From an optimization exercise on the open Yosys and OpenROAD flow, aimed at a short achievable clock period and few clock cycles per item; shortcuts taken in it are not production practice.
Where RTL was checked, it was by simulation tests only, not by an equivalence proof against the original.
Some runs may be left out. An edit can pass the tests and still lose a function that they never use.
Function not checked in runs 2 to 10: the RTL went through the layout flow alone.

File: design.v
module cpu(clk, rst, imem_addr, imem_rdata, dmem_addr, dmem_rdata, dmem_we, dmem_wdata);
  input clk;
  input rst;
  output [9:0] imem_addr;
  input [31:0] imem_rdata;
  output [9:0] dmem_addr;
  input [31:0] dmem_rdata;
  output dmem_we;
  output [31:0] dmem_wdata;
  parameter nop = 32'd0, lw = 6'd35, sw = 6'd43, RInstruction = 6'd0, beq = 6'd4, bne = 6'd5, j = 6'd2,
            addi = 6'd8, andi = 6'd12, ori = 6'd13;
  reg [9:0] PC, IFID_PC, IDEX_PC;
  reg [31:0] RegisterFile [1:31];
  reg [31:0] IFID_Instruction,
             IDEX_Instruction, IDEX_Rs, IDEX_Rt, IDEX_Constant,
             EXMEM_Instruction, EXMEM_ALUout, EXMEM_Rt,
             MEMWB_Instruction, MEMWB_Value, MEMWB_ALUout;
  function [4:0] dest;
    input [31:0] i;
    begin
      dest = 5'd0;
      if(i[31:26] == RInstruction) begin
        case(i[5:0])
          6'd00, 6'd02, 6'd32, 6'd34, 6'd36, 6'd37, 6'd39: dest = i[15:11];
          default: dest = 5'd0;
        endcase
      end else if(i[31:26] == lw | i[31:26] == addi | i[31:26] == andi | i[31:26] == ori)
        dest = i[20:16];
    end
  endfunction
  wire [4:0] EXMEM_Dest = dest(EXMEM_Instruction);
  wire [4:0] MEMWB_Dest = dest(MEMWB_Instruction);
  wire [31:0] MEMWB_Result = (MEMWB_Instruction[31:26] == lw) ? MEMWB_Value : MEMWB_ALUout;
  wire [4:0] IFID_RsNum = IFID_Instruction[25:21], IFID_RtNum = IFID_Instruction[20:16];
  wire [31:0] ID_Rs = IFID_RsNum == 0 ? 32'd0
                    : MEMWB_Dest == IFID_RsNum ? MEMWB_Result : RegisterFile[IFID_RsNum];
  wire [31:0] ID_Rt = IFID_RtNum == 0 ? 32'd0
                    : MEMWB_Dest == IFID_RtNum ? MEMWB_Result : RegisterFile[IFID_RtNum];
  wire Stall = (IDEX_Instruction[31:26] == lw)
             & (IDEX_Instruction[20:16] == IFID_RsNum | IDEX_Instruction[20:16] == IFID_RtNum);
  wire [4:0] IDEX_RsNum = IDEX_Instruction[25:21], IDEX_RtNum = IDEX_Instruction[20:16];
  wire [31:0] EX_Rs = (EXMEM_Dest != 0 & EXMEM_Dest == IDEX_RsNum) ? EXMEM_ALUout
                    : (MEMWB_Dest != 0 & MEMWB_Dest == IDEX_RsNum) ? MEMWB_Result : IDEX_Rs;
  wire [31:0] EX_Rt = (EXMEM_Dest != 0 & EXMEM_Dest == IDEX_RtNum) ? EXMEM_ALUout
                    : (MEMWB_Dest != 0 & MEMWB_Dest == IDEX_RtNum) ? MEMWB_Result : IDEX_Rt;
  reg [31:0] ALUout;
  always @ * begin
    ALUout = 32'd0;
    if(IDEX_Instruction[31:26] == lw | IDEX_Instruction[31:26] == sw)
      ALUout = EX_Rs + (IDEX_Constant >> 2);
    else if(IDEX_Instruction[31:26] == RInstruction) begin
      case(IDEX_Instruction[5:0])
        6'd00: ALUout = EX_Rt << IDEX_Instruction[10:6];
        6'd02: ALUout = EX_Rt >> IDEX_Instruction[10:6];
        6'd32: ALUout = EX_Rs + EX_Rt;
        6'd34: ALUout = EX_Rs - EX_Rt;
        6'd36: ALUout = EX_Rs & EX_Rt;
        6'd37: ALUout = EX_Rs | EX_Rt;
        6'd39: ALUout = ~(EX_Rs | EX_Rt);
        default: ALUout = 32'd0;
      endcase
    end else if(IDEX_Instruction[31:26] == addi) ALUout = EX_Rs + IDEX_Constant;
    else if(IDEX_Instruction[31:26] == andi) ALUout = EX_Rs & IDEX_Constant;
    else if(IDEX_Instruction[31:26] == ori) ALUout = EX_Rs | IDEX_Constant;
  end
  wire Taken = (IDEX_Instruction[31:26] == beq & EX_Rs == EX_Rt)
             | (IDEX_Instruction[31:26] == bne & EX_Rs != EX_Rt);
  wire Jump = IDEX_Instruction[31:26] == j;
  wire [9:0] Target = Jump ? IDEX_Instruction[9:0] : IDEX_PC + 10'd1 + IDEX_Constant[9:0];
  assign imem_addr = PC;
  assign dmem_addr = EXMEM_ALUout[9:0];
  assign dmem_we = EXMEM_Instruction[31:26] == sw;
  assign dmem_wdata = EXMEM_Rt;
  always @(posedge clk) begin
    if(rst) begin
      PC <= 10'd0;
      IFID_Instruction <= nop;
      IDEX_Instruction <= nop;
      EXMEM_Instruction <= nop;
      MEMWB_Instruction <= nop;
    end else begin
      if(Taken | Jump) begin
        PC <= Target;
        IFID_Instruction <= nop;
        IDEX_Instruction <= nop;
      end else if(Stall) begin
        IDEX_Instruction <= nop;
      end else begin
        PC <= PC + 10'd1;
        IFID_PC <= PC;
        IFID_Instruction <= imem_rdata;
        IDEX_Instruction <= IFID_Instruction;
      end
      EXMEM_Instruction <= IDEX_Instruction;
      MEMWB_Instruction <= EXMEM_Instruction;
    end
    IDEX_PC <= IFID_PC;
    IDEX_Rs <= ID_Rs;
    IDEX_Rt <= ID_Rt;
    IDEX_Constant <= { { 16 { IFID_Instruction[15] } }, IFID_Instruction[15:0]};
    EXMEM_ALUout <= ALUout;
    EXMEM_Rt <= EX_Rt;
    MEMWB_ALUout <= EXMEM_ALUout;
    MEMWB_Value <= dmem_rdata;
    if(MEMWB_Dest != 0) RegisterFile[MEMWB_Dest] <= MEMWB_Result;
  end
endmodule
File: run.sh
#!/bin/bash
# synth_recipe.tcl (not shown) runs the flow's synth.tcl, then flattens the netlist and writes it again
# the make line also repeats each setting of config.mk as NAME=value (left out here)
make -C /OpenROAD-flow-scripts/flow DESIGN_CONFIG=/design/flow/config.mk WORK_HOME=/design/flow/orfs CLKGATE_MAP_FILE= SYNTH_SCRIPT=/design/flow/synth_recipe.tcl finish
File: constraint.sdc
create_clock -name core_clock -period 7.5 [get_ports {clk}]
set_input_delay 1.5000 -clock core_clock [delete_from_list [all_inputs] [get_ports {clk}]]
set_output_delay 1.5000 -clock core_clock [all_outputs]
set_load 0.01 [all_outputs]
File: config.mk
export PLATFORM = sky130hd
export DESIGN_NAME = cpu
export DESIGN_NICKNAME = cpu
export VERILOG_FILES = /design/flow/design.v
export SDC_FILE = /design/flow/constraint.sdc
export NUM_CORES = 8
export LEC_CHECK = 0
export CAP_MARGIN = 20
export CORE_MARGIN = 2
export CORE_UTILIZATION = 40
export SLEW_MARGIN = 20
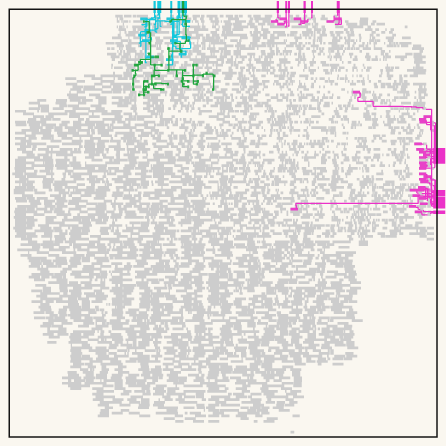
(run_1/io_fan.png)
(1 px per um)
legend:
  `rst`:
    color: green
    direction: input
    end_cells: 56
    buffers: 2
    wire: 492 um
  `dmem_wdata`:
    color: magenta
    direction: output
    end_cells: 32
    buffers: 32
    wire: 918 um
  `imem_addr`:
    color: cyan
    direction: output
    end_cells: 10
    buffers: 10
    wire: 596 um

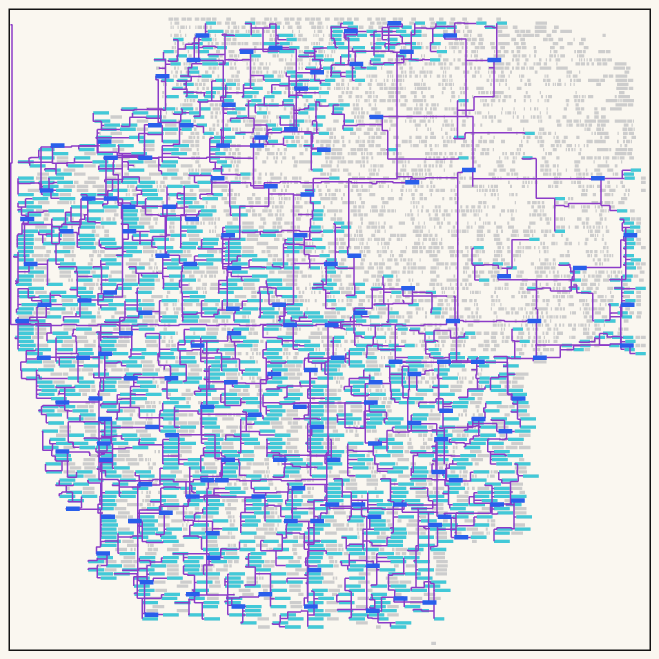
(run_1/clk_routes.png)
(1.5 px per um)
legend:
  flip-flops:
    color: cyan
    count: 1338
  clock wires:
    color: purple
    length: 17100 um
  clock drivers:
    color: blue
    count: 145
routed clock nets: 146

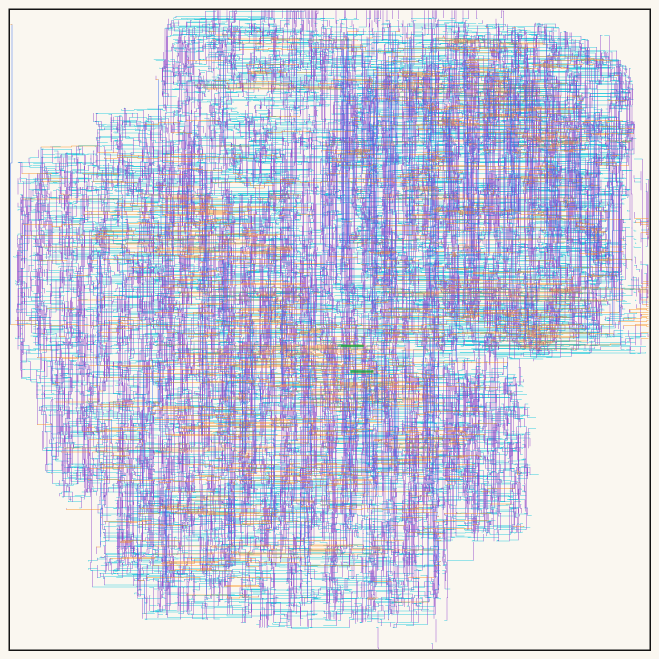
(run_1/wires.png)
(1.5 px per um)
legend:
  metal 3:
    color: orange
    wire_length: 24.7 mm
  metal 4:
    color: blue
    wire_length: 13600 um
  metal 1:
    color: cyan
    wire_length: 102 mm
  metal 5:
    color: green
    wire_length: 27.6 um
  metal 2:
    color: purple
    wire_length: 118 mm

==> out/qor_table.md, run 1 <==
| Step | Quantity | This run |
|:---|:---|:---|
| outcome | Status | no timing/DRC/antenna violations |
| worst setup path | Worst Path Required | 8140 ps |
| worst setup path | Critical path's largest stage delay | 540 ps |
| clock network | CTS tree | yes |
| global routing | Maximum number of pins on one net before global-route repair | 98 |
| logic synthesis | Synthesized instance count | 5346 |
| sta | Post-layout minimum cycle time | 7230 ps |
| sta | RSZ-0062 raised after global routing | false |
| logic synthesis | Leading cell types by total area after synthesis | sky130_fd_sc_hd__edfxtp_1, sky130_fd_sc_hd__mux4_2, sky130_fd_sc_hd__dfxtp_1, sky130_fd_sc_hd__mux2i_1, sky130_fd_sc_hd__ha_1 |
| logic synthesis | Top cell types by occurrence after synthesis | sky130_fd_sc_hd__edfxtp_1, sky130_fd_sc_hd__mux4_2, sky130_fd_sc_hd__a21oi_1 |
| die | Cell Rows | 154 |
| global routing | GRT Residual Overflow | 0 |
| clock network | Root Buffer | sky130_fd_sc_hd__clkbuf_16 |
| worst setup path | Count of cells along the worst register-to-register path | 24 |
| logic synthesis | Area share of the leading cell type in the synthesized netlist | 42.2% |
| placed design | Placer congestion estimate | 1.04 |
| clock network | Clock sinks | 1338 |
| drt | Vias per inst | 6.46 |
| cells and area | Commonest non-fill, non-tap cell in the layout | sky130_fd_sc_hd__edfxtp_1 |
| logic synthesis | Synth Area in Simple Gates | 7.27% |
| worst setup path | R2R Setup Slk | 270 ps |
| logic synthesis | Number of distinct library cells after synthesis | 100 |
| global routing | All-layer global routing usage | 28.0% |
| cells and area | Core occupancy in the finished layout | 45.6% |
| logic synthesis | Adder-cell share of the synthesized area | 3.53% |
| logic synthesis | Number of flops mapped to enable cells by yosys | 1002 |
| cells and area | Non-filler cells in the finished layout | 7858 |
| logic synthesis | Fraction of synthesized cell area in xor and xnor cells | 1.15% |
| placed design | Count of port buffers added during placement | 118 |
| sta | Fin Setup TNS | 0 ps |
| logic synthesis | Synthesized-area fraction occupied by ao, oa, aoi and oai cells | 11.1% |
| die | IO Count | 119 |
| drt | Routed vias | 50758 |
| clock network | Clock edge transition at the registers on the reported setup and hold paths | 60 ps |
| worst setup path | Worst R2R End | EXMEM_ALUout[19] |
| sta | Final Slew Violations | 0 |
| cells and area | Number of nets in the final layout | 5662 |
| global routing | First-pass GRT wire length | 365000 um |
| placed design | Worst-case setup slack after placement | 219 ps |
| placed design | Post-DP Area | 75900 sq um |
| worst hold path | Class of the worst hold path | register to register |
| worst setup path | Launching element type of the critical path | register |
| clock network | Clock insertion delay at the later pin of the skew report | 800 ps |
| cells and area | Proportion of layout cells with a drive suffix above 1 | 22.5% |
| cells and area | Layout Cell Area excl Fill | 80700 sq um |
| drt | Post-detailed-routing wire length | 258000 um |
| clock network | CTS-repair resized insts | 0 |
Testbench counts for the RTL of run 1, summed over its fixed seeds: cycles 63,139, instructions 44,290.
[run 1: flip-flops by register name, summed over array words and instances (netlist names)]
register           count
MEMWB_ALUout          32
IDEX_PC               10
IDEX_Rt               32
EXMEM_Rt              32
MEMWB_Instruction     22
IDEX_Constant         16
IFID_PC               10
IDEX_Instruction      32
IFID_Instruction      32
RegisterFile         992
IDEX_Rs               32
PC                    10
EXMEM_ALUout          32
MEMWB_Value           32
EXMEM_Instruction     22
[run 1: per-layer routing]
metal | vias to the layer above | global-route usage [%] | wire length, um
li1 | 21187 | - | -
met4 | 4 | 12.6 | 13600
met5 | - | 0 | 27
met2 | 2885 | 43.6 | 118000
met1 | 26074 | 37.6 | 102000
met3 | 608 | 5.83 | 24700
[run 1: layout make-up]
cell class                      count  area (sq um)  area share (%)
Timing Repair Buffer              314          2800            3.48
Inverter                          143           537           0.665
Tap cell                         2340          2930            3.63
Multi-Input combinational cell   3456         32800            40.6
Clock inverter                     56           686           0.850
Antenna cell                        3          7.51         0.00931
Clock buffer                      208          4060            5.03
Sequential cell                  1338         36900            45.7
==> run_1/flops_by_reg.png <==
(1 px per um) Other sequential cells in the stronger gray, the rest of the logic in the fainter gray.
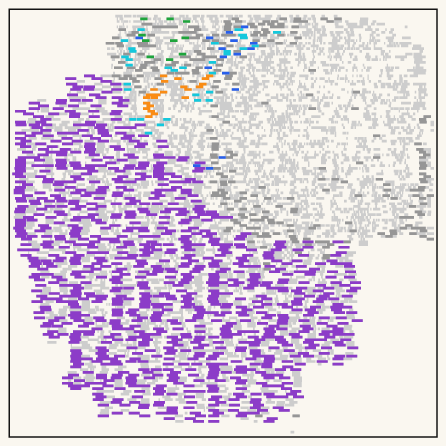

## Run 2: files that changed since run 1, shown whole
==> design.v <==
module cpu(clk, rst, imem_addr, imem_rdata, dmem_addr, dmem_rdata, dmem_we, dmem_wdata);
  input clk;
  input rst;
  output [9:0] imem_addr;
  input [31:0] imem_rdata;
  output [9:0] dmem_addr;
  input [31:0] dmem_rdata;
  output dmem_we;
  output [31:0] dmem_wdata;
  reg [9:0] PC;
  wire [31:0] fI = imem_rdata;
  wire fJ = fI[31:26] == 6'd2;
  wire fBr = fI[31:27] == 5'b00010;
  wire fPT = fBr & fI[15];
  wire [9:0] fPC1 = PC + 10'd1;
  wire [9:0] fBT = fPC1 + fI[9:0];
  wire [9:0] fNext = fJ ? fI[9:0] : fPT ? fBT : fPC1;
  wire [9:0] fAlt = fPT ? fPC1 : fBT;
  reg [31:0] dI;
  reg dV, dPT;
  reg [9:0] dAlt;
  reg [31:0] RF [1:31];
  reg [31:0] wRes;
  reg [4:0] wDest;
  wire [5:0] dOp = dI[31:26], dFn = dI[5:0];
  wire [4:0] dRs = dI[25:21], dRt = dI[20:16], dRd = dI[15:11];
  wire dR = dOp == 6'd0;
  wire dSLL = dR & dFn == 6'd0, dSRL = dR & dFn == 6'd2, dADD = dR & dFn == 6'd32,
       dSUB = dR & dFn == 6'd34, dAND = dR & dFn == 6'd36, dOR = dR & dFn == 6'd37,
       dNOR = dR & dFn == 6'd39;
  wire dADDI = dOp == 6'd8, dANDI = dOp == 6'd12, dORI = dOp == 6'd13,
       dLW = dOp == 6'd35, dSW = dOp == 6'd43, dBEQ = dOp == 6'd4, dBNE = dOp == 6'd5;
  wire dRW = dSLL | dSRL | dADD | dSUB | dAND | dOR | dNOR;
  wire dIW = dADDI | dANDI | dORI | dLW;
  wire [4:0] dDest = dRW ? dRd : dIW ? dRt : 5'd0;
  wire dImm = dADDI | dANDI | dORI;
  wire [31:0] dSimm = {{16{dI[15]}}, dI[15:0]};
  wire [31:0] dRsV = dRs == 5'd0 ? 32'd0 : wDest == dRs ? wRes : RF[dRs];
  wire [31:0] dRtV = dRt == 5'd0 ? 32'd0 : wDest == dRt ? wRes : RF[dRt];
  reg [4:0] eDest;
  reg eWe, eBeq, eBne, ePT;
  reg [9:0] eAlt, eAddr;
  reg [31:0] eA, eB, eO2;
  reg eFA, eFB, eF2, eSub;
  reg [4:0] eSh;
  reg sAdd, sAnd, sOr, sNor, sSll, sSrl, sLw;
  wire dStall = dV & (dLW | dSW) & eDest != 5'd0 & eDest == dRs;
  wire [31:0] A = eFA ? wRes : eA;
  wire [31:0] B = eFB ? wRes : eB;
  wire [31:0] O2 = eF2 ? wRes ^ {32{eSub}} : eO2;
  wire [31:0] sum = A + O2 + {31'd0, eSub};
  wire [31:0] res = ({32{sAdd}} & sum) | ({32{sAnd}} & (A & O2)) | ({32{sOr}} & (A | O2))
                  | ({32{sNor}} & ~(A | O2)) | ({32{sSll}} & (B << eSh))
                  | ({32{sSrl}} & (B >> eSh)) | ({32{sLw}} & dmem_rdata);
  wire eEq = A == B;
  wire eMis = (eBeq & (eEq ^ ePT)) | (eBne & (eEq ~^ ePT));
  assign imem_addr = PC;
  assign dmem_addr = eAddr;
  assign dmem_we = eWe;
  assign dmem_wdata = B;
  wire dGo = dV & ~dStall & ~eMis;
  always @(posedge clk) begin
    if(rst) begin
      PC <= 10'd0;
      dV <= 1'b0;
      eDest <= 5'd0;
      eWe <= 1'b0;
      eBeq <= 1'b0;
      eBne <= 1'b0;
      wDest <= 5'd0;
    end else begin
      if(eMis) begin
        PC <= eAlt;
        dV <= 1'b0;
      end else if(~dStall) begin
        PC <= fNext;
        dV <= 1'b1;
      end
      eDest <= dGo ? dDest : 5'd0;
      eWe <= dGo & dSW;
      eBeq <= dGo & dBEQ;
      eBne <= dGo & dBNE;
      wDest <= eDest;
    end
    if(~dStall) begin
      dI <= fI;
      dPT <= fPT;
      dAlt <= fAlt;
    end
    ePT <= dPT;
    eAlt <= dAlt;
    eAddr <= dRsV[9:0] + dI[11:2];
    eA <= dRsV;
    eB <= dRtV;
    eO2 <= dImm ? dSimm : dSUB ? ~dRtV : dRtV;
    eFA <= eDest != 5'd0 & eDest == dRs;
    eFB <= eDest != 5'd0 & eDest == dRt;
    eF2 <= ~dImm & eDest != 5'd0 & eDest == dRt;
    eSub <= dSUB;
    eSh <= dI[10:6];
    sAdd <= dADD | dSUB | dADDI;
    sAnd <= dAND | dANDI;
    sOr <= dOR | dORI;
    sNor <= dNOR;
    sSll <= dSLL;
    sSrl <= dSRL;
    sLw <= dLW;
    wRes <= res;
    if(wDest != 5'd0) RF[wDest] <= wRes;
  end
endmodule
==> config.mk <==
export PLATFORM = sky130hd
export DESIGN_NAME = cpu
export DESIGN_NICKNAME = cpu
export VERILOG_FILES = /design/flow/design.v
export SDC_FILE = /design/flow/constraint.sdc
export NUM_CORES = 8
export LEC_CHECK = 0
export ABC_CLOCK_PERIOD_IN_PS = 3000
export CAP_MARGIN = 20
export CORE_MARGIN = 2
export CORE_UTILIZATION = 40
export SETUP_SLACK_MARGIN = 4.5
export SLEW_MARGIN = 20
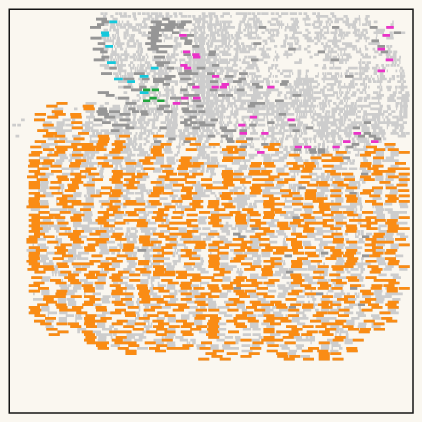
(run_2/flops_by_reg.png)
(1 px per um) Other sequential cells in the stronger gray, the rest of the logic in the fainter gray.
legend:
  `eDest`:
    color: green
    placed_flops: 5
  `PC`:
    color: cyan
    placed_flops: 10
    where: north-west
  `eO2`:
    color: magenta
    placed_flops: 32
  `RF`:
    color: orange
    placed_flops: 992
not colored: 195

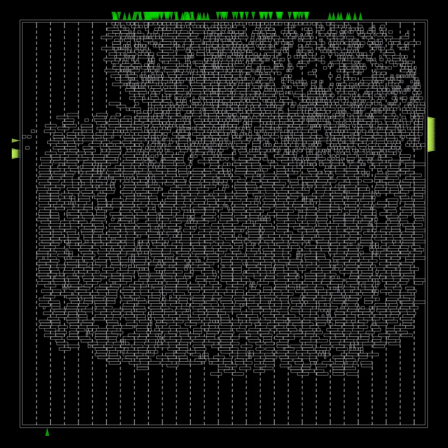
(run_2/placement.png)
number of sequential storage elements: 1234
non-filler cells in the finished layout: 6673
tap cells: 2072

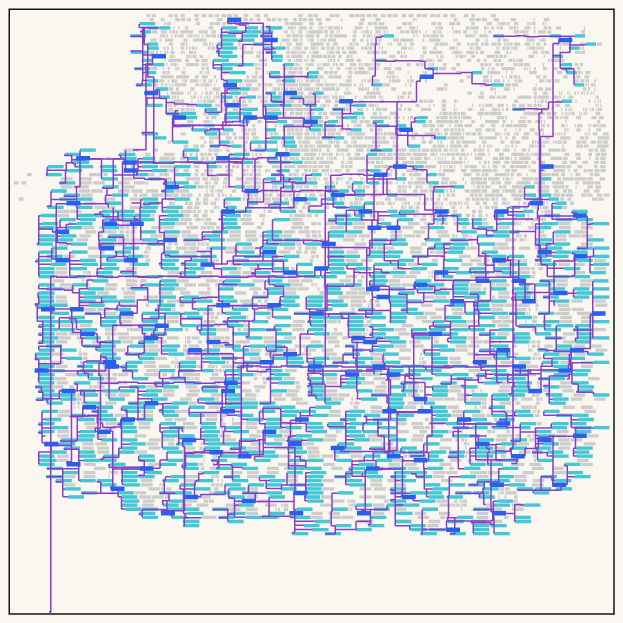
(run_2/clk_routes.png)
(1.5 px per um)
legend:
  flip-flops:
    color: cyan
    count: 1234
  clock drivers:
    color: blue
    count: 132
  clock wires:
    color: purple
    length: 15200 um
routed clock nets: 133

==> out/qor_table.md, run 2 <==
| Step | Quantity | This run | Change |
|:---|:---|:---|:---|
| worst setup path | Launching element type of the critical path | register |  |
| sta | Post-layout minimum cycle time | 3560 ps | -3670 ps |
| placed design | Worst-case setup slack after placement | 2870 ps | +2650 ps |
| die | Cell Rows | 146 | -5.2% |
| clock network | CTS tree | yes |  |
| placed design | Placer congestion estimate | 0.936 | -9.7% |
| outcome | Status | no timing/DRC/antenna violations |  |
| cells and area | Fraction of area in multi-input gates | 37.6% | -3.0 points |
| clock network | Root Buffer | sky130_fd_sc_hd__clkbuf_16 |  |
| cells and area | Footprint of the multi-input gates | 29100 sq um | -11% |
| global routing | First-pass GRT wire length | 314000 um | -14% |
| cells and area | Flip-flop and latch area | 35200 sq um | -4.6% |
| cells and area | Core occupancy in the finished layout | 49.0% | +3.3 points |
| worst setup path | R2R Setup Slk | 3940 ps | +3670 ps |
| worst hold path | Hold path startpoint | dAlt[5] |  |
| cells and area | Clkbuf count | 162 | -22% |
| cells and area | Clock buffers and inverters, area share | 5.52% | -0.37 points |
| logic synthesis | Number of flops mapped to enable cells by yosys | 1035 | +3.3% |
| cells and area | Layout multi-input combinational cell count | 2531 | -27% |
| placed design | Count of port buffers added during placement | 118 | unchanged |
| worst setup path | Count of cells along the worst register-to-register path | 20 | -17% |
| worst setup path | Worst Path Required | 6000 ps | -2140 ps |
| cells and area | Number of signal-net buffers in the layout | 461 | +47% |
| clock network | Clock insertion delay at the later pin of the skew report | 800 ps | about the same |
| logic synthesis | Leading cell types by total area after synthesis | sky130_fd_sc_hd__edfxtp_1, sky130_fd_sc_hd__mux4_2, sky130_fd_sc_hd__dfxtp_1, sky130_fd_sc_hd__mux2i_1, sky130_fd_sc_hd__a211oi_1 |  |
| sta | Final Slew Violations | 0 | unchanged |
| cells and area | Number of nets in the final layout | 4644 | -18% |
| drt | Met1 layer wirelength in the final routing | 88000 um | -14% |
| cells and area | Proportion of layout cells with a drive suffix above 1 | 35.3% | +13 points |
| global routing | Maximum number of pins on one net before global-route repair | 79 | -19% |
| drt | Detail Route met2 WL | 105000 um | -11% |
| global routing | GRT Residual Overflow | 0 | unchanged |
| sta | RSZ-0062 raised after global routing | true |  |
| cells and area | Non-clk buf share | 7.34% | +3.9 points |
| logic synthesis | Top cell types by occurrence after synthesis | sky130_fd_sc_hd__edfxtp_1, sky130_fd_sc_hd__mux4_2, sky130_fd_sc_hd__nor2_1 |  |
| worst hold path | Class of the worst hold path | register to register |  |
| clock network | Clock sinks | 1234 | -7.8% |
| global routing | GR peak layer | met2 |  |
| placed design | Post-DP Area | 67300 sq um | -11% |
| cells and area | Flip-flop and latch share of the layout cell area | 45.5% | -0.20 points |
| cells and area | Antenna Cells | 1 | -2 |
| cells and area | Top class by area | flip-flops and latches |  |
| die | IO Count | 119 | unchanged |
| drt | Top routing layer in use | met5 |  |
| cells and area | Commonest non-fill, non-tap cell in the layout | sky130_fd_sc_hd__edfxtp_1 |  |
| worst setup path | Worst-path cell with the longest stage delay | sky130_fd_sc_hd__dfxtp_4 |  |
| global routing | Grt met1 use | 37.4% | -0.21 points |
| cells and area | Count of inverters not on the clock network in the layout | 131 | -8.4% |
| cells and area | Max reg flops | 992 | unchanged |
| worst setup path | Critical path's largest stage delay | 360 ps | -180 ps |
| drt | Metal3 WL | 23400 um | -5.3% |
| worst setup path | Worst R2R End | eAddr[8] |  |
| logic synthesis | Number of distinct library cells after synthesis | 83 | -17% |
| drt | Avg WL per Cell | 34.0 um |  |
[run 2: changes by cell type in the layout (fill, tap and decap cells not counted), moves of 67 or more]
cell                       previous run  this run
sky130_fd_sc_hd__dfxtp_1            320       156
sky130_fd_sc_hd__a21oi_1            377       144
sky130_fd_sc_hd__mux2_2             171        26
sky130_fd_sc_hd__o21ai_0            159        73
sky130_fd_sc_hd__a21oi_2              0        68
sky130_fd_sc_hd__mux4_2             499       574
sky130_fd_sc_hd__xnor2_1             55       124
sky130_fd_sc_hd__ha_1               193        59
sky130_fd_sc_hd__buf_6                1        79
sky130_fd_sc_hd__nor3_1              83        16
sky130_fd_sc_hd__a211oi_1            64       140
[run 2: kinds of logic (layout without fill, tap and decap cells)]
logic type	after synthesis	in the layout	synth area share, %
AOI/OAI and AO/OA	719	719	7.36
xor gates and xnor gates	180	180	2.49
adders and majority gates	87	87	1.76
buffers and inverters	462	835	2.99
DFF	1234	1234	55.3
muxes	897	897	25.6
other	0	1	0
and+or+nand+nor	647	648	4.50
==> run_2/wires.png <==
(1.5 px per um)
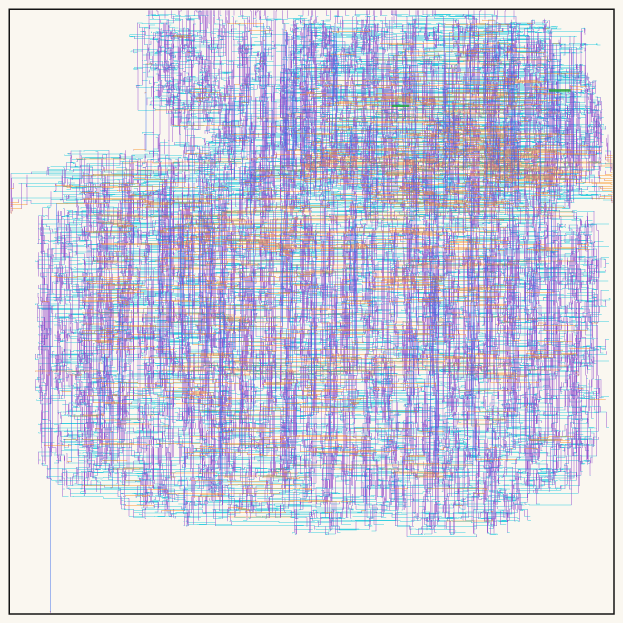

==> run 3: changes to the inputs <==
==> config.mk (replaced) <==
export PLATFORM = sky130hd
export DESIGN_NAME = cpu
export DESIGN_NICKNAME = cpu
export VERILOG_FILES = /design/flow/design.v
export SDC_FILE = /design/flow/constraint.sdc
export NUM_CORES = 8
export LEC_CHECK = 0
export ABC_CLOCK_PERIOD_IN_PS = 2000
export CAP_MARGIN = 20
export CORE_MARGIN = 2
export CORE_UTILIZATION = 40
export SETUP_SLACK_MARGIN = 5
export SLEW_MARGIN = 20
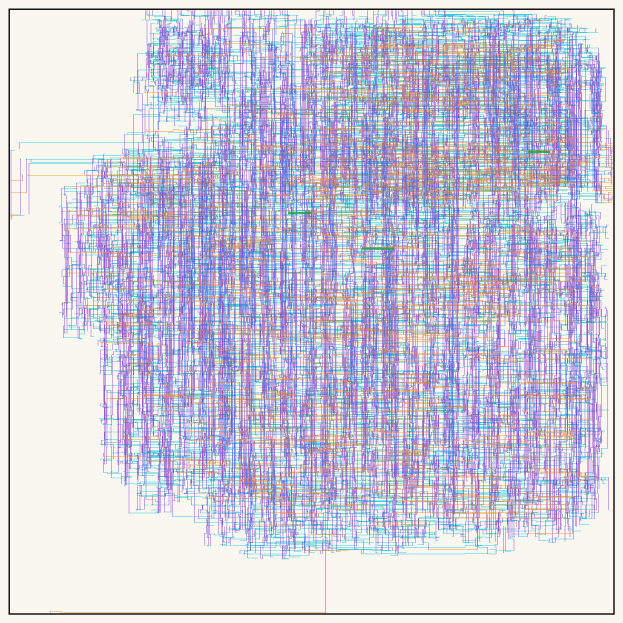
(run_3/wires.png)
(1.5 px per um)
legend:
  metal 1:
    color: cyan
    wire_length: 88.7 mm
  metal 2:
    color: purple
    wire_length: 113 mm
  metal 4:
    color: blue
    wire_length: 15900 um
  metal 5:
    color: green
    wire_length: 46.9 um
  metal 3:
    color: orange
    wire_length: 30.0 mm

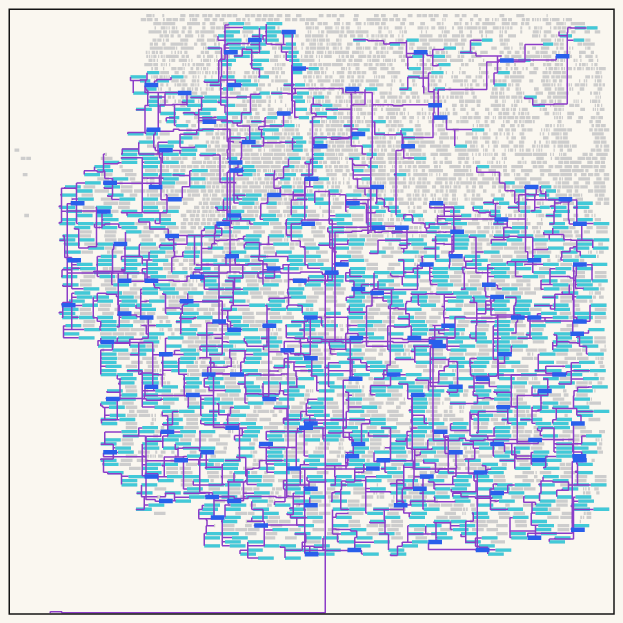
(run_3/clk_routes.png)
(1.5 px per um)
legend:
  flip-flops:
    color: cyan
    count: 1234
  clock drivers:
    color: blue
    count: 138
  clock wires:
    color: purple
    length: 15900 um
flops lie: widely spread

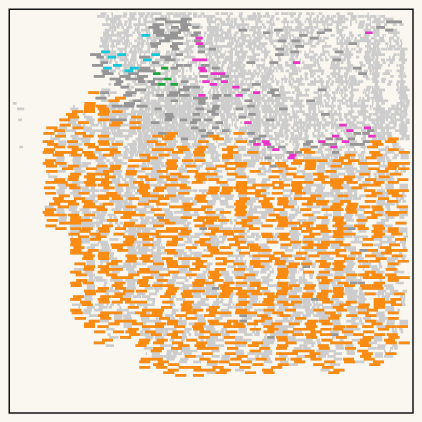
(run_3/flops_by_reg.png)
(1 px per um) Other sequential cells in the stronger gray, the rest of the logic in the fainter gray.
legend:
  `RF`:
    color: orange
    placed_flops: 992
  `PC`:
    color: cyan
    placed_flops: 10
  `eDest`:
    color: green
    placed_flops: 5
    where: north
  `eO2`:
    color: magenta
    placed_flops: 32
not colored: 195

==> out/qor_table.md, run 3 <==
| Step | Quantity | This run | Change |
|:---|:---|:---|:---|
| clock network | CTS H-tree lvls | 4 |  |
| sta | Final clock period utilization by the worst path | 48.6% |  |
| job | Max-cap viol count | 0 |  |
| clock network | Maximum count of clock buffers along a single path | 3 |  |
| die | Die footprint | 162000 sq um |  |
| global routing | GRT Residual Overflow | 0 | unchanged |
| logic synthesis | Total of flip-flops plus latches after synthesis | 1234 |  |
| logic synthesis | Number of flops mapped to enable cells by yosys | 1035 | unchanged |
| cells and area | Number of nets in the final layout | 4902 | +5.6% |
| worst setup path | Launching element type of the critical path | register |  |
| cells and area | Commonest non-fill, non-tap cell in the layout | sky130_fd_sc_hd__edfxtp_1 |  |
| worst setup path | Worst R2R End | eAddr[9] |  |
| worst setup path | Worst-path cell with the longest stage delay | sky130_fd_sc_hd__xnor2_2 |  |
| die | Die height | 402 um |  |
| sta | Setup Skew | 32.0 ps |  |
| die | IO Count | 119 | unchanged |
| outcome | Status | no timing/DRC/antenna violations |  |
| sta | RSZ-0062 raised after global routing | true |  |
| logic synthesis | Top cell types by occurrence after synthesis | sky130_fd_sc_hd__edfxtp_1, sky130_fd_sc_hd__mux4_2, sky130_fd_sc_hd__nor2_1 |  |
| drt | Metal3 WL | 30000 um | +28% |
| clock network | Clock insertion delay at the later pin of the skew report | 810 ps | about the same |
| sta | Worst slew margin relative to its limit | 18.6% |  |
| worst setup path | Data arrival time at the worst-slack endpoint | 4310 ps |  |
| sta | Post-layout minimum cycle time | 3650 ps | +81.8 ps |
| worst setup path | Worst Setup End Kind | register |  |
| placed design | Count of port buffers added during placement | 118 | unchanged |
| cells and area | Max reg flops | 992 | unchanged |
| worst setup path | Critical path's largest stage delay | 550 ps | +190 ps |
| worst setup path | Number of cells on the critical path | 15 |  |
| drt | Met1 layer wirelength in the final routing | 88700 um | +0.88% |
| placed design | Placer congestion estimate | 0.940 | +0.42% |
| sta | Final Slew Violations | 0 | unchanged |
| cells and area | Flip-flop and latch area | 35300 sq um | +0.31% |
| cells and area | Non-filler cells in the finished layout | 6942 | +4.0% |
| clock network | Root Buffer | sky130_fd_sc_hd__clkbuf_16 |  |
| cells and area | Proportion of layout cells with a drive suffix above 1 | 42.2% | +6.9 points |
| logic synthesis | Leading cell types by total area after synthesis | sky130_fd_sc_hd__edfxtp_1, sky130_fd_sc_hd__mux4_2, sky130_fd_sc_hd__dfxtp_1, sky130_fd_sc_hd__mux2i_1, sky130_fd_sc_hd__a211oi_1 |  |
| worst hold path | Class of the worst hold path | register to register |  |
| worst hold path | Hold path startpoint | dAlt[3] |  |
| placed design | Post-DP Area | 67500 sq um | +0.24% |
| drt | Top routing layer in use | met5 |  |
| cells and area | Fillers | 12542 |  |
| logic synthesis | Async S/R FF share, synth | 0% |  |
| worst setup path | R2R Setup Slk | 3850 ps | -80 ps |
| clock network | CTS tree | yes |  |
| logic synthesis | Number of distinct library cells after synthesis | 83 | unchanged |
| die | Core outline area | 158000 sq um |  |
| drt | Routed vias | 44976 |  |
| worst setup path | List of cells traversed by the critical path | xnor2_2 > nand3_4 > clkbuf_8 > o21ai_2 > or2_4 > inv_4 > ha_4 > a21o_1 > a21oi_2 > o21ai_2 > a21oi_2 > o21ai_2 > nand3_2 > a21oi_2 > a31oi_1 |  |
| placed design | Number of cells after detailed placement | 6169 |  |
| global routing | Via count of the first global-routing pass | 44158 |  |
| worst setup path | Beginning of the critical path | dI[21] |  |
| drt | Detail Route met2 WL | 113000 um | +7.9% |
| drt | Avg WL per Cell | 35.7 um | +5.1% |
| logic synthesis | Synthesized instance count | 4226 |  |
| worst hold path | Hold depth | 0 |  |
| die | Cell Rows | 146 | unchanged |
| worst setup path | Count of cells along the worst register-to-register path | 15 | -25% |
| worst setup path | Type of the setup path with the least slack | register to register |  |
| worst setup path | Critical path endpoint | eAddr[9] |  |
| global routing | Maximum number of pins on one net before global-route repair | 79 | unchanged |
| logic synthesis | Syn. warnings | 1 |  |
| worst setup path | Worst Path Required | 8160 ps | +2160 ps |
| global routing | Antenna violations before repair | 10 |  |
| global routing | First-pass GRT wire length | 342000 um | +9.1% |
| clock network | Clock sinks | 1234 | unchanged |
| global routing | All-layer global routing usage | 30.1% |  |
| die | Starting Density | 40.2% |  |
| cells and area | Footprint of the multi-input gates | 30200 sq um | +3.7% |
| sta | Final-layout worst hold slack | 340 ps |  |
run 3: through the flow:
stage                     setup slack, ps  utilization [%]
final                                3850             52.3
after global routing                 3800             52.3
after CTS                            3880             50.9
after detailed placement             3070             42.8
after global placement               3060             42.8
after floorplan                      4060                -
run 3: final cells by class:
cell class	instances	share of cell area, %
sequential	1234	42.8
antenna	10	0.0303
tap	2072	3.14
inverter	128	0.602
clock inverter	63	1.01
clock buffer	188	4.61
timing repair buffer	711	11.3
multi-input combinational	2536	36.5
run 3: cell families (layout without fill, tap and decap cells):
family,count (synthesis),count (layout),synth area share [%]
fa+ha+maj,87,87,1.76
buf+inv,462,1090,2.99
mux,897,897,25.6
simple gates,647,653,4.50
xor+xnor,180,180,2.49
flops,1234,1234,55.3
compound gates,719,719,7.36
other cells,0,10,0
run 3: what timing repair did:
item,in CTS,in global routing
pin swaps,181,178
cloned,63,9
setup buffers,329,111
hold buffers,0,0
endpoints found under the setup margin,649,337
resized for setup,1007,203
run 3: routing by layer:
metal  up-vias  global-route usage (%)
li1      18006                       -
met1     23067                    39.1
met2      3176                    46.8
met3       721                    7.59
met4         6                    15.9
met5         -                       0
==> run_3/placement.png <==
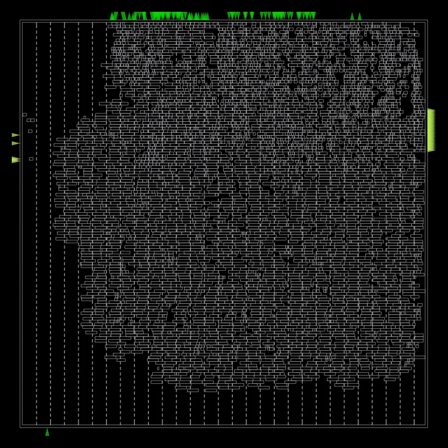

--- run 4 (changed files replaced; the others as in run 3) ---
==> design.v <==
module cpu(clk, rst, imem_addr, imem_rdata, dmem_addr, dmem_rdata, dmem_we, dmem_wdata);
  input clk;
  input rst;
  output [9:0] imem_addr;
  input [31:0] imem_rdata;
  output [9:0] dmem_addr;
  input [31:0] dmem_rdata;
  output dmem_we;
  output [31:0] dmem_wdata;
  reg [31:0] RF [1:31];
  reg [31:0] wRes, w2Res;      
  reg [4:0] wDest;             
  reg [9:0] PC;
  wire [31:0] fI = imem_rdata;
  wire fJ = fI[31:26] == 6'd2;
  wire fBr = fI[31:27] == 5'b00010;
  wire fPT = fBr & fI[15];
  wire [9:0] fPC1 = PC + 10'd1;
  wire [10:0] fBTx = {PC, 1'b1} + {fI[9:0], 1'b1};
  wire [9:0] fBT = fBTx[10:1];
  wire [9:0] fNext = fJ ? fI[9:0] : fPT ? fBT : fPC1;
  wire [9:0] fAlt = fPT ? fPC1 : fBT;
  wire [4:0] fRs = fI[25:21], fRt = fI[20:16];
  wire [31:0] fRsV = fRs == 5'd0 ? 32'd0 : RF[fRs];
  wire [31:0] fRtV = fRt == 5'd0 ? 32'd0 : RF[fRt];
  reg [31:0] dI, dA, dB;
  reg dV, dPT, dA2, dA3, dB2, dB3;
  reg [9:0] dAlt;
  wire [5:0] dOp = dI[31:26], dFn = dI[5:0];
  wire [4:0] dRs = dI[25:21], dRt = dI[20:16], dRd = dI[15:11];
  wire dR = dOp == 6'd0;
  wire dSLL = dR & dFn == 6'd0, dSRL = dR & dFn == 6'd2, dADD = dR & dFn == 6'd32,
       dSUB = dR & dFn == 6'd34, dAND = dR & dFn == 6'd36, dOR = dR & dFn == 6'd37,
       dNOR = dR & dFn == 6'd39;
  wire dADDI = dOp == 6'd8, dANDI = dOp == 6'd12, dORI = dOp == 6'd13,
       dLW = dOp == 6'd35, dSW = dOp == 6'd43, dBEQ = dOp == 6'd4, dBNE = dOp == 6'd5;
  wire dRW = dSLL | dSRL | dADD | dSUB | dAND | dOR | dNOR;
  wire dIW = dADDI | dANDI | dORI | dLW;
  wire [4:0] dDest = dRW ? dRd : dIW ? dRt : 5'd0;
  wire dImm = dADDI | dANDI | dORI;
  wire [31:0] dSimm = {{16{dI[15]}}, dI[15:0]};
  wire [31:0] dAv = dA2 ? wRes : dA3 ? w2Res : dA;
  wire [31:0] dBv = dB2 ? wRes : dB3 ? w2Res : dB;
  wire [9:0] dAddr = dAv[9:0] + dI[11:2];
  reg [4:0] eDest;
  reg eSW, eBeq, eBne, ePT;
  reg [9:0] eAlt, eAddr, mAddr;
  reg [31:0] eA, eB, eO2;
  reg eFA, eFB, eF2, eSub;
  reg [4:0] eSh;
  reg sAdd, sAnd, sOr, sNor, sSll, sSrl, sLw;
  reg sWe;
  reg [31:0] sData;
  wire dStall = dV & (((dLW | dSW) & eDest != 5'd0 & eDest == dRs) | (dLW & eSW));
  wire [31:0] A = eFA ? wRes : eA;
  wire [31:0] B = eFB ? wRes : eB;
  wire [31:0] O2 = eF2 ? wRes ^ {32{eSub}} : eO2;
  wire [32:0] sumx = {A, 1'b1} + {O2, eSub};
  wire [31:0] sum = sumx[32:1];
  wire [31:0] res = ({32{sAdd}} & sum) | ({32{sAnd}} & (A & O2)) | ({32{sOr}} & (A | O2))
                  | ({32{sNor}} & ~(A | O2)) | ({32{sSll}} & (B << eSh))
                  | ({32{sSrl}} & (B >> eSh)) | ({32{sLw}} & dmem_rdata);
  wire eqAB = eA == eB, eqRB = wRes == eB, eqAR = eA == wRes;
  wire eEq = eFA ? (eFB | eqRB) : (eFB ? eqAR : eqAB);
  wire eMis = (eBeq & (eEq ^ ePT)) | (eBne & (eEq ~^ ePT));
  assign imem_addr = PC;
  assign dmem_addr = mAddr;
  assign dmem_we = sWe;
  assign dmem_wdata = sData;
  wire dGo = dV & ~dStall & ~eMis;
  always @(posedge clk) begin
    if(rst) begin
      PC <= 10'd0;
      dV <= 1'b0;
      eDest <= 5'd0;
      eSW <= 1'b0;
      eBeq <= 1'b0;
      eBne <= 1'b0;
      wDest <= 5'd0;
      sWe <= 1'b0;
    end else begin
      if(eMis) begin
        PC <= eAlt;
        dV <= 1'b0;
      end else if(~dStall) begin
        PC <= fNext;
        dV <= 1'b1;
      end
      eDest <= dGo ? dDest : 5'd0;
      eSW <= dGo & dSW;
      eBeq <= dGo & dBEQ;
      eBne <= dGo & dBNE;
      wDest <= eDest;
      sWe <= eSW;
    end
    if(~dStall) begin
      dI <= fI;
      dPT <= fPT;
      dAlt <= fAlt;
      dA <= fRsV;
      dB <= fRtV;
      dA2 <= eDest != 5'd0 & eDest == fRs;
      dB2 <= eDest != 5'd0 & eDest == fRt;
      dA3 <= wDest != 5'd0 & wDest == fRs;
      dB3 <= wDest != 5'd0 & wDest == fRt;
    end else begin
      dA <= dAv;
      dB <= dBv;
      dA2 <= eDest != 5'd0 & eDest == dRs;
      dB2 <= eDest != 5'd0 & eDest == dRt;
      dA3 <= 1'b0;
      dB3 <= 1'b0;
    end
    ePT <= dPT;
    eAlt <= dAlt;
    eAddr <= dAddr;
    mAddr <= eSW ? eAddr : dAddr;
    eA <= dAv;
    eB <= dBv;
    eO2 <= dImm ? dSimm : dSUB ? ~dBv : dBv;
    eFA <= eDest != 5'd0 & eDest == dRs;
    eFB <= eDest != 5'd0 & eDest == dRt;
    eF2 <= ~dImm & eDest != 5'd0 & eDest == dRt;
    eSub <= dSUB;
    eSh <= dI[10:6];
    sAdd <= dADD | dSUB | dADDI;
    sAnd <= dAND | dANDI;
    sOr <= dOR | dORI;
    sNor <= dNOR;
    sSll <= dSLL;
    sSrl <= dSRL;
    sLw <= dLW;
    sData <= B;
    wRes <= res;
    w2Res <= wRes;
    if(wDest != 5'd0) RF[wDest] <= wRes;
  end
endmodule
==> config.mk <==
export PLATFORM = sky130hd
export DESIGN_NAME = cpu
export DESIGN_NICKNAME = cpu
export VERILOG_FILES = /design/flow/design.v
export SDC_FILE = /design/flow/constraint.sdc
export NUM_CORES = 8
export LEC_CHECK = 0
export ABC_CLOCK_PERIOD_IN_PS = 2500
export CAP_MARGIN = 20
export CORE_MARGIN = 2
export CORE_UTILIZATION = 40
export SETUP_SLACK_MARGIN = 4.8
export SLEW_MARGIN = 20
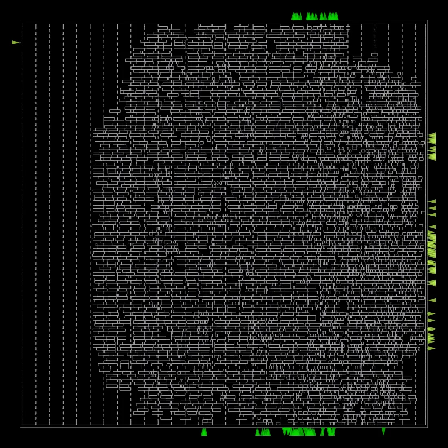
(run_4/placement.png)
fillers: 13925
number of sequential storage elements: 1367
flip-flop and latch share of the layout cell area: 45.8%
core occupancy in the finished layout: 49.5%
Cell Rows: 150

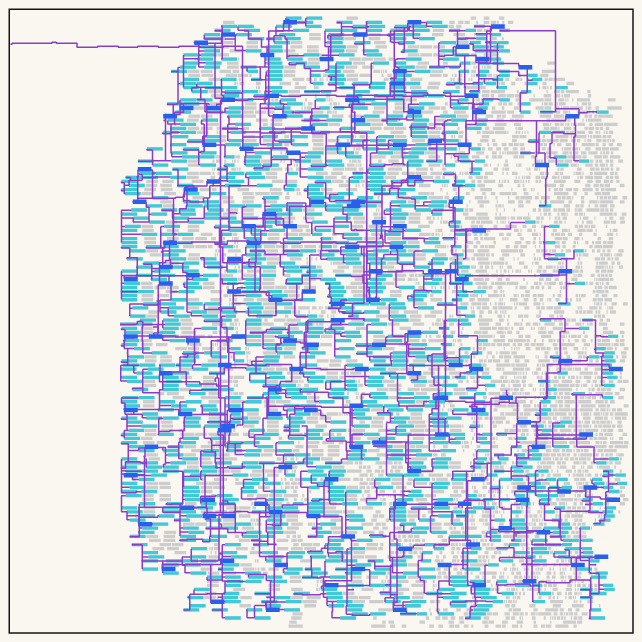
(run_4/clk_routes.png)
(1.5 px per um)
legend:
  clock wires:
    color: purple
    length: 17200 um
  clock drivers:
    color: blue
    count: 144
  flip-flops:
    color: cyan
    count: 1367
routed clock nets: 145

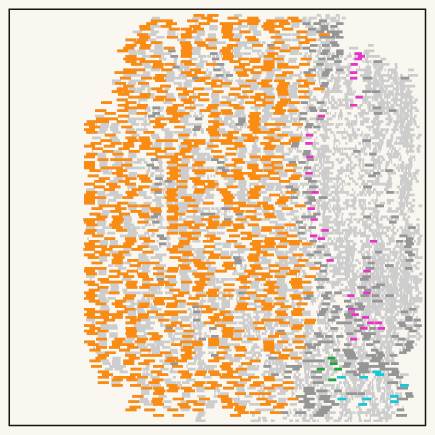
(run_4/flops_by_reg.png)
(1 px per um) Other sequential cells in the stronger gray, the rest of the logic in the fainter gray.
legend:
  `PC`:
    color: cyan
    placed_flops: 10
    where: south-east
  `eDest`:
    color: green
    placed_flops: 5
    where: south-east
  `RF`:
    color: orange
    placed_flops: 992
  `eO2`:
    color: magenta
    placed_flops: 32
    where: a column on the right

==> out/qor_table.md, run 4 <==
| Step | Quantity | This run | Change |
|:---|:---|:---|:---|
| drt | Metal3 WL | 27100 um | -9.8% |
| global routing | Via count of the first global-routing pass | 44479 | +0.73% |
| clock network | CTS H-tree lvls | 4 | unchanged |
| drt | Initial drt markers | 5955 |  |
| worst setup path | R2R Setup Slk | 4240 ps | +390 ps |
| logic synthesis | Total of flip-flops plus latches after synthesis | 1367 | +11% |
| logic synthesis | Main combinational cell family by area after synthesis | multiplexers |  |
| global routing | M2 GR Usage | 46.4% | -0.34 points |
| die | Die width | 415 um |  |
| drt | Detail Route met2 WL | 122000 um | +7.6% |
| worst setup path | Data arrival time at the worst-slack endpoint | 3960 ps | -350 ps |
| logic synthesis | Number of flops mapped to enable cells by yosys | 1035 | unchanged |
| sta | Final Slew Violations | 0 | unchanged |
| clock network | Root Buffer | sky130_fd_sc_hd__clkbuf_16 |  |
| sta | Worst Slack Setup Final | 4240 ps | +390 ps |
| die | Starting Density | 40.3% | +0.15 points |
| clock network | Maximum count of clock buffers along a single path | 3 | unchanged |
| worst setup path | Critical path's largest stage delay | 460 ps | -90 ps |
| cells and area | Leading cell types in the layout, fill and taps excluded | sky130_fd_sc_hd__edfxtp_1, sky130_fd_sc_hd__mux4_2, sky130_fd_sc_hd__mux2i_1 |  |
| clock network | Clock sinks | 1367 | +11% |
| sta | Final-layout worst hold slack | 339 ps | -0.975 ps |
| cells and area | Proportion of layout cells with a drive suffix above 1 | 36.5% | -5.8 points |
| drt | Met1 layer wirelength in the final routing | 90400 um | +1.9% |
| cells and area | Non-filler cells in the finished layout | 7125 | +2.6% |
| die | Die height | 415 um | +3.1% |
| drt | Residual antenna-violating net count after detailed routing | 0 |  |
| worst setup path | List of cells traversed by the critical path | buf_12 > buf_12 > mux2_4 > xnor2_2 > nand4_1 > nor4_4 > a32o_2 > a21boi_4 > or2_4 > mux2i_1 |  |
| logic synthesis | Synthesized instance count | 4468 | +5.7% |
| die | Die footprint | 172000 sq um | +6.4% |
| worst setup path | Type of the setup path with the least slack | register to register |  |
| logic synthesis | Syn. warnings | 1 | unchanged |
| global routing | Routing usage on met3 | 6.49% | -1.1 points |
| logic synthesis | Adder-cell share of the synthesized area | 1.65% | -0.12 points |
| placed design | Count of port buffers added during placement | 118 | unchanged |
| global routing | GRT Residual Overflow | 0 | unchanged |
| die | Core outline area | 167000 sq um | +6.1% |
| cells and area | Max reg flops | 992 | unchanged |
| logic synthesis | Top cell types by occurrence after synthesis | sky130_fd_sc_hd__edfxtp_1, sky130_fd_sc_hd__mux4_2, sky130_fd_sc_hd__mux2i_1 |  |
| sta | Setup Skew | 39.9 ps | +7.85 ps |
| clock network | Clock insertion delay at the later pin of the skew report | 800 ps | about the same |
| worst setup path | Worst-path cell with the longest stage delay | sky130_fd_sc_hd__nor4_4 |  |
| worst setup path | Worst Setup End Kind | register |  |
| drt | Avg WL per Cell | 36.0 um | +0.86% |
| global routing | GR peak layer | met2 |  |
| global routing | All-layer global routing usage | 28.7% | -1.5 points |
| drt | Top routing layer in use | met5 |  |
| placed design | Worst-case setup slack after placement | 2820 ps | -248 ps |
| sta | Post-layout minimum cycle time | 3260 ps | -390 ps |
| global routing | Antenna violations before repair | 9 | -1 |
| sta | Final setup viols | 0 |  |
| logic synthesis | Fraction of synthesized cell area in xor and xnor cells | 2.64% | +0.16 points |
| logic synthesis | Number of distinct library cells after synthesis | 86 | +3.6% |
| logic synthesis | Multiplexer share of the synthesized area | 26.6% | +1.0 points |
| logic synthesis | Synthesized-area fraction occupied by ao, oa, aoi and oai cells | 5.74% | -1.6 points |
| sta | RSZ-0062 raised after global routing | true |  |
| logic synthesis | Async S/R FF share, synth | 0% | unchanged |
| logic synthesis | Synth Area in Simple Gates | 4.43% | -0.073 points |
| job | Max-cap viol count | 0 | unchanged |
| global routing | First-pass GRT wire length | 348000 um | +1.6% |
| drt | Routed vias | 45649 | +1.5% |
| worst setup path | Launching element type of the critical path | register |  |
| placed design | Post-DP Area | 71200 sq um | +5.5% |
| die | IO Count | 119 | unchanged |
| placed design | Placer congestion estimate | 0.980 | +4.3% |
| placed design | Number of cells after detailed placement | 6531 | +5.9% |
| outcome | Status | no timing/DRC/antenna violations |  |
| cells and area | Number of nets in the final layout | 4950 | +0.98% |
| clock network | CTS tree | yes |  |
| sta | Worst slew margin relative to its limit | 23.4% | +4.8 points |
| global routing | Grt met1 use | 35.6% | -3.5 points |
| worst hold path | Class of the worst hold path | register to register |  |
| logic synthesis | Leading cell types by total area after synthesis | sky130_fd_sc_hd__edfxtp_1, sky130_fd_sc_hd__mux4_2, sky130_fd_sc_hd__dfxtp_1, sky130_fd_sc_hd__mux2i_1, sky130_fd_sc_hd__xnor2_1 |  |
| global routing | Maximum number of pins on one net before global-route repair | 74 | -6.3% |
==> run 4: layout make-up <==
class                           count  area [sq um]  area share (%)
Antenna cell                        2          5.00         0.00604
Clock buffer                      213          4200            5.07
Clock inverter                     55           536           0.646
Inverter                          134           548           0.661
Multi-Input combinational cell   2619         30200            36.4
Sequential cell                  1367         37900            45.8
Tap cell                         2204          2760            3.33
Timing Repair Buffer              530          6730            8.12
Timing Repair inverter              1          8.76          0.0106
==> run 4: cells by family after synthesis <==
family | after synthesis
xor gates and xnor gates | 201
muxes | 1017
and+or+nand+nor | 678
adders and majority gates | 87
DFF | 1367
buffers and inverters | 485
AOI/OAI and AO/OA | 633
==> run 4: final timing paths <==
| path | from | endpoint | depth (start not counted) |
|---|---|---|---|
| worst min register to register | dAlt[0] | eAlt[0] | 0 |
| worst max-delay path | eFB | PC[9] | 10 |
| worst max register to register | eFB | PC[9] | 10 |
| worst min-delay path | dAlt[0] | eAlt[0] | 0 |
==> run 4: timing repair <==
action / CTS / global route
endpoints found under the setup margin: 666 / 212
pin swaps: 96 / 120
hold buffers: 0 / 0
gates cloned: 43 / 19
resized for setup: 705 / 217
buffers inserted: 174 / 88
==> run_4/wires.png <==
(1.5 px per um)
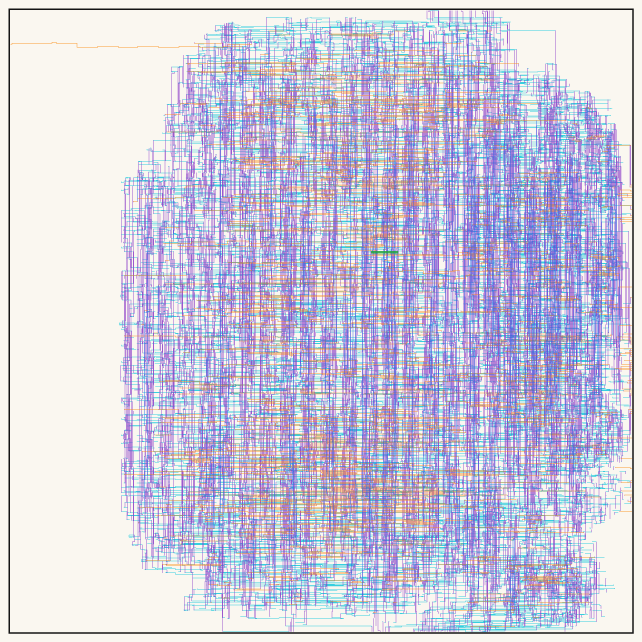

==> run 5: changes to the inputs <==
==> config.mk (replaced) <==
export PLATFORM = sky130hd
export DESIGN_NAME = cpu
export DESIGN_NICKNAME = cpu
export VERILOG_FILES = /design/flow/design.v
export SDC_FILE = /design/flow/constraint.sdc
export NUM_CORES = 8
export LEC_CHECK = 0
export ABC_CLOCK_PERIOD_IN_PS = 3000
export CAP_MARGIN = 20
export CORE_MARGIN = 2
export CORE_UTILIZATION = 40
export SETUP_SLACK_MARGIN = 4.5
export SLEW_MARGIN = 20
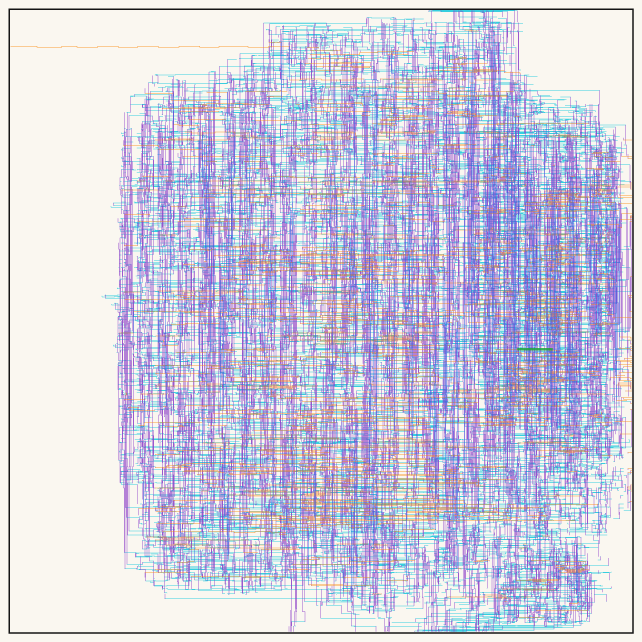
(run_5/wires.png)
(1.5 px per um)
legend:
  metal 1:
    color: cyan
    wire_length: 87.4 mm
  metal 4:
    color: blue
    wire_length: 14200 um
  metal 3:
    color: orange
    wire_length: 21.4 mm
  metal 2:
    color: purple
    wire_length: 115 mm
  metal 5:
    color: green
    wire_length: 22.1 um

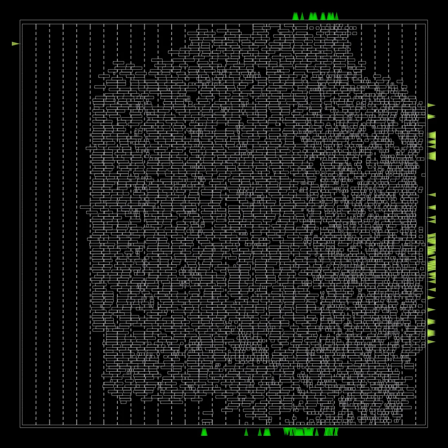
(run_5/placement.png)
fillers: 14185
tap cells: 2204

==> out/qor_table.md, run 5 <==
| Step | Quantity | This run | Change |
|:---|:---|:---|:---|
| outcome | Status | no timing/DRC/antenna violations |  |
| logic synthesis | Number of distinct library cells after synthesis | 86 | unchanged |
| worst setup path | Data arrival time at the worst-slack endpoint | 3920 ps | -40 ps |
| clock network | CTS tree | yes |  |
| cells and area | Number of signal-net buffers in the layout | 385 | -27% |
| sta | Worst Slack Setup Final | 4290 ps | +44.3 ps |
| sta | Final-layout worst hold slack | 340 ps | +0.653 ps |
| worst setup path | R2R Setup Slk | 4290 ps | +40 ps |
| logic synthesis | Synthesized-area fraction occupied by ao, oa, aoi and oai cells | 5.74% | unchanged |
| sta | Worst slew margin relative to its limit | 23.3% | -0.094 points |
| global routing | GRT Residual Overflow | 0 | unchanged |
| logic synthesis | Synthesized instance count | 4468 | unchanged |
| cells and area | Count of inverters not on the clock network in the layout | 134 | -0.74% |
| global routing | Antenna violations before repair | 9 | unchanged |
| global routing | Maximum number of pins on one net before global-route repair | 73 | -1.4% |
| clock network | Root Buffer | sky130_fd_sc_hd__clkbuf_16 |  |
| worst setup path | Critical path's largest stage delay | 490 ps | +30 ps |
| global routing | First-pass GRT wire length | 329000 um | -5.3% |
| logic synthesis | Total of flip-flops plus latches after synthesis | 1367 | unchanged |
| cells and area | Number of sequential storage elements | 1367 | unchanged |
| clock network | CTS-repair resized insts | 401 | -43% |
| drt | Initial drt markers | 5571 | -6.4% |
| cells and area | Proportion of layout cells with a drive suffix above 1 | 31.1% | -5.3 points |
| clock network | Maximum count of clock buffers along a single path | 3 | unchanged |
| placed design | Post-DP Area | 71200 sq um | about the same |
| cells and area | Top class by area | flip-flops and latches |  |
| cells and area | Flip-flop and latch share of the layout cell area | 47.4% | +1.6 points |
| worst hold path | Class of the worst hold path | register to register |  |
| sta | Final setup viols | 0 | unchanged |
| job | Max-cap viol count | 0 | unchanged |
| logic synthesis | Leading cell types by total area after synthesis | sky130_fd_sc_hd__edfxtp_1, sky130_fd_sc_hd__mux4_2, sky130_fd_sc_hd__dfxtp_1, sky130_fd_sc_hd__mux2i_1, sky130_fd_sc_hd__xnor2_1 |  |
| worst setup path | RR Startpoint | eFB |  |
| cells and area | Antenna Cells | 4 | +2 |
| cells and area | Number of nets in the final layout | 4802 | -3.0% |
| drt | Residual antenna-violating net count after detailed routing | 0 | unchanged |
| logic synthesis | Fraction of synthesized cell area in xor and xnor cells | 2.64% | unchanged |
| die | IO Count | 119 | unchanged |
| cells and area | Leading cell types in the layout, fill and taps excluded | sky130_fd_sc_hd__edfxtp_1, sky130_fd_sc_hd__mux4_2, sky130_fd_sc_hd__mux2i_1 |  |
| logic synthesis | Async S/R FF share, synth | 0% | unchanged |
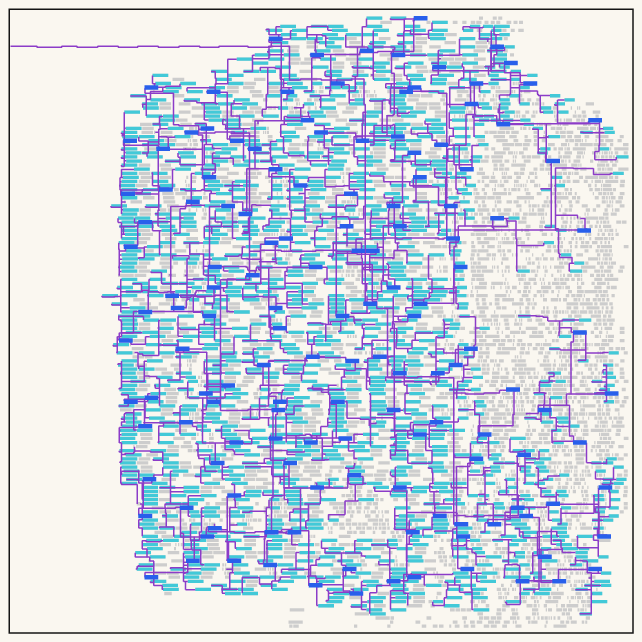
(run_5/clk_routes.png)
(1.5 px per um)
legend:
  clock drivers:
    color: blue
    count: 144
  clock wires:
    color: purple
    length: 16900 um
  flip-flops:
    color: cyan
    count: 1367
routed clock nets: 145

-- run 5: logic make-up (layout without fill, tap and decap cells) --
group,Yosys count,count (layout)
mux,1017,1017
buf+inv,485,788
compound gates,633,633
flops,1367,1367
other cells,0,4
fa+ha+maj,87,87
simple gates,678,679
xor+xnor,201,201
-- run 5: metal layers --
layer,track usage [%],up-vias,wire length [um]
met1,33.9,22947,87400
met5,0,-,22
met3,5.11,645,21400
met2,44.5,2541,115000
met4,14.2,2,14200
li1,-,18005,-
-- run 5: worst max path at each step --
stage	to	cells past startpoint	from	slack, ps
6_report	eBeq	11	eFB	4290
5_1_grt	wRes[27]	16	eFA	4290
4_1_cts	PC[9]	10	imem_rdata[3]	4360
3_5_place_dp	PC[9]	9	eFB	2970
3_3_place_gp	dA[27]	6	imem_rdata[21]	3030
2_1_floorplan	PC[8]	12	imem_rdata[0]	4250
-- run 5: stage by stage --
stage | cells
3_5_place_dp | 6548
2_1_floorplan | 4468
4_1_cts | 6927
6_report | 6980
3_3_place_gp | 6548
5_1_grt | 6976
==> run_5/io_fan.png <==
(1 px per um)
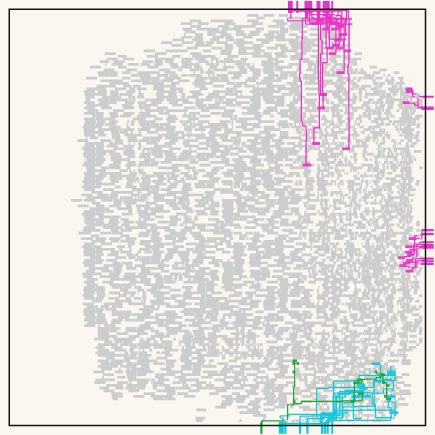

==> run 6: changes to the inputs <==
--- a/design.v
+++ b/design.v
@@ -10,6 +10,7 @@
   reg [31:0] RF [1:31];
   reg [31:0] wRes, w2Res;      
   reg [4:0] wDest;             
+  reg [31:0] rfData;           
   reg [9:0] PC;
   wire [31:0] fI = imem_rdata;
   wire fJ = fI[31:26] == 6'd2;
@@ -43,7 +44,9 @@
   wire [31:0] dBv = dB2 ? wRes : dB3 ? w2Res : dB;
   wire [9:0] dAddr = dAv[9:0] + dI[11:2];
   reg [4:0] eDest;
-  reg eSW, eBeq, eBne, ePT;
+  reg eSW, eBeq, eBne, ePT, eK;
+  wire [4:0] eDestV = eK ? 5'd0 : eDest;
+  wire eSWV = eSW & ~eK;
   reg [9:0] eAlt, eAddr, mAddr;
   reg [31:0] eA, eB, eO2;
   reg eFA, eFB, eF2, eSub;
@@ -51,7 +54,7 @@
   reg sAdd, sAnd, sOr, sNor, sSll, sSrl, sLw;
   reg sWe;
   reg [31:0] sData;
-  wire dStall = dV & (((dLW | dSW) & eDest != 5'd0 & eDest == dRs) | (dLW & eSW));
+  wire dStall = dV & (((dLW | dSW) & eDestV != 5'd0 & eDestV == dRs) | (dLW & eSWV));
   wire [31:0] A = eFA ? wRes : eA;
   wire [31:0] B = eFB ? wRes : eB;
   wire [31:0] O2 = eF2 ? wRes ^ {32{eSub}} : eO2;
@@ -62,12 +65,12 @@
                   | ({32{sSrl}} & (B >> eSh)) | ({32{sLw}} & dmem_rdata);
   wire eqAB = eA == eB, eqRB = wRes == eB, eqAR = eA == wRes;
   wire eEq = eFA ? (eFB | eqRB) : (eFB ? eqAR : eqAB);
-  wire eMis = (eBeq & (eEq ^ ePT)) | (eBne & (eEq ~^ ePT));
+  wire eMis = ~eK & ((eBeq & (eEq ^ ePT)) | (eBne & (eEq ~^ ePT)));
   assign imem_addr = PC;
   assign dmem_addr = mAddr;
   assign dmem_we = sWe;
   assign dmem_wdata = sData;
-  wire dGo = dV & ~dStall & ~eMis;
+  wire dGo = dV & ~dStall;
   always @(posedge clk) begin
     if(rst) begin
       PC <= 10'd0;
@@ -76,6 +79,7 @@
       eSW <= 1'b0;
       eBeq <= 1'b0;
       eBne <= 1'b0;
+      eK <= 1'b0;
       wDest <= 5'd0;
       sWe <= 1'b0;
     end else begin
@@ -90,8 +94,9 @@
       eSW <= dGo & dSW;
       eBeq <= dGo & dBEQ;
       eBne <= dGo & dBNE;
-      wDest <= eDest;
-      sWe <= eSW;
+      eK <= eMis;
+      wDest <= eDestV;
+      sWe <= eSWV;
     end
     if(~dStall) begin
       dI <= fI;
@@ -99,28 +104,28 @@
       dAlt <= fAlt;
       dA <= fRsV;
       dB <= fRtV;
-      dA2 <= eDest != 5'd0 & eDest == fRs;
-      dB2 <= eDest != 5'd0 & eDest == fRt;
+      dA2 <= eDestV != 5'd0 & eDestV == fRs;
+      dB2 <= eDestV != 5'd0 & eDestV == fRt;
       dA3 <= wDest != 5'd0 & wDest == fRs;
       dB3 <= wDest != 5'd0 & wDest == fRt;
     end else begin
       dA <= dAv;
       dB <= dBv;
-      dA2 <= eDest != 5'd0 & eDest == dRs;
-      dB2 <= eDest != 5'd0 & eDest == dRt;
+      dA2 <= eDestV != 5'd0 & eDestV == dRs;
+      dB2 <= eDestV != 5'd0 & eDestV == dRt;
       dA3 <= 1'b0;
       dB3 <= 1'b0;
     end
     ePT <= dPT;
     eAlt <= dAlt;
     eAddr <= dAddr;
-    mAddr <= eSW ? eAddr : dAddr;
+    mAddr <= eSWV ? eAddr : dAddr;
     eA <= dAv;
     eB <= dBv;
     eO2 <= dImm ? dSimm : dSUB ? ~dBv : dBv;
-    eFA <= eDest != 5'd0 & eDest == dRs;
-    eFB <= eDest != 5'd0 & eDest == dRt;
-    eF2 <= ~dImm & eDest != 5'd0 & eDest == dRt;
+    eFA <= eDestV != 5'd0 & eDestV == dRs;
+    eFB <= eDestV != 5'd0 & eDestV == dRt;
+    eF2 <= ~dImm & eDestV != 5'd0 & eDestV == dRt;
     eSub <= dSUB;
     eSh <= dI[10:6];
     sAdd <= dADD | dSUB | dADDI;
@@ -132,7 +137,8 @@
     sLw <= dLW;
     sData <= B;
     wRes <= res;
-    w2Res <= wRes;
-    if(wDest != 5'd0) RF[wDest] <= wRes;
+    rfData <= eDestV != 5'd0 ? res : 32'd0;
+    w2Res <= rfData;
+    if(wDest != 5'd0) RF[wDest] <= rfData;
   end
 endmodule
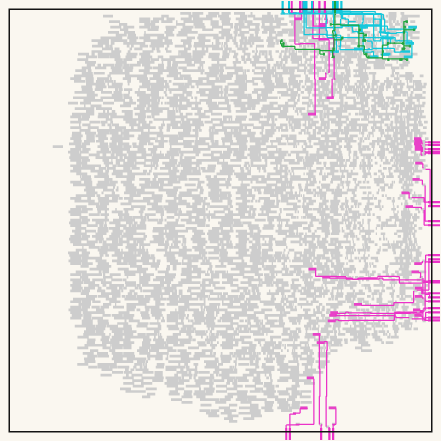
(run_6/io_fan.png)
(1 px per um)
legend:
  `dmem_wdata`:
    color: magenta
    direction: output
    end_cells: 32
    buffers: 32
    wire: 1730 um
  `imem_addr`:
    color: cyan
    direction: output
    end_cells: 10
    buffers: 10
    wire: 1230 um
  `rst`:
    color: green
    direction: input
    end_cells: 27
    buffers: 1
    wire: 354 um

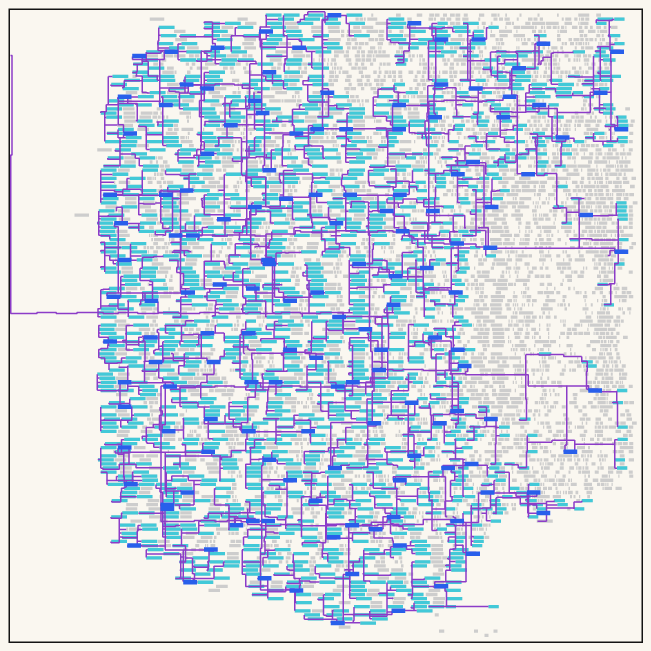
(run_6/clk_routes.png)
(1.5 px per um)
legend:
  clock drivers:
    color: blue
    count: 146
  flip-flops:
    color: cyan
    count: 1400
  clock wires:
    color: purple
    length: 17500 um
routed clock nets: 147

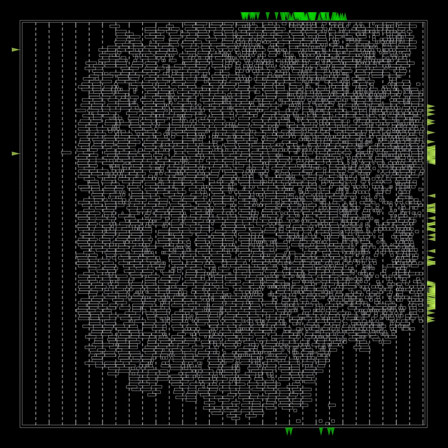
(run_6/placement.png)
number of sequential storage elements: 1400
fillers: 15002

==> out/qor_table.md, run 6 <==
| Step | Quantity | This run | Change |
|:---|:---|:---|:---|
| outcome | Status | no timing/DRC/antenna violations |  |
| cells and area | Proportion of layout cells with a drive suffix above 1 | 27.1% | -4.0 points |
| sta | Worst slew margin relative to its limit | 25.5% | +2.2 points |
| job | Max-cap viol count | 0 | unchanged |
| drt | Residual antenna-violating net count after detailed routing | 0 | unchanged |
| worst hold path | Class of the worst hold path | register to register |  |
| global routing | GR peak layer | met2 |  |
| logic synthesis | Fraction of synthesized cell area in xor and xnor cells | 2.38% | -0.26 points |
| sta | Final setup viols | 0 | unchanged |
| global routing | M2 GR Usage | 44.0% | -0.57 points |
| cells and area | Leading cell types in the layout, fill and taps excluded | sky130_fd_sc_hd__edfxtp_1, sky130_fd_sc_hd__mux2i_1, sky130_fd_sc_hd__mux4_2 |  |
| cells and area | Top class by area | flip-flops and latches |  |
| drt | Metal3 WL | 24200 um | +13% |
| logic synthesis | Number of distinct library cells after synthesis | 83 | -3.5% |
| worst setup path | Beginning of the critical path | eFA |  |
| die | IO Count | 119 | unchanged |
| cells and area | Non-filler cells in the finished layout | 7679 | +10% |
| sta | Final-layout worst hold slack | 340 ps | -0.249 ps |
| cells and area | Count of inverters not on the clock network in the layout | 132 | -1.5% |
| global routing | Routing usage on met3 | 5.26% | +0.15 points |
| cells and area | Number of signal-net buffers in the layout | 384 | -0.26% |
| drt | Top routing layer in use | met5 |  |
| global routing | First-pass GRT wire length | 352000 um | +7.1% |
| global routing | Antenna violations before repair | 17 | +8 |
| drt | Met1 layer wirelength in the final routing | 96300 um | +10% |
| cells and area | Flip-flop and latch share of the layout cell area | 46.7% | -0.64 points |
| drt | Detail Route met2 WL | 118000 um | +2.7% |
| worst setup path | Data arrival time at the worst-slack endpoint | 4040 ps | +120 ps |
| logic synthesis | Total of flip-flops plus latches after synthesis | 1400 | +2.4% |
| global routing | Maximum number of pins on one net before global-route repair | 78 | +6.8% |
| cells and area | Antenna Cells | 3 | -1 |
| clock network | Maximum count of clock buffers along a single path | 3 | unchanged |
| cells and area | Number of nets in the final layout | 5381 | +12% |
| worst setup path | RR Startpoint | eFA |  |
| die | Tap cells | 2325 | +5.5% |
| logic synthesis | Async S/R FF share, synth | 0% | unchanged |
| global routing | Grt met1 use | 36.6% | +2.7 points |
| placed design | Post-DP Area | 73400 sq um | +3.0% |
| logic synthesis | Synthesized-area fraction occupied by ao, oa, aoi and oai cells | 9.20% | +3.5 points |
-- run 6: changes by cell type after synthesis, moves of 33 or more --
cell / before / now
sky130_fd_sc_hd__mux2i_1: 349 / 499
sky130_fd_sc_hd__a21oi_1: 237 / 306
sky130_fd_sc_hd__dfxtp_1: 332 / 365
sky130_fd_sc_hd__o221ai_1: 3 / 89
sky130_fd_sc_hd__mux2_2: 34 / 89
sky130_fd_sc_hd__nor2_1: 294 / 374
sky130_fd_sc_hd__clkbuf_1: 214 / 251
sky130_fd_sc_hd__o22ai_1: 41 / 84
sky130_fd_sc_hd__buf_2: 37 / 82
sky130_fd_sc_hd__o21ai_0: 141 / 180
sky130_fd_sc_hd__a211oi_1: 9 / 88
sky130_fd_sc_hd__mux4_2: 609 / 433
-- run 6: what timing repair did --
action | 4_1_cts | 5_1_grt
setup buffers | 67 | 61
endpoints found under the setup margin | 252 | 128
pin swaps | 50 | 60
resized for setup | 485 | 179
hold endpoints to repair | 0 | 0
cloned | 25 | 6
-- run 6: path summary, 6_finish.rpt --
check                   to  slack [ps]  cells past startpoint
setup / recovery  wRes[20]        4140                     13
setup reg to reg  wRes[20]        4140                     13
hold reg to reg    eAlt[6]         340                      0
hold / removal     eAlt[6]         340                      0
==> run 7: changes to the inputs <==
--- a/config.mk
+++ b/config.mk
@@ -5,7 +5,7 @@
 export SDC_FILE = /design/flow/constraint.sdc
 export NUM_CORES = 8
 export LEC_CHECK = 0
-export ABC_CLOCK_PERIOD_IN_PS = 3000
+export ABC_CLOCK_PERIOD_IN_PS = 1600
 export CAP_MARGIN = 20
 export CORE_MARGIN = 2
 export CORE_UTILIZATION = 40
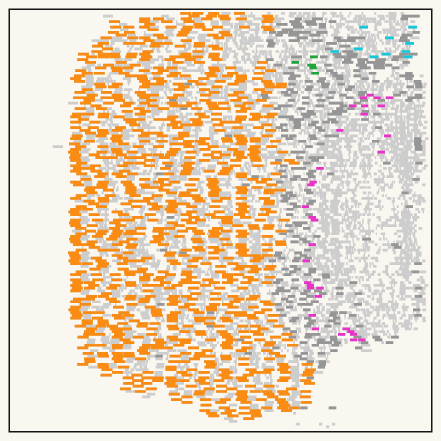
(run_7/flops_by_reg.png)
(1 px per um) Other sequential cells in the stronger gray, the rest of the logic in the fainter gray.
legend:
  `eO2`:
    color: magenta
    placed_flops: 32
  `PC`:
    color: cyan
    placed_flops: 10
    where: north-east
  `eDest`:
    color: green
    placed_flops: 5
    where: north-east
  `RF`:
    color: orange
    placed_flops: 992

==> out/qor_table.md, run 7 <==
| Step | Quantity | This run | Change |
|:---|:---|:---|:---|
| die | Core outline area | 173000 sq um |  |
| sta | Number of hold-slack violations in the final timing report | 0 |  |
| global routing | Grt met1 use | 36.6% | unchanged |
| clock network | CTS H-tree lvls | 4 |  |
| die | Tap cells | 2325 | unchanged |
| die | IO Count | 119 | unchanged |
| global routing | Maximum number of pins on one net before global-route repair | 78 | unchanged |
| cells and area | Count of inverters not on the clock network in the layout | 132 | unchanged |
| outcome | Status | no timing/DRC/antenna violations |  |
| cells and area | Fillers | 15002 | unchanged |
| sta | Worst slew margin relative to its limit | 25.5% | unchanged |
| cells and area | Non-filler cells in the finished layout | 7679 | unchanged |
| sta | Final setup viols | 0 | unchanged |
| clock network | Maximum count of clock buffers along a single path | 3 | unchanged |
| logic synthesis | Main combinational cell family by area after synthesis | multiplexers |  |
| drt | Metal3 WL | 24200 um | unchanged |
| worst setup path | List of cells traversed by the critical path | buf_12 > buf_16 > mux2i_4 > inv_2 > ha_4 > nand2_1 > o211ai_1 > a221o_1 > or2_4 > a31o_2 > a21oi_4 > nor3b_1 > or3_4 |  |
| worst hold path | Class of the worst hold path | register to register |  |
| worst setup path | Type of the setup path with the least slack | register to register |  |
| logic synthesis | Number of distinct library cells after synthesis | 83 | unchanged |
| global routing | GR peak layer | met2 |  |
| worst setup path | Number of cells on the critical path | 13 | unchanged |
| logic synthesis | Synthesized-area fraction occupied by ao, oa, aoi and oai cells | 9.20% | unchanged |
| cells and area | Flip-flop and latch share of the layout cell area | 46.7% | unchanged |
| worst setup path | Worst Setup End Kind | register |  |
| sta | Final-layout worst hold slack | 340 ps | unchanged |
| cells and area | Number of nets in the final layout | 5381 | unchanged |
| global routing | Antenna violations before repair | 17 | unchanged |
| drt | Routed vias | 48426 |  |
| sta | RSZ-0062 raised after global routing | true |  |
| logic synthesis | Count leader, synth | sky130_fd_sc_hd__edfxtp_1 |  |
| worst setup path | Data arrival time at the worst-slack endpoint | 4040 ps | about the same |
| logic synthesis | Fraction of synthesized cell area in xor and xnor cells | 2.38% | unchanged |
| sta | Worst Slack Setup Final | 4140 ps |  |
| logic synthesis | Average footprint of a synthesized cell | 13.6 sq um |  |
| cells and area | Leading cell types in the layout, fill and taps excluded | sky130_fd_sc_hd__edfxtp_1, sky130_fd_sc_hd__mux2i_1, sky130_fd_sc_hd__mux4_2 |  |
| logic synthesis | Async S/R FF share, synth | 0% | unchanged |
| global routing | Routing usage on met3 | 5.26% | unchanged |
| worst setup path | Kind of cell adding the most delay to the critical path | compound AO/OA/AOI/OAI gates |  |
| cells and area | Number of sequential storage elements | 1400 | unchanged |
| global routing | M2 GR Usage | 44.0% | unchanged |
| job | Max-cap viol count | 0 | unchanged |
| drt | Residual antenna-violating net count after detailed routing | 0 | unchanged |
| drt | Detail Route met2 WL | 118000 um | unchanged |
| cells and area | Top class by area | flip-flops and latches |  |
| global routing | First-pass GRT wire length | 352000 um | unchanged |
| logic synthesis | Syn. warnings | 1 |  |
| logic synthesis | Total of flip-flops plus latches after synthesis | 1400 | unchanged |
| placed design | Post-DP Area | 73400 sq um | unchanged |
| worst setup path | Beginning of the critical path | eFA |  |
| worst setup path | R2R Setup Slk | 4140 ps | about the same |
| placed design | Number of cells after detailed placement | 7245 |  |
| drt | Top routing layer in use | met5 |  |
| cells and area | Antenna Cells | 3 | unchanged |
| cells and area | Number of signal-net buffers in the layout | 384 | unchanged |
| worst setup path | Critical path endpoint | wRes[20] |  |
| placed design | Placer congestion estimate | 0.969 |  |
| worst setup path | Maximum fanout encountered on the critical timing path | 6 |  |
| drt | Met1 layer wirelength in the final routing | 96300 um | unchanged |
| drt | Vias per inst | 6.31 |  |
| cells and area | Proportion of layout cells with a drive suffix above 1 | 27.1% | unchanged |
| worst setup path | RR Startpoint | eFA |  |
| worst setup path | Count of cells along the worst register-to-register path | 13 | unchanged |
| worst setup path | Worst R2R End | wRes[20] |  |
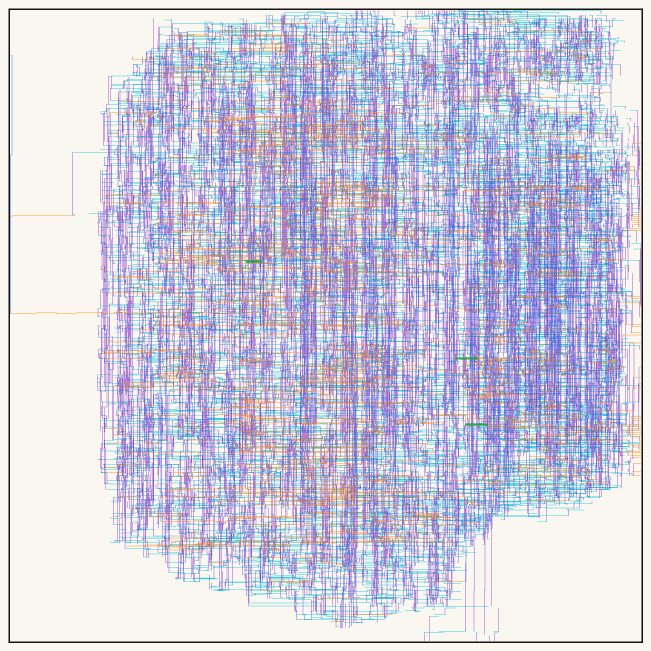
(run_7/wires.png)
(1.5 px per um)
legend:
  metal 3:
    color: orange
    wire_length: 24.2 mm
  metal 4:
    color: blue
    wire_length: 12400 um
  metal 2:
    color: purple
    wire_length: 118 mm
  metal 1:
    color: cyan
    wire_length: 96.3 mm
  metal 5:
    color: green
    wire_length: 36.8 um

==> run 7: cell counts after synthesis <==
No cell type changed its count.
==> run 7: worst min-delay path by stage <==
| stage | start | end | slack, ps | cells past startpoint |
|---|---|---|---|---|
| 2_1_floorplan | dAlt[0] | eAlt[0] | 320 | 0 |
| 5_1_grt | dAlt[1] | eAlt[1] | 350 | 0 |
| 6_report | dAlt[6] | eAlt[6] | 340 | 0 |
| 3_5_place_dp | dAlt[1] | eAlt[1] | 330 | 0 |
| 4_1_cts | dAlt[1] | eAlt[1] | 340 | 0 |
| 3_3_place_gp | dAlt[5] | eAlt[5] | 320 | 0 |
==> run 7: what timing repair did <==
item                                    4_1_cts  5_1_grt
endpoints found under the setup margin      252      128
endpoints found under the hold margin         0        0
pin swaps                                    50       60
cloned                                       25        6
gates resized for setup                     485      179
buffers inserted                             67       61
==> run 8: changes to the inputs <==
--- a/config.mk
+++ b/config.mk
@@ -5,7 +5,7 @@
 export SDC_FILE = /design/flow/constraint.sdc
 export NUM_CORES = 8
 export LEC_CHECK = 0
-export ABC_CLOCK_PERIOD_IN_PS = 1600
+export ABC_CLOCK_PERIOD_IN_PS = 800
 export CAP_MARGIN = 20
 export CORE_MARGIN = 2
 export CORE_UTILIZATION = 40
==> out/qor_table.md, run 8 <==
| Step | Quantity | This run | Change |
|:---|:---|:---|:---|
| global routing | Grt met1 use | 36.6% | unchanged |
| worst setup path | Worst R2R End | wRes[20] |  |
| cells and area | Antenna Cells | 3 | unchanged |
| global routing | Routing usage on met3 | 5.26% | unchanged |
| global routing | Maximum number of pins on one net before global-route repair | 78 | unchanged |
| logic synthesis | Synthesized-area fraction occupied by ao, oa, aoi and oai cells | 9.20% | unchanged |
| cells and area | Count of inverters not on the clock network in the layout | 132 | unchanged |
| cells and area | Flip-flop and latch share of the layout cell area | 46.7% | unchanged |
| logic synthesis | Total of flip-flops plus latches after synthesis | 1400 | unchanged |
| drt | Metal3 WL | 24200 um | unchanged |
| worst setup path | Beginning of the critical path | eFA |  |
| worst setup path | List of cells traversed by the critical path | buf_12 > buf_16 > mux2i_4 > inv_2 > ha_4 > nand2_1 > o211ai_1 > a221o_1 > or2_4 > a31o_2 > a21oi_4 > nor3b_1 > or3_4 |  |
| drt | Top routing layer in use | met5 |  |
| drt | Detail Route met2 WL | 118000 um | unchanged |
| sta | Final-layout worst hold slack | 340 ps | unchanged |
| worst setup path | Maximum fanout encountered on the critical timing path | 6 | unchanged |
| global routing | M2 GR Usage | 44.0% | unchanged |
| drt | Routed vias | 48426 | unchanged |
| logic synthesis | Number of distinct library cells after synthesis | 83 | unchanged |
| logic synthesis | Adder-cell share of the synthesized area | 1.60% |  |
| logic synthesis | Average footprint of a synthesized cell | 13.6 sq um | unchanged |
| cells and area | Top class by area | flip-flops and latches |  |
| logic synthesis | Multiplexer share of the synthesized area | 22.7% |  |
| worst setup path | Critical path endpoint | wRes[20] |  |
| worst setup path | Type of the setup path with the least slack | register to register |  |
| worst hold path | Hold path endpoint | eAlt[6] |  |
| cells and area | Proportion of layout cells with a drive suffix above 1 | 27.1% | unchanged |
| logic synthesis | Main combinational cell family by area after synthesis | multiplexers |  |
| worst setup path | Number of cells on the critical path | 13 | unchanged |
| die | Tap cells | 2325 | unchanged |
| outcome | Status | no timing/DRC/antenna violations |  |
| worst setup path | RR Startpoint | eFA |  |
| global routing | Antenna violations before repair | 17 | unchanged |
| job | Max-cap viol count | 0 | unchanged |
| sta | Number of hold-slack violations in the final timing report | 0 | unchanged |
| drt | Residual antenna-violating net count after detailed routing | 0 | unchanged |
| logic synthesis | Syn. warnings | 1 | unchanged |
| global routing | First-pass GRT wire length | 352000 um | unchanged |
| clock network | CTS H-tree lvls | 4 | unchanged |
| die | Core outline area | 173000 sq um | unchanged |
| worst setup path | Kind of cell adding the most delay to the critical path | compound AO/OA/AOI/OAI gates |  |
| sta | Final setup viols | 0 | unchanged |
| cells and area | Number of sequential storage elements | 1400 | unchanged |
| placed design | Placer congestion estimate | 0.969 | unchanged |
| logic synthesis | Async S/R FF share, synth | 0% | unchanged |
| worst hold path | Class of the worst hold path | register to register |  |
| worst setup path | Count of cells along the worst register-to-register path | 13 | unchanged |
| global routing | GR peak layer | met2 |  |
| cells and area | Leading cell types in the layout, fill and taps excluded | sky130_fd_sc_hd__edfxtp_1, sky130_fd_sc_hd__mux2i_1, sky130_fd_sc_hd__mux4_2 |  |
| drt | Drt pass-1 iters | 6 |  |
| worst setup path | Worst Setup End Kind | register |  |
| sta | RSZ-0062 raised after global routing | true |  |
| cells and area | Number of signal-net buffers in the layout | 384 | unchanged |
| clock network | Maximum count of clock buffers along a single path | 3 | unchanged |
## run 8: cell counts in the layout (fill, tap and decap cells not counted)
Identical to the previous run, type by type.
## run 8: timing repair
action,CTS,global route
gates cloned,25,6
resized for setup,485,179
pin swaps,50,60
setup buffers,67,61
endpoints found under the setup margin,252,128
hold buffers,0,0
## run 8: per-stage QoR
stage,area (sq um),utilization (%),std cells,setup slack (ps)
floorplan,70700,-,5104,4100
global placement,73400,42.3,7245,2370
detailed placement,73400,42.3,7245,2290
CTS,81000,46.7,7608,4140
global route,82400,47.6,7678,4080
finish,82400,47.6,7679,4140
## run 8: worst reg2reg max path: cells and delay by family (launching register included)
family | cells | cell delay (ps)
AND/OR/NAND/NOR | 4 | 880
AO/OA/AOI/OAI | 4 | 1040
multiplexers | 1 | 280
buffers and inverters | 3 | 360
adder cells (fa/ha/maj) | 1 | 260
flip-flops | 1 | 420
==> run 9: changes to the inputs <==
==> config.mk (replaced) <==
export PLATFORM = sky130hd
export DESIGN_NAME = cpu
export DESIGN_NICKNAME = cpu
export VERILOG_FILES = /design/flow/design.v
export SDC_FILE = /design/flow/constraint.sdc
export NUM_CORES = 8
export LEC_CHECK = 0
export ABC_CLOCK_PERIOD_IN_PS = 2800
export CAP_MARGIN = 20
export CORE_MARGIN = 2
export CORE_UTILIZATION = 55
export SETUP_SLACK_MARGIN = 4.7
export SLEW_MARGIN = 20
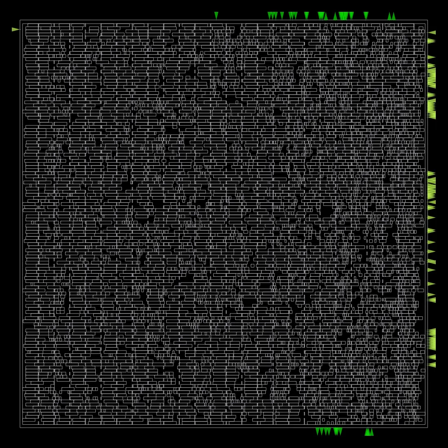
(run_9/placement.png)
tap cells: 1650
core occupancy in the finished layout: 66.5%

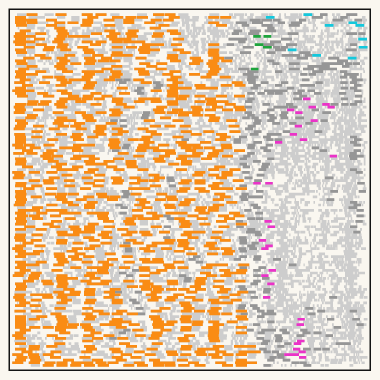
(run_9/flops_by_reg.png)
(1 px per um) Other sequential cells in the stronger gray, the rest of the logic in the fainter gray.
legend:
  `RF`:
    color: orange
    placed_flops: 992
  `eDest`:
    color: green
    placed_flops: 5
  `eO2`:
    color: magenta
    placed_flops: 32
    where: a column on the right
  `PC`:
    color: cyan
    placed_flops: 10
    where: north-east

==> out/qor_table.md, run 9 <==
| Step | Quantity | This run | Change |
|:---|:---|:---|:---|
| cells and area | Count of inverters not on the clock network in the layout | 134 | +1.5% |
| worst setup path | Launching element type of the critical path | register |  |
| drt | Metal3 WL | 27500 um | +13% |
| die | Die height | 360 um |  |
| cells and area | Proportion of layout cells with a drive suffix above 1 | 30.3% | +3.2 points |
| placed design | Placer congestion estimate | 0.999 | +3.0% |
| logic synthesis | Async S/R FF share, synth | 0% | unchanged |
| worst setup path | Worst R2R End | wRes[30] |  |
| sta | Final-layout worst hold slack | 325 ps | -14.8 ps |
| global routing | Via count of the first global-routing pass | 47490 |  |
| cells and area | Fraction of area in multi-input gates | 37.6% |  |
| cells and area | Leading cell types in the layout, fill and taps excluded | sky130_fd_sc_hd__edfxtp_1, sky130_fd_sc_hd__mux2i_1, sky130_fd_sc_hd__mux4_2 |  |
| worst setup path | Worst-path cell with the longest stage delay | sky130_fd_sc_hd__a221o_1 |  |
| global routing | M2 GR Usage | 61.4% | +17 points |
| cells and area | Fillers | 8929 |  |
| clock network | CTS H-tree lvls | 4 | unchanged |
| logic synthesis | Total of flip-flops plus latches after synthesis | 1400 | unchanged |
| sta | Transition at the pin with the smallest max-transition slack | 1200 ps |  |
| cells and area | Footprint of the multi-input gates | 31400 sq um |  |
| die | Cell Rows | 130 |  |
| worst setup path | List of cells traversed by the critical path | buf_6 > mux2i_4 > inv_2 > ha_4 > a21oi_2 > o211ai_1 > a221o_1 > o2111ai_2 > nand3b_1 > buf_6 > a221oi_4 > nor3b_2 > or3_1 |  |
| worst setup path | Type of the setup path with the least slack | register to register |  |
| logic synthesis | Sequential fraction of the synthesis area | 55.2% |  |
| logic synthesis | Number of distinct library cells after synthesis | 83 | unchanged |
| drt | Drt pass-1 iters | 8 | +2 |
| logic synthesis | Area share of the leading cell type in the synthesized netlist | 44.7% |  |
| global routing | Routing usage on met3 | 8.30% | +3.0 points |
| sta | Worst slew margin relative to its limit | 20.0% |  |
| drt | Post-detailed-routing wire length | 255000 um |  |
| drt | Top routing layer in use | met5 |  |
| worst hold path | Hold path startpoint | dPT |  |
| global routing | GR peak layer | met2 |  |
| global routing | First-pass GRT wire length | 354000 um | +0.60% |
| logic synthesis | Cell taking the most area after synthesis | sky130_fd_sc_hd__edfxtp_1 |  |
| outcome | Status | no timing/DRC/antenna violations |  |
| sta | Final setup viols | 0 | unchanged |
| drt | Detail Route met2 WL | 119000 um | +1.2% |
| cells and area | Number of sequential storage elements | 1400 | unchanged |
| drt | Residual antenna-violating net count after detailed routing | 0 | unchanged |
| logic synthesis | Syn. warnings | 1 | unchanged |
| logic synthesis | Average footprint of a synthesized cell | 13.6 sq um | unchanged |
| logic synthesis | Mapped Nets | 5257 |  |
| sta | Worst Slack Setup Final | 4060 ps | -74.3 ps |
| clock network | Clock insertion delay at the later pin of the skew report | 810 ps |  |
| sta | Number of hold-slack violations in the final timing report | 0 | unchanged |
| worst setup path | Maximum fanout encountered on the critical timing path | 6 | unchanged |
| placed design | Number of cells after detailed placement | 6587 | -9.1% |
| sta | Post-layout minimum cycle time | 3440 ps |  |
| clock network | Post-CTS setup buffer count | 147 | +120% |
| global routing | Grt met1 use | 51.0% | +14 points |
| worst setup path | Number of cells on the critical path | 13 | unchanged |
| cells and area | Non-filler cells in the finished layout | 7132 | -7.1% |
| global routing | GRT Residual Overflow | 0 |  |
| clock network | Root Buffer | sky130_fd_sc_hd__clkbuf_16 |  |
| placed design | Worst-case setup slack after placement | 2830 ps | +533 ps |
| clock network | Clock edge transition at the registers on the reported setup and hold paths | 60 ps |  |
| global routing | Maximum number of pins on one net before global-route repair | 74 | -5.1% |
| drt | Routed vias | 49570 | +2.4% |
| drt | Vias per inst | 6.95 |  |
| sta | Fin Setup TNS | 0 ps |  |
| global routing | Antenna violations before repair | 14 | -3 |
| die | Core outline area | 126000 sq um | -28% |
| worst setup path | Critical path endpoint | wRes[30] |  |
| cells and area | Flip-flop and latch area | 38500 sq um |  |
| worst setup path | Beginning of the critical path | eFA |  |
| cells and area | Top class by area | flip-flops and latches |  |
| worst setup path | RR Startpoint | eFA |  |
| worst setup path | Worst Path Required | 8170 ps |  |
| worst hold path | Hold path endpoint | ePT |  |
| worst setup path | Worst Setup End Kind | register |  |
| worst hold path | Class of the worst hold path | register to register |  |
| logic synthesis | Synthesized instance count | 5104 |  |
| cells and area | Clkbuf count | 212 |  |
| cells and area | Number of signal-net buffers in the layout | 503 | +31% |
| clock network | Maximum count of clock buffers along a single path | 3 | unchanged |
| placed design | Count of port buffers added during placement | 118 |  |
| worst setup path | Critical path's most frequent cell | sky130_fd_sc_hd__buf_6 |  |
| cells and area | Layout Cell Area excl Fill | 83500 sq um | +1.3% |
| worst setup path | Kind of cell adding the most delay to the critical path | compound AO/OA/AOI/OAI gates |  |
| clock network | CTS-repair resized insts | 661 | +36% |
| worst setup path | Count of cells along the worst register-to-register path | 13 | unchanged |
| sta | Setup Skew | 30.9 ps |  |
| clock network | # hold bufs at CTS | 0 | unchanged |
| job | Max-cap viol count | 0 | unchanged |
| placed design | Post-DP Area | 72800 sq um | -0.77% |
| logic synthesis | Number of flops mapped to enable cells by yosys | 1035 |  |
| logic synthesis | Count leader, synth | sky130_fd_sc_hd__edfxtp_1 |  |
| cells and area | Antenna Cells | 2 | -1 |
| sta | RSZ-0062 raised after global routing | true |  |
| cells and area | Flip-flop and latch share of the layout cell area | 46.2% | -0.58 points |
| die | IO Count | 119 |  |
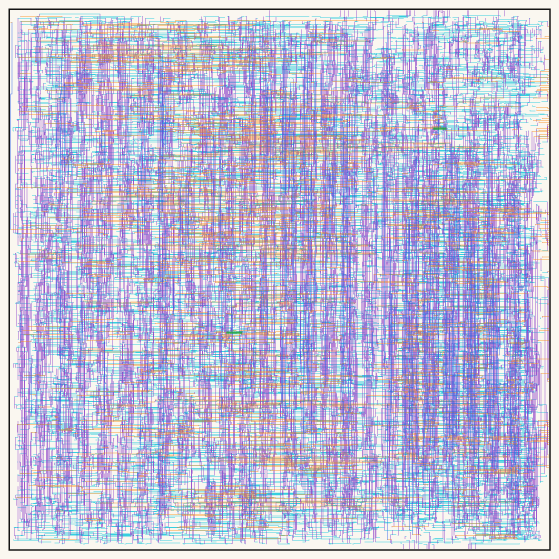
(run_9/wires.png)
(1.5 px per um)
legend:
  metal 4:
    color: blue
    wire_length: 14500 um
  metal 5:
    color: green
    wire_length: 16.6 um
  metal 3:
    color: orange
    wire_length: 27.5 mm
  metal 2:
    color: purple
    wire_length: 119 mm
  metal 1:
    color: cyan
    wire_length: 94.3 mm

run 9: logic make-up (layout without fill, tap and decap cells):
group | after synthesis | in the layout | synth area share (%)
flops | 1400 | 1400 | 55.2
mux | 1022 | 1022 | 22.7
compound gates | 989 | 989 | 9.20
simple gates | 874 | 877 | 5.73
buf+inv | 543 | 916 | 3.22
xor+xnor | 189 | 189 | 2.38
fa+ha+maj | 87 | 87 | 1.60
other cells | 0 | 2 | 0
run 9: worst register-to-register path, stage by stage, from the launching register on:
cell,delay (ps)
sky130_fd_sc_hd__dfxtp_4,450
sky130_fd_sc_hd__buf_6,140
sky130_fd_sc_hd__mux2i_4,290
sky130_fd_sc_hd__inv_2,80
sky130_fd_sc_hd__ha_4,280
sky130_fd_sc_hd__a21oi_2,130
sky130_fd_sc_hd__o211ai_1,140
sky130_fd_sc_hd__a221o_1,460
sky130_fd_sc_hd__o2111ai_2,210
sky130_fd_sc_hd__nand3b_1,180
sky130_fd_sc_hd__buf_6,180
sky130_fd_sc_hd__a221oi_4,340
sky130_fd_sc_hd__nor3b_2,100
sky130_fd_sc_hd__or3_1,320
==> run_9/io_fan.png <==
(1.5 px per um)
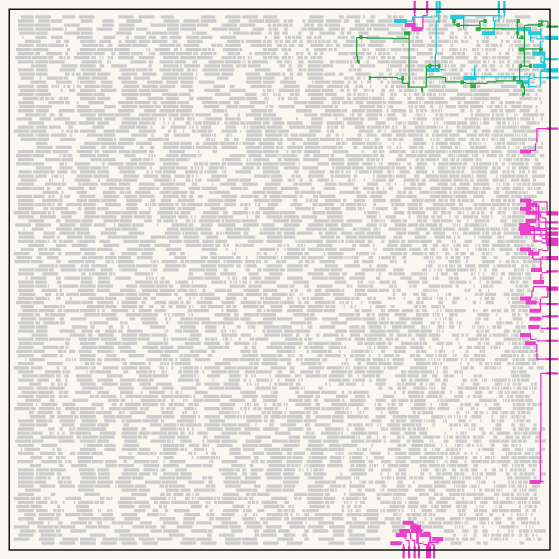

## Run 10: files that changed since run 9, shown whole
==> design.v <==
module cpu(clk, rst, imem_addr, imem_rdata, dmem_addr, dmem_rdata, dmem_we, dmem_wdata);
  input clk;
  input rst;
  output [9:0] imem_addr;
  input [31:0] imem_rdata;
  output [9:0] dmem_addr;
  input [31:0] dmem_rdata;
  output dmem_we;
  output [31:0] dmem_wdata;
  reg [31:0] RF [1:31];
  reg [31:0] wRes, w2Res;      
  reg [4:0] wDest;             
  reg [4:0] eDest;
  reg eSW, eK;
  wire [4:0] eDestV = eK ? 5'd0 : eDest;
  wire eSWV = eSW & ~eK;
  reg [127:0] BHT;             
  reg uV, uInv;
  reg [5:0] uIdx;
  reg [9:0] PC;
  wire [31:0] fI = imem_rdata;
  wire fJ = fI[31:26] == 6'd2;
  wire fBr = fI[31:27] == 5'b00010;
  wire fInv = BHT[{PC[5:0], 1'b1}];
  wire fPT = fBr & (fI[15] ^ fInv);
  wire [9:0] fPC1 = PC + 10'd1;
  wire [10:0] fBTx = {PC, 1'b1} + {fI[9:0], 1'b1};
  wire [9:0] fBT = fBTx[10:1];
  wire [9:0] fNext = fJ ? fI[9:0] : fPT ? fBT : fPC1;
  wire [9:0] fAlt = fPT ? fPC1 : fBT;
  wire [4:0] fRs = fI[25:21], fRt = fI[20:16];
  wire [31:0] fA0 = fRs[2:0] == 3'd0 ? 32'd0 : RF[{2'd0, fRs[2:0]}];
  wire [31:0] fA1 = RF[{2'd1, fRs[2:0]}], fA2 = RF[{2'd2, fRs[2:0]}], fA3 = RF[{2'd3, fRs[2:0]}];
  wire [31:0] fB0 = fRt[2:0] == 3'd0 ? 32'd0 : RF[{2'd0, fRt[2:0]}];
  wire [31:0] fB1 = RF[{2'd1, fRt[2:0]}], fB2 = RF[{2'd2, fRt[2:0]}], fB3 = RF[{2'd3, fRt[2:0]}];
  reg [31:0] dI;
  reg [31:0] dA0, dA1, dA2v, dA3v, dB0, dB1, dB2v, dB3v;
  reg dV, dPT, dA2, dA3, dB2, dB3;
  reg [9:0] dAlt;
  reg [5:0] dIdx;
  wire [5:0] dOp = dI[31:26], dFn = dI[5:0];
  wire [4:0] dRs = dI[25:21], dRt = dI[20:16], dRd = dI[15:11];
  wire dR = dOp == 6'd0;
  wire dSLL = dR & dFn == 6'd0, dSRL = dR & dFn == 6'd2, dADD = dR & dFn == 6'd32,
       dSUB = dR & dFn == 6'd34, dAND = dR & dFn == 6'd36, dOR = dR & dFn == 6'd37,
       dNOR = dR & dFn == 6'd39;
  wire dADDI = dOp == 6'd8, dANDI = dOp == 6'd12, dORI = dOp == 6'd13,
       dLW = dOp == 6'd35, dSW = dOp == 6'd43, dBEQ = dOp == 6'd4, dBNE = dOp == 6'd5;
  wire dRW = dSLL | dSRL | dADD | dSUB | dAND | dOR | dNOR;
  wire dIW = dADDI | dANDI | dORI | dLW;
  wire [4:0] dDest = dRW ? dRd : dIW ? dRt : 5'd0;
  wire dImm = dADDI | dANDI | dORI;
  wire [31:0] dSimm = {{16{dI[15]}}, dI[15:0]};
  wire [31:0] dA = dRs[4:3] == 2'd0 ? dA0 : dRs[4:3] == 2'd1 ? dA1 : dRs[4:3] == 2'd2 ? dA2v : dA3v;
  wire [31:0] dB = dRt[4:3] == 2'd0 ? dB0 : dRt[4:3] == 2'd1 ? dB1 : dRt[4:3] == 2'd2 ? dB2v : dB3v;
  wire [31:0] dAv = dA2 ? wRes : dA3 ? w2Res : dA;
  wire [31:0] dBv = dB2 ? wRes : dB3 ? w2Res : dB;
  wire [9:0] dAddr = dAv[9:0] + dI[11:2];
  wire dMA = eDestV != 5'd0 & eDestV == dRs;
  wire dMB = eDestV != 5'd0 & eDestV == dRt;
  wire dStall = dV & (((dLW | dSW) & dMA) | (dLW & eSWV));
  wire dGo = dV & ~dStall;
  reg eBeq, eBne, ePT, eSt;
  reg [5:0] eIdx;
  reg [9:0] eAlt, eAddr, mAddr;
  reg [31:0] eA, eB, eO2;      
  reg eSub;
  reg [4:0] eSh;
  reg sAdd, sAnd, sOr, sNor, sSll, sSrl, sLw;
  reg sWe;
  reg [31:0] sData;
  wire [32:0] sumx = {eA, 1'b1} + {eO2, eSub};
  wire [31:0] sum = sumx[32:1];
  wire [31:0] res = ({32{sAdd}} & sum) | ({32{sAnd}} & (eA & eO2)) | ({32{sOr}} & (eA | eO2))
                  | ({32{sNor}} & ~(eA | eO2)) | ({32{sSll}} & (eB << eSh))
                  | ({32{sSrl}} & (eB >> eSh)) | ({32{sLw}} & dmem_rdata);
  wire eEq = eA == eB;
  wire eBr = ~eK & (eBeq | eBne);
  wire eTaken = eBeq ? eEq : ~eEq;
  wire eMis = eBr & (eTaken ^ ePT);
  wire [31:0] nA = dMA ? res : dAv;
  wire [31:0] nB = dMB ? res : dBv;
  assign imem_addr = PC;
  assign dmem_addr = mAddr;
  assign dmem_we = sWe;
  assign dmem_wdata = sData;
  always @(posedge clk) begin
    if(rst) begin
      PC <= 10'd0;
      dV <= 1'b0;
      BHT <= 128'd0;
      uV <= 1'b0;
      eDest <= 5'd0;
      eSW <= 1'b0;
      eBeq <= 1'b0;
      eBne <= 1'b0;
      eK <= 1'b0;
      wDest <= 5'd0;
      sWe <= 1'b0;
    end else begin
      if(eMis) begin
        PC <= eAlt;
        dV <= 1'b0;
      end else if(~dStall) begin
        PC <= fNext;
        dV <= 1'b1;
      end
      if(uV) begin
        if(uInv) begin
          if(BHT[{uIdx, 1'b1}] == 1'b0 | BHT[{uIdx, 1'b0}] == 1'b0)
            {BHT[{uIdx, 1'b1}], BHT[{uIdx, 1'b0}]} <= {BHT[{uIdx, 1'b1}], BHT[{uIdx, 1'b0}]} + 2'd1;
        end else begin
          if(BHT[{uIdx, 1'b1}] == 1'b1 | BHT[{uIdx, 1'b0}] == 1'b1)
            {BHT[{uIdx, 1'b1}], BHT[{uIdx, 1'b0}]} <= {BHT[{uIdx, 1'b1}], BHT[{uIdx, 1'b0}]} - 2'd1;
        end
      end
      uV <= eBr;
      eDest <= dGo ? dDest : 5'd0;
      eSW <= dGo & dSW;
      eBeq <= dGo & dBEQ;
      eBne <= dGo & dBNE;
      eK <= eMis;
      wDest <= eDestV;
      sWe <= eSWV;
    end
    uIdx <= eIdx;
    uInv <= eTaken ^ eSt;
    if(~dStall) begin
      dI <= fI;
      dPT <= fPT;
      dAlt <= fAlt;
      dIdx <= PC[5:0];
      dA0 <= fA0; dA1 <= fA1; dA2v <= fA2; dA3v <= fA3;
      dB0 <= fB0; dB1 <= fB1; dB2v <= fB2; dB3v <= fB3;
      dA2 <= eDestV != 5'd0 & eDestV == fRs;
      dB2 <= eDestV != 5'd0 & eDestV == fRt;
      dA3 <= wDest != 5'd0 & wDest == fRs;
      dB3 <= wDest != 5'd0 & wDest == fRt;
    end else begin
      dA0 <= dAv; dA1 <= dAv; dA2v <= dAv; dA3v <= dAv;
      dB0 <= dBv; dB1 <= dBv; dB2v <= dBv; dB3v <= dBv;
      dA2 <= dMA;
      dB2 <= dMB;
      dA3 <= 1'b0;
      dB3 <= 1'b0;
    end
    ePT <= dPT;
    eSt <= dI[15];
    eIdx <= dIdx;
    eAlt <= dAlt;
    eAddr <= dAddr;
    mAddr <= eSWV ? eAddr : dAddr;
    eA <= nA;
    eB <= nB;
    eO2 <= dImm ? dSimm : nB ^ {32{dSUB}};
    eSub <= dSUB;
    eSh <= dI[10:6];
    sAdd <= dADD | dSUB | dADDI;
    sAnd <= dAND | dANDI;
    sOr <= dOR | dORI;
    sNor <= dNOR;
    sSll <= dSLL;
    sSrl <= dSRL;
    sLw <= dLW;
    sData <= eB;
    wRes <= res;
    w2Res <= wRes;
    if(wDest != 5'd0) RF[wDest] <= wRes;
  end
endmodule
==> config.mk <==
export PLATFORM = sky130hd
export DESIGN_NAME = cpu
export DESIGN_NICKNAME = cpu
export VERILOG_FILES = /design/flow/design.v
export SDC_FILE = /design/flow/constraint.sdc
export NUM_CORES = 8
export LEC_CHECK = 0
export CAP_MARGIN = 20
export CORE_MARGIN = 2
export CORE_UTILIZATION = 40
export SETUP_SLACK_MARGIN = 4.5
export SLEW_MARGIN = 20
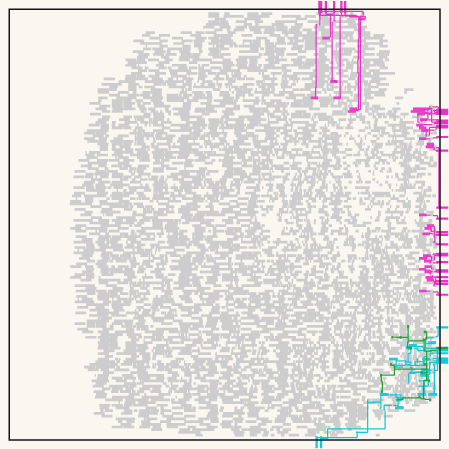
(run_10/io_fan.png)
(1 px per um)
legend:
  `dmem_wdata`:
    color: magenta
    direction: output
    end_cells: 32
    buffers: 32
    wire: 1030 um
  `rst`:
    color: green
    direction: input
    end_cells: 15
    buffers: 2
    wire: 273 um
  `imem_addr`:
    color: cyan
    direction: output
    end_cells: 10
    buffers: 10
    wire: 741 um

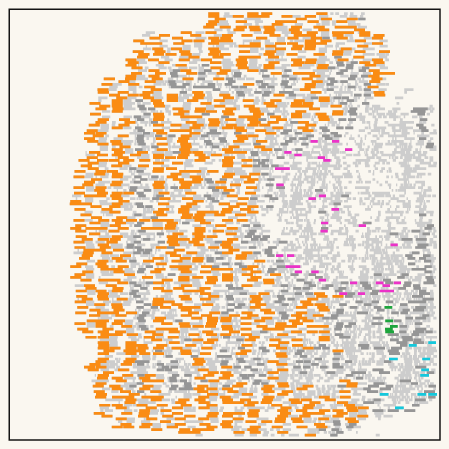
(run_10/flops_by_reg.png)
(1 px per um) Other sequential cells in the stronger gray, the rest of the logic in the fainter gray.
legend:
  `eO2`:
    color: magenta
    placed_flops: 32
    where: east
  `eDest`:
    color: green
    placed_flops: 5
    where: south-east
  `RF`:
    color: orange
    placed_flops: 992
  `PC`:
    color: cyan
    placed_flops: 10
    where: south-east

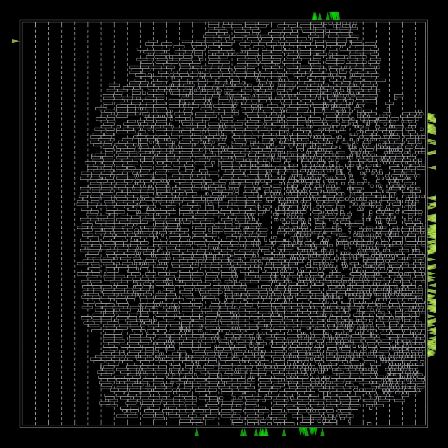
(run_10/placement.png)
non-filler cells in the finished layout: 7639
fillers: 15573

==> out/qor_table.md, run 10 <==
| Step | Quantity | This run | Change |
|:---|:---|:---|:---|
| clock network | # hold bufs at CTS | 0 | unchanged |
| die | Die height | 429 um | +19% |
| logic synthesis | Total of flip-flops plus latches after synthesis | 1557 | +11% |
| placed design | Worst-case setup slack after placement | 2910 ps | +79.9 ps |
| global routing | Routing usage on met3 | 4.31% | -4.0 points |
| cells and area | Core occupancy in the finished layout | 47.2% | -19 points |
| cells and area | Clkbuf count | 240 | +13% |
| cells and area | Flip-flop and latch share of the layout cell area | 49.0% | +2.9 points |
| die | Tap cells | 2370 | +44% |
| sta | Number of hold-slack violations in the final timing report | 0 | unchanged |
| logic synthesis | Count leader, synth | sky130_fd_sc_hd__edfxtp_1 |  |
| cells and area | Proportion of layout cells with a drive suffix above 1 | 28.9% | -1.4 points |
| worst hold path | Hold path endpoint | eAlt[7] |  |
| cells and area | Flip-flop and latch area | 41700 sq um | +8.2% |
| cells and area | Number of signal-net buffers in the layout | 402 | -20% |
| logic synthesis | Sequential fraction of the synthesis area | 57.4% | +2.2 points |
| sta | Worst slew margin relative to its limit | 25.1% | +5.1 points |
| worst setup path | Worst-path cell with the longest stage delay | sky130_fd_sc_hd__mux4_2 |  |
| logic synthesis | Fraction of synthesized cell area in xor and xnor cells | 1.47% | -0.92 points |
| logic synthesis | Syn. warnings | 1 | unchanged |
| logic synthesis | Mapped Nets | 5081 | -3.3% |
| clock network | Root Buffer | sky130_fd_sc_hd__clkbuf_16 |  |
| logic synthesis | Synth Area in Simple Gates | 4.57% | -1.2 points |
| drt | Drt pass-1 iters | 6 | -2 |
| clock network | Maximum count of clock buffers along a single path | 3 | unchanged |
| global routing | Via count of the first global-routing pass | 46314 | -2.5% |
| placed design | Number of cells after detailed placement | 7150 | +8.5% |
| worst setup path | Number of cells on the critical path | 18 | +5 |
| worst setup path | Worst R2R End | mAddr[8] |  |
| logic synthesis | Synthesized-area fraction occupied by ao, oa, aoi and oai cells | 7.87% | -1.3 points |
| sta | RSZ-0062 raised after global routing | true |  |
| die | Cell Rows | 156 | +20% |
| logic synthesis | Synthesized instance count | 4929 | -3.4% |
| sta | Post-layout minimum cycle time | 3370 ps | -63.9 ps |
| cells and area | Fraction of area in multi-input gates | 35.8% | -1.8 points |
| sta | Worst Slack Setup Final | 4130 ps | +63.9 ps |
| clock network | Clock insertion delay at the later pin of the skew report | 820 ps | about the same |
| worst hold path | Hold path startpoint | dAlt[7] |  |
| outcome | Status | no timing/DRC/antenna violations |  |
| cells and area | Count of inverters not on the clock network in the layout | 137 | +2.2% |
| worst setup path | Beginning of the critical path | dI[24] |  |
| global routing | M2 GR Usage | 41.0% | -20 points |
| worst setup path | Worst Path Required | 8190 ps | +20 ps |
| drt | Metal3 WL | 20200 um | -27% |
| clock network | CTS H-tree lvls | 4 | unchanged |
| logic synthesis | Async S/R FF share, synth | 0% | unchanged |
| clock network | Clock edge transition at the registers on the reported setup and hold paths | 70 ps | about the same |
| cells and area | Leading cell types in the layout, fill and taps excluded | sky130_fd_sc_hd__edfxtp_1, sky130_fd_sc_hd__mux4_2, sky130_fd_sc_hd__dfxtp_1 |  |
| worst setup path | Critical path endpoint | mAddr[8] |  |
| placed design | Placer congestion estimate | 1.03 | +2.8% |
| worst setup path | RR Startpoint | dI[24] |  |
| placed design | Post-DP Area | 76200 sq um | +4.7% |
| worst setup path | Kind of cell adding the most delay to the critical path | compound AO/OA/AOI/OAI gates |  |
| sta | Final-layout worst hold slack | 343 ps | +17.7 ps |
| cells and area | Footprint of the multi-input gates | 30500 sq um | -2.9% |
| die | Core outline area | 180000 sq um | +43% |
| global routing | GRT Residual Overflow | 0 | unchanged |
| worst hold path | Class of the worst hold path | register to register |  |
## run 10: cell count changes after synthesis, sizes merged, moves of 84 or more
cell,change
nand2,-94
mux4,+133
dfxtp,+157
o21ai,-90
o221ai,-84
xnor2,-100
a21oi,+131
## run 10: cells by family after synthesis
| kind of cell | count (synthesis) |
|---|---|
| flip-flops | 1557 |
| multiplexers | 1040 |
| AO/OA/AOI/OAI | 914 |
| AND/OR/NAND/NOR | 704 |
| buffers and inverters | 507 |
| XOR/XNOR | 121 |
| adder cells (fa/ha/maj) | 86 |
## run 10: repair_timing
| action | in CTS | in global routing |
|---|---|---|
| setup buffers | 106 | 56 |
| setup endpoints to repair | 554 | 266 |
| pin swaps | 62 | 82 |
| gates resized for setup | 382 | 191 |
| cloned | 9 | 8 |

==> gallery <==
I/O nets highlighted.
(1 px per um)
picture 1
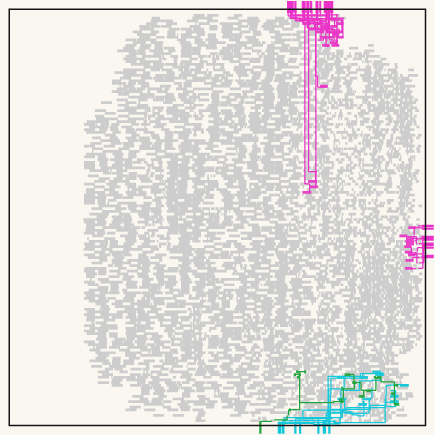
picture 2
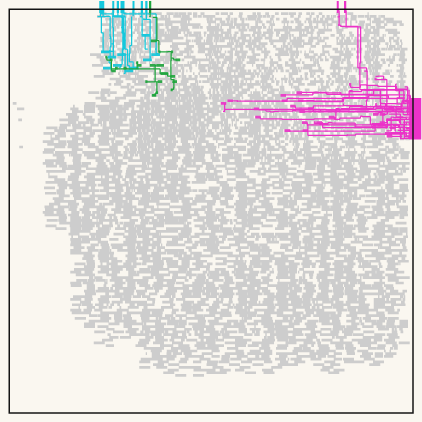
picture 1 -> run 4
picture 2 -> run 3

Key to picture 1:
legend:
  `rst`:
    color: green
    direction: input
    end_cells: 18
    buffers: 2
    wire: 295 um
  `imem_addr`:
    color: cyan
    direction: output
    end_cells: 10
    buffers: 10
    wire: 1170 um
  `dmem_wdata`:
    color: magenta
    direction: output
    end_cells: 32
    buffers: 32
    wire: 1640 um

==> static timing again, ports no longer ideal <==
The results above use ideal ports. As a check the final layouts listed here were re-extracted and re-timed, cells and wires unchanged. Step 1: set_driving_cell puts a clkbuf_16 on clk and a buf_2 on each other input, an assumption about the parent block. Step 2 adds t to the input delays and takes it off the output delays; t is the mean of the earliest and latest rising clock arrival at the registers after step 1. Input paths then give back, and output paths get back, about the clock's delay inside the block. a / b / c = ideal ports / drivers / drivers and shift; a / b = the first two.
run	t (ns)	slack for setup (ns)	slew at the worst register clock pin (ns)
run 1	0.869	0.267 / 0.267 / 0.267	0.07 / 0.07
run 2	0.872	3.936 / 3.843 / 3.531	0.07 / 0.07
run 3	0.871	3.854 / 3.816 / 3.748	0.07 / 0.07
run 4	0.872	4.244 / 4.244 / 3.668	0.07 / 0.07
run 5	0.874	4.288 / 4.288 / 3.589	0.07 / 0.07
run 6	0.881	4.138 / 4.138 / 3.381	0.07 / 0.07
run 7	0.881	4.138 / 4.138 / 3.381	0.07 / 0.07
run 8	0.881	4.138 / 4.138 / 3.381	0.07 / 0.07
run 9	0.867	4.063 / 4.063 / 3.511	0.07 / 0.07
run 10	0.898	4.127 / 4.127 / 3.604	0.08 / 0.08
After both steps setup and hold are still met in every run listed.
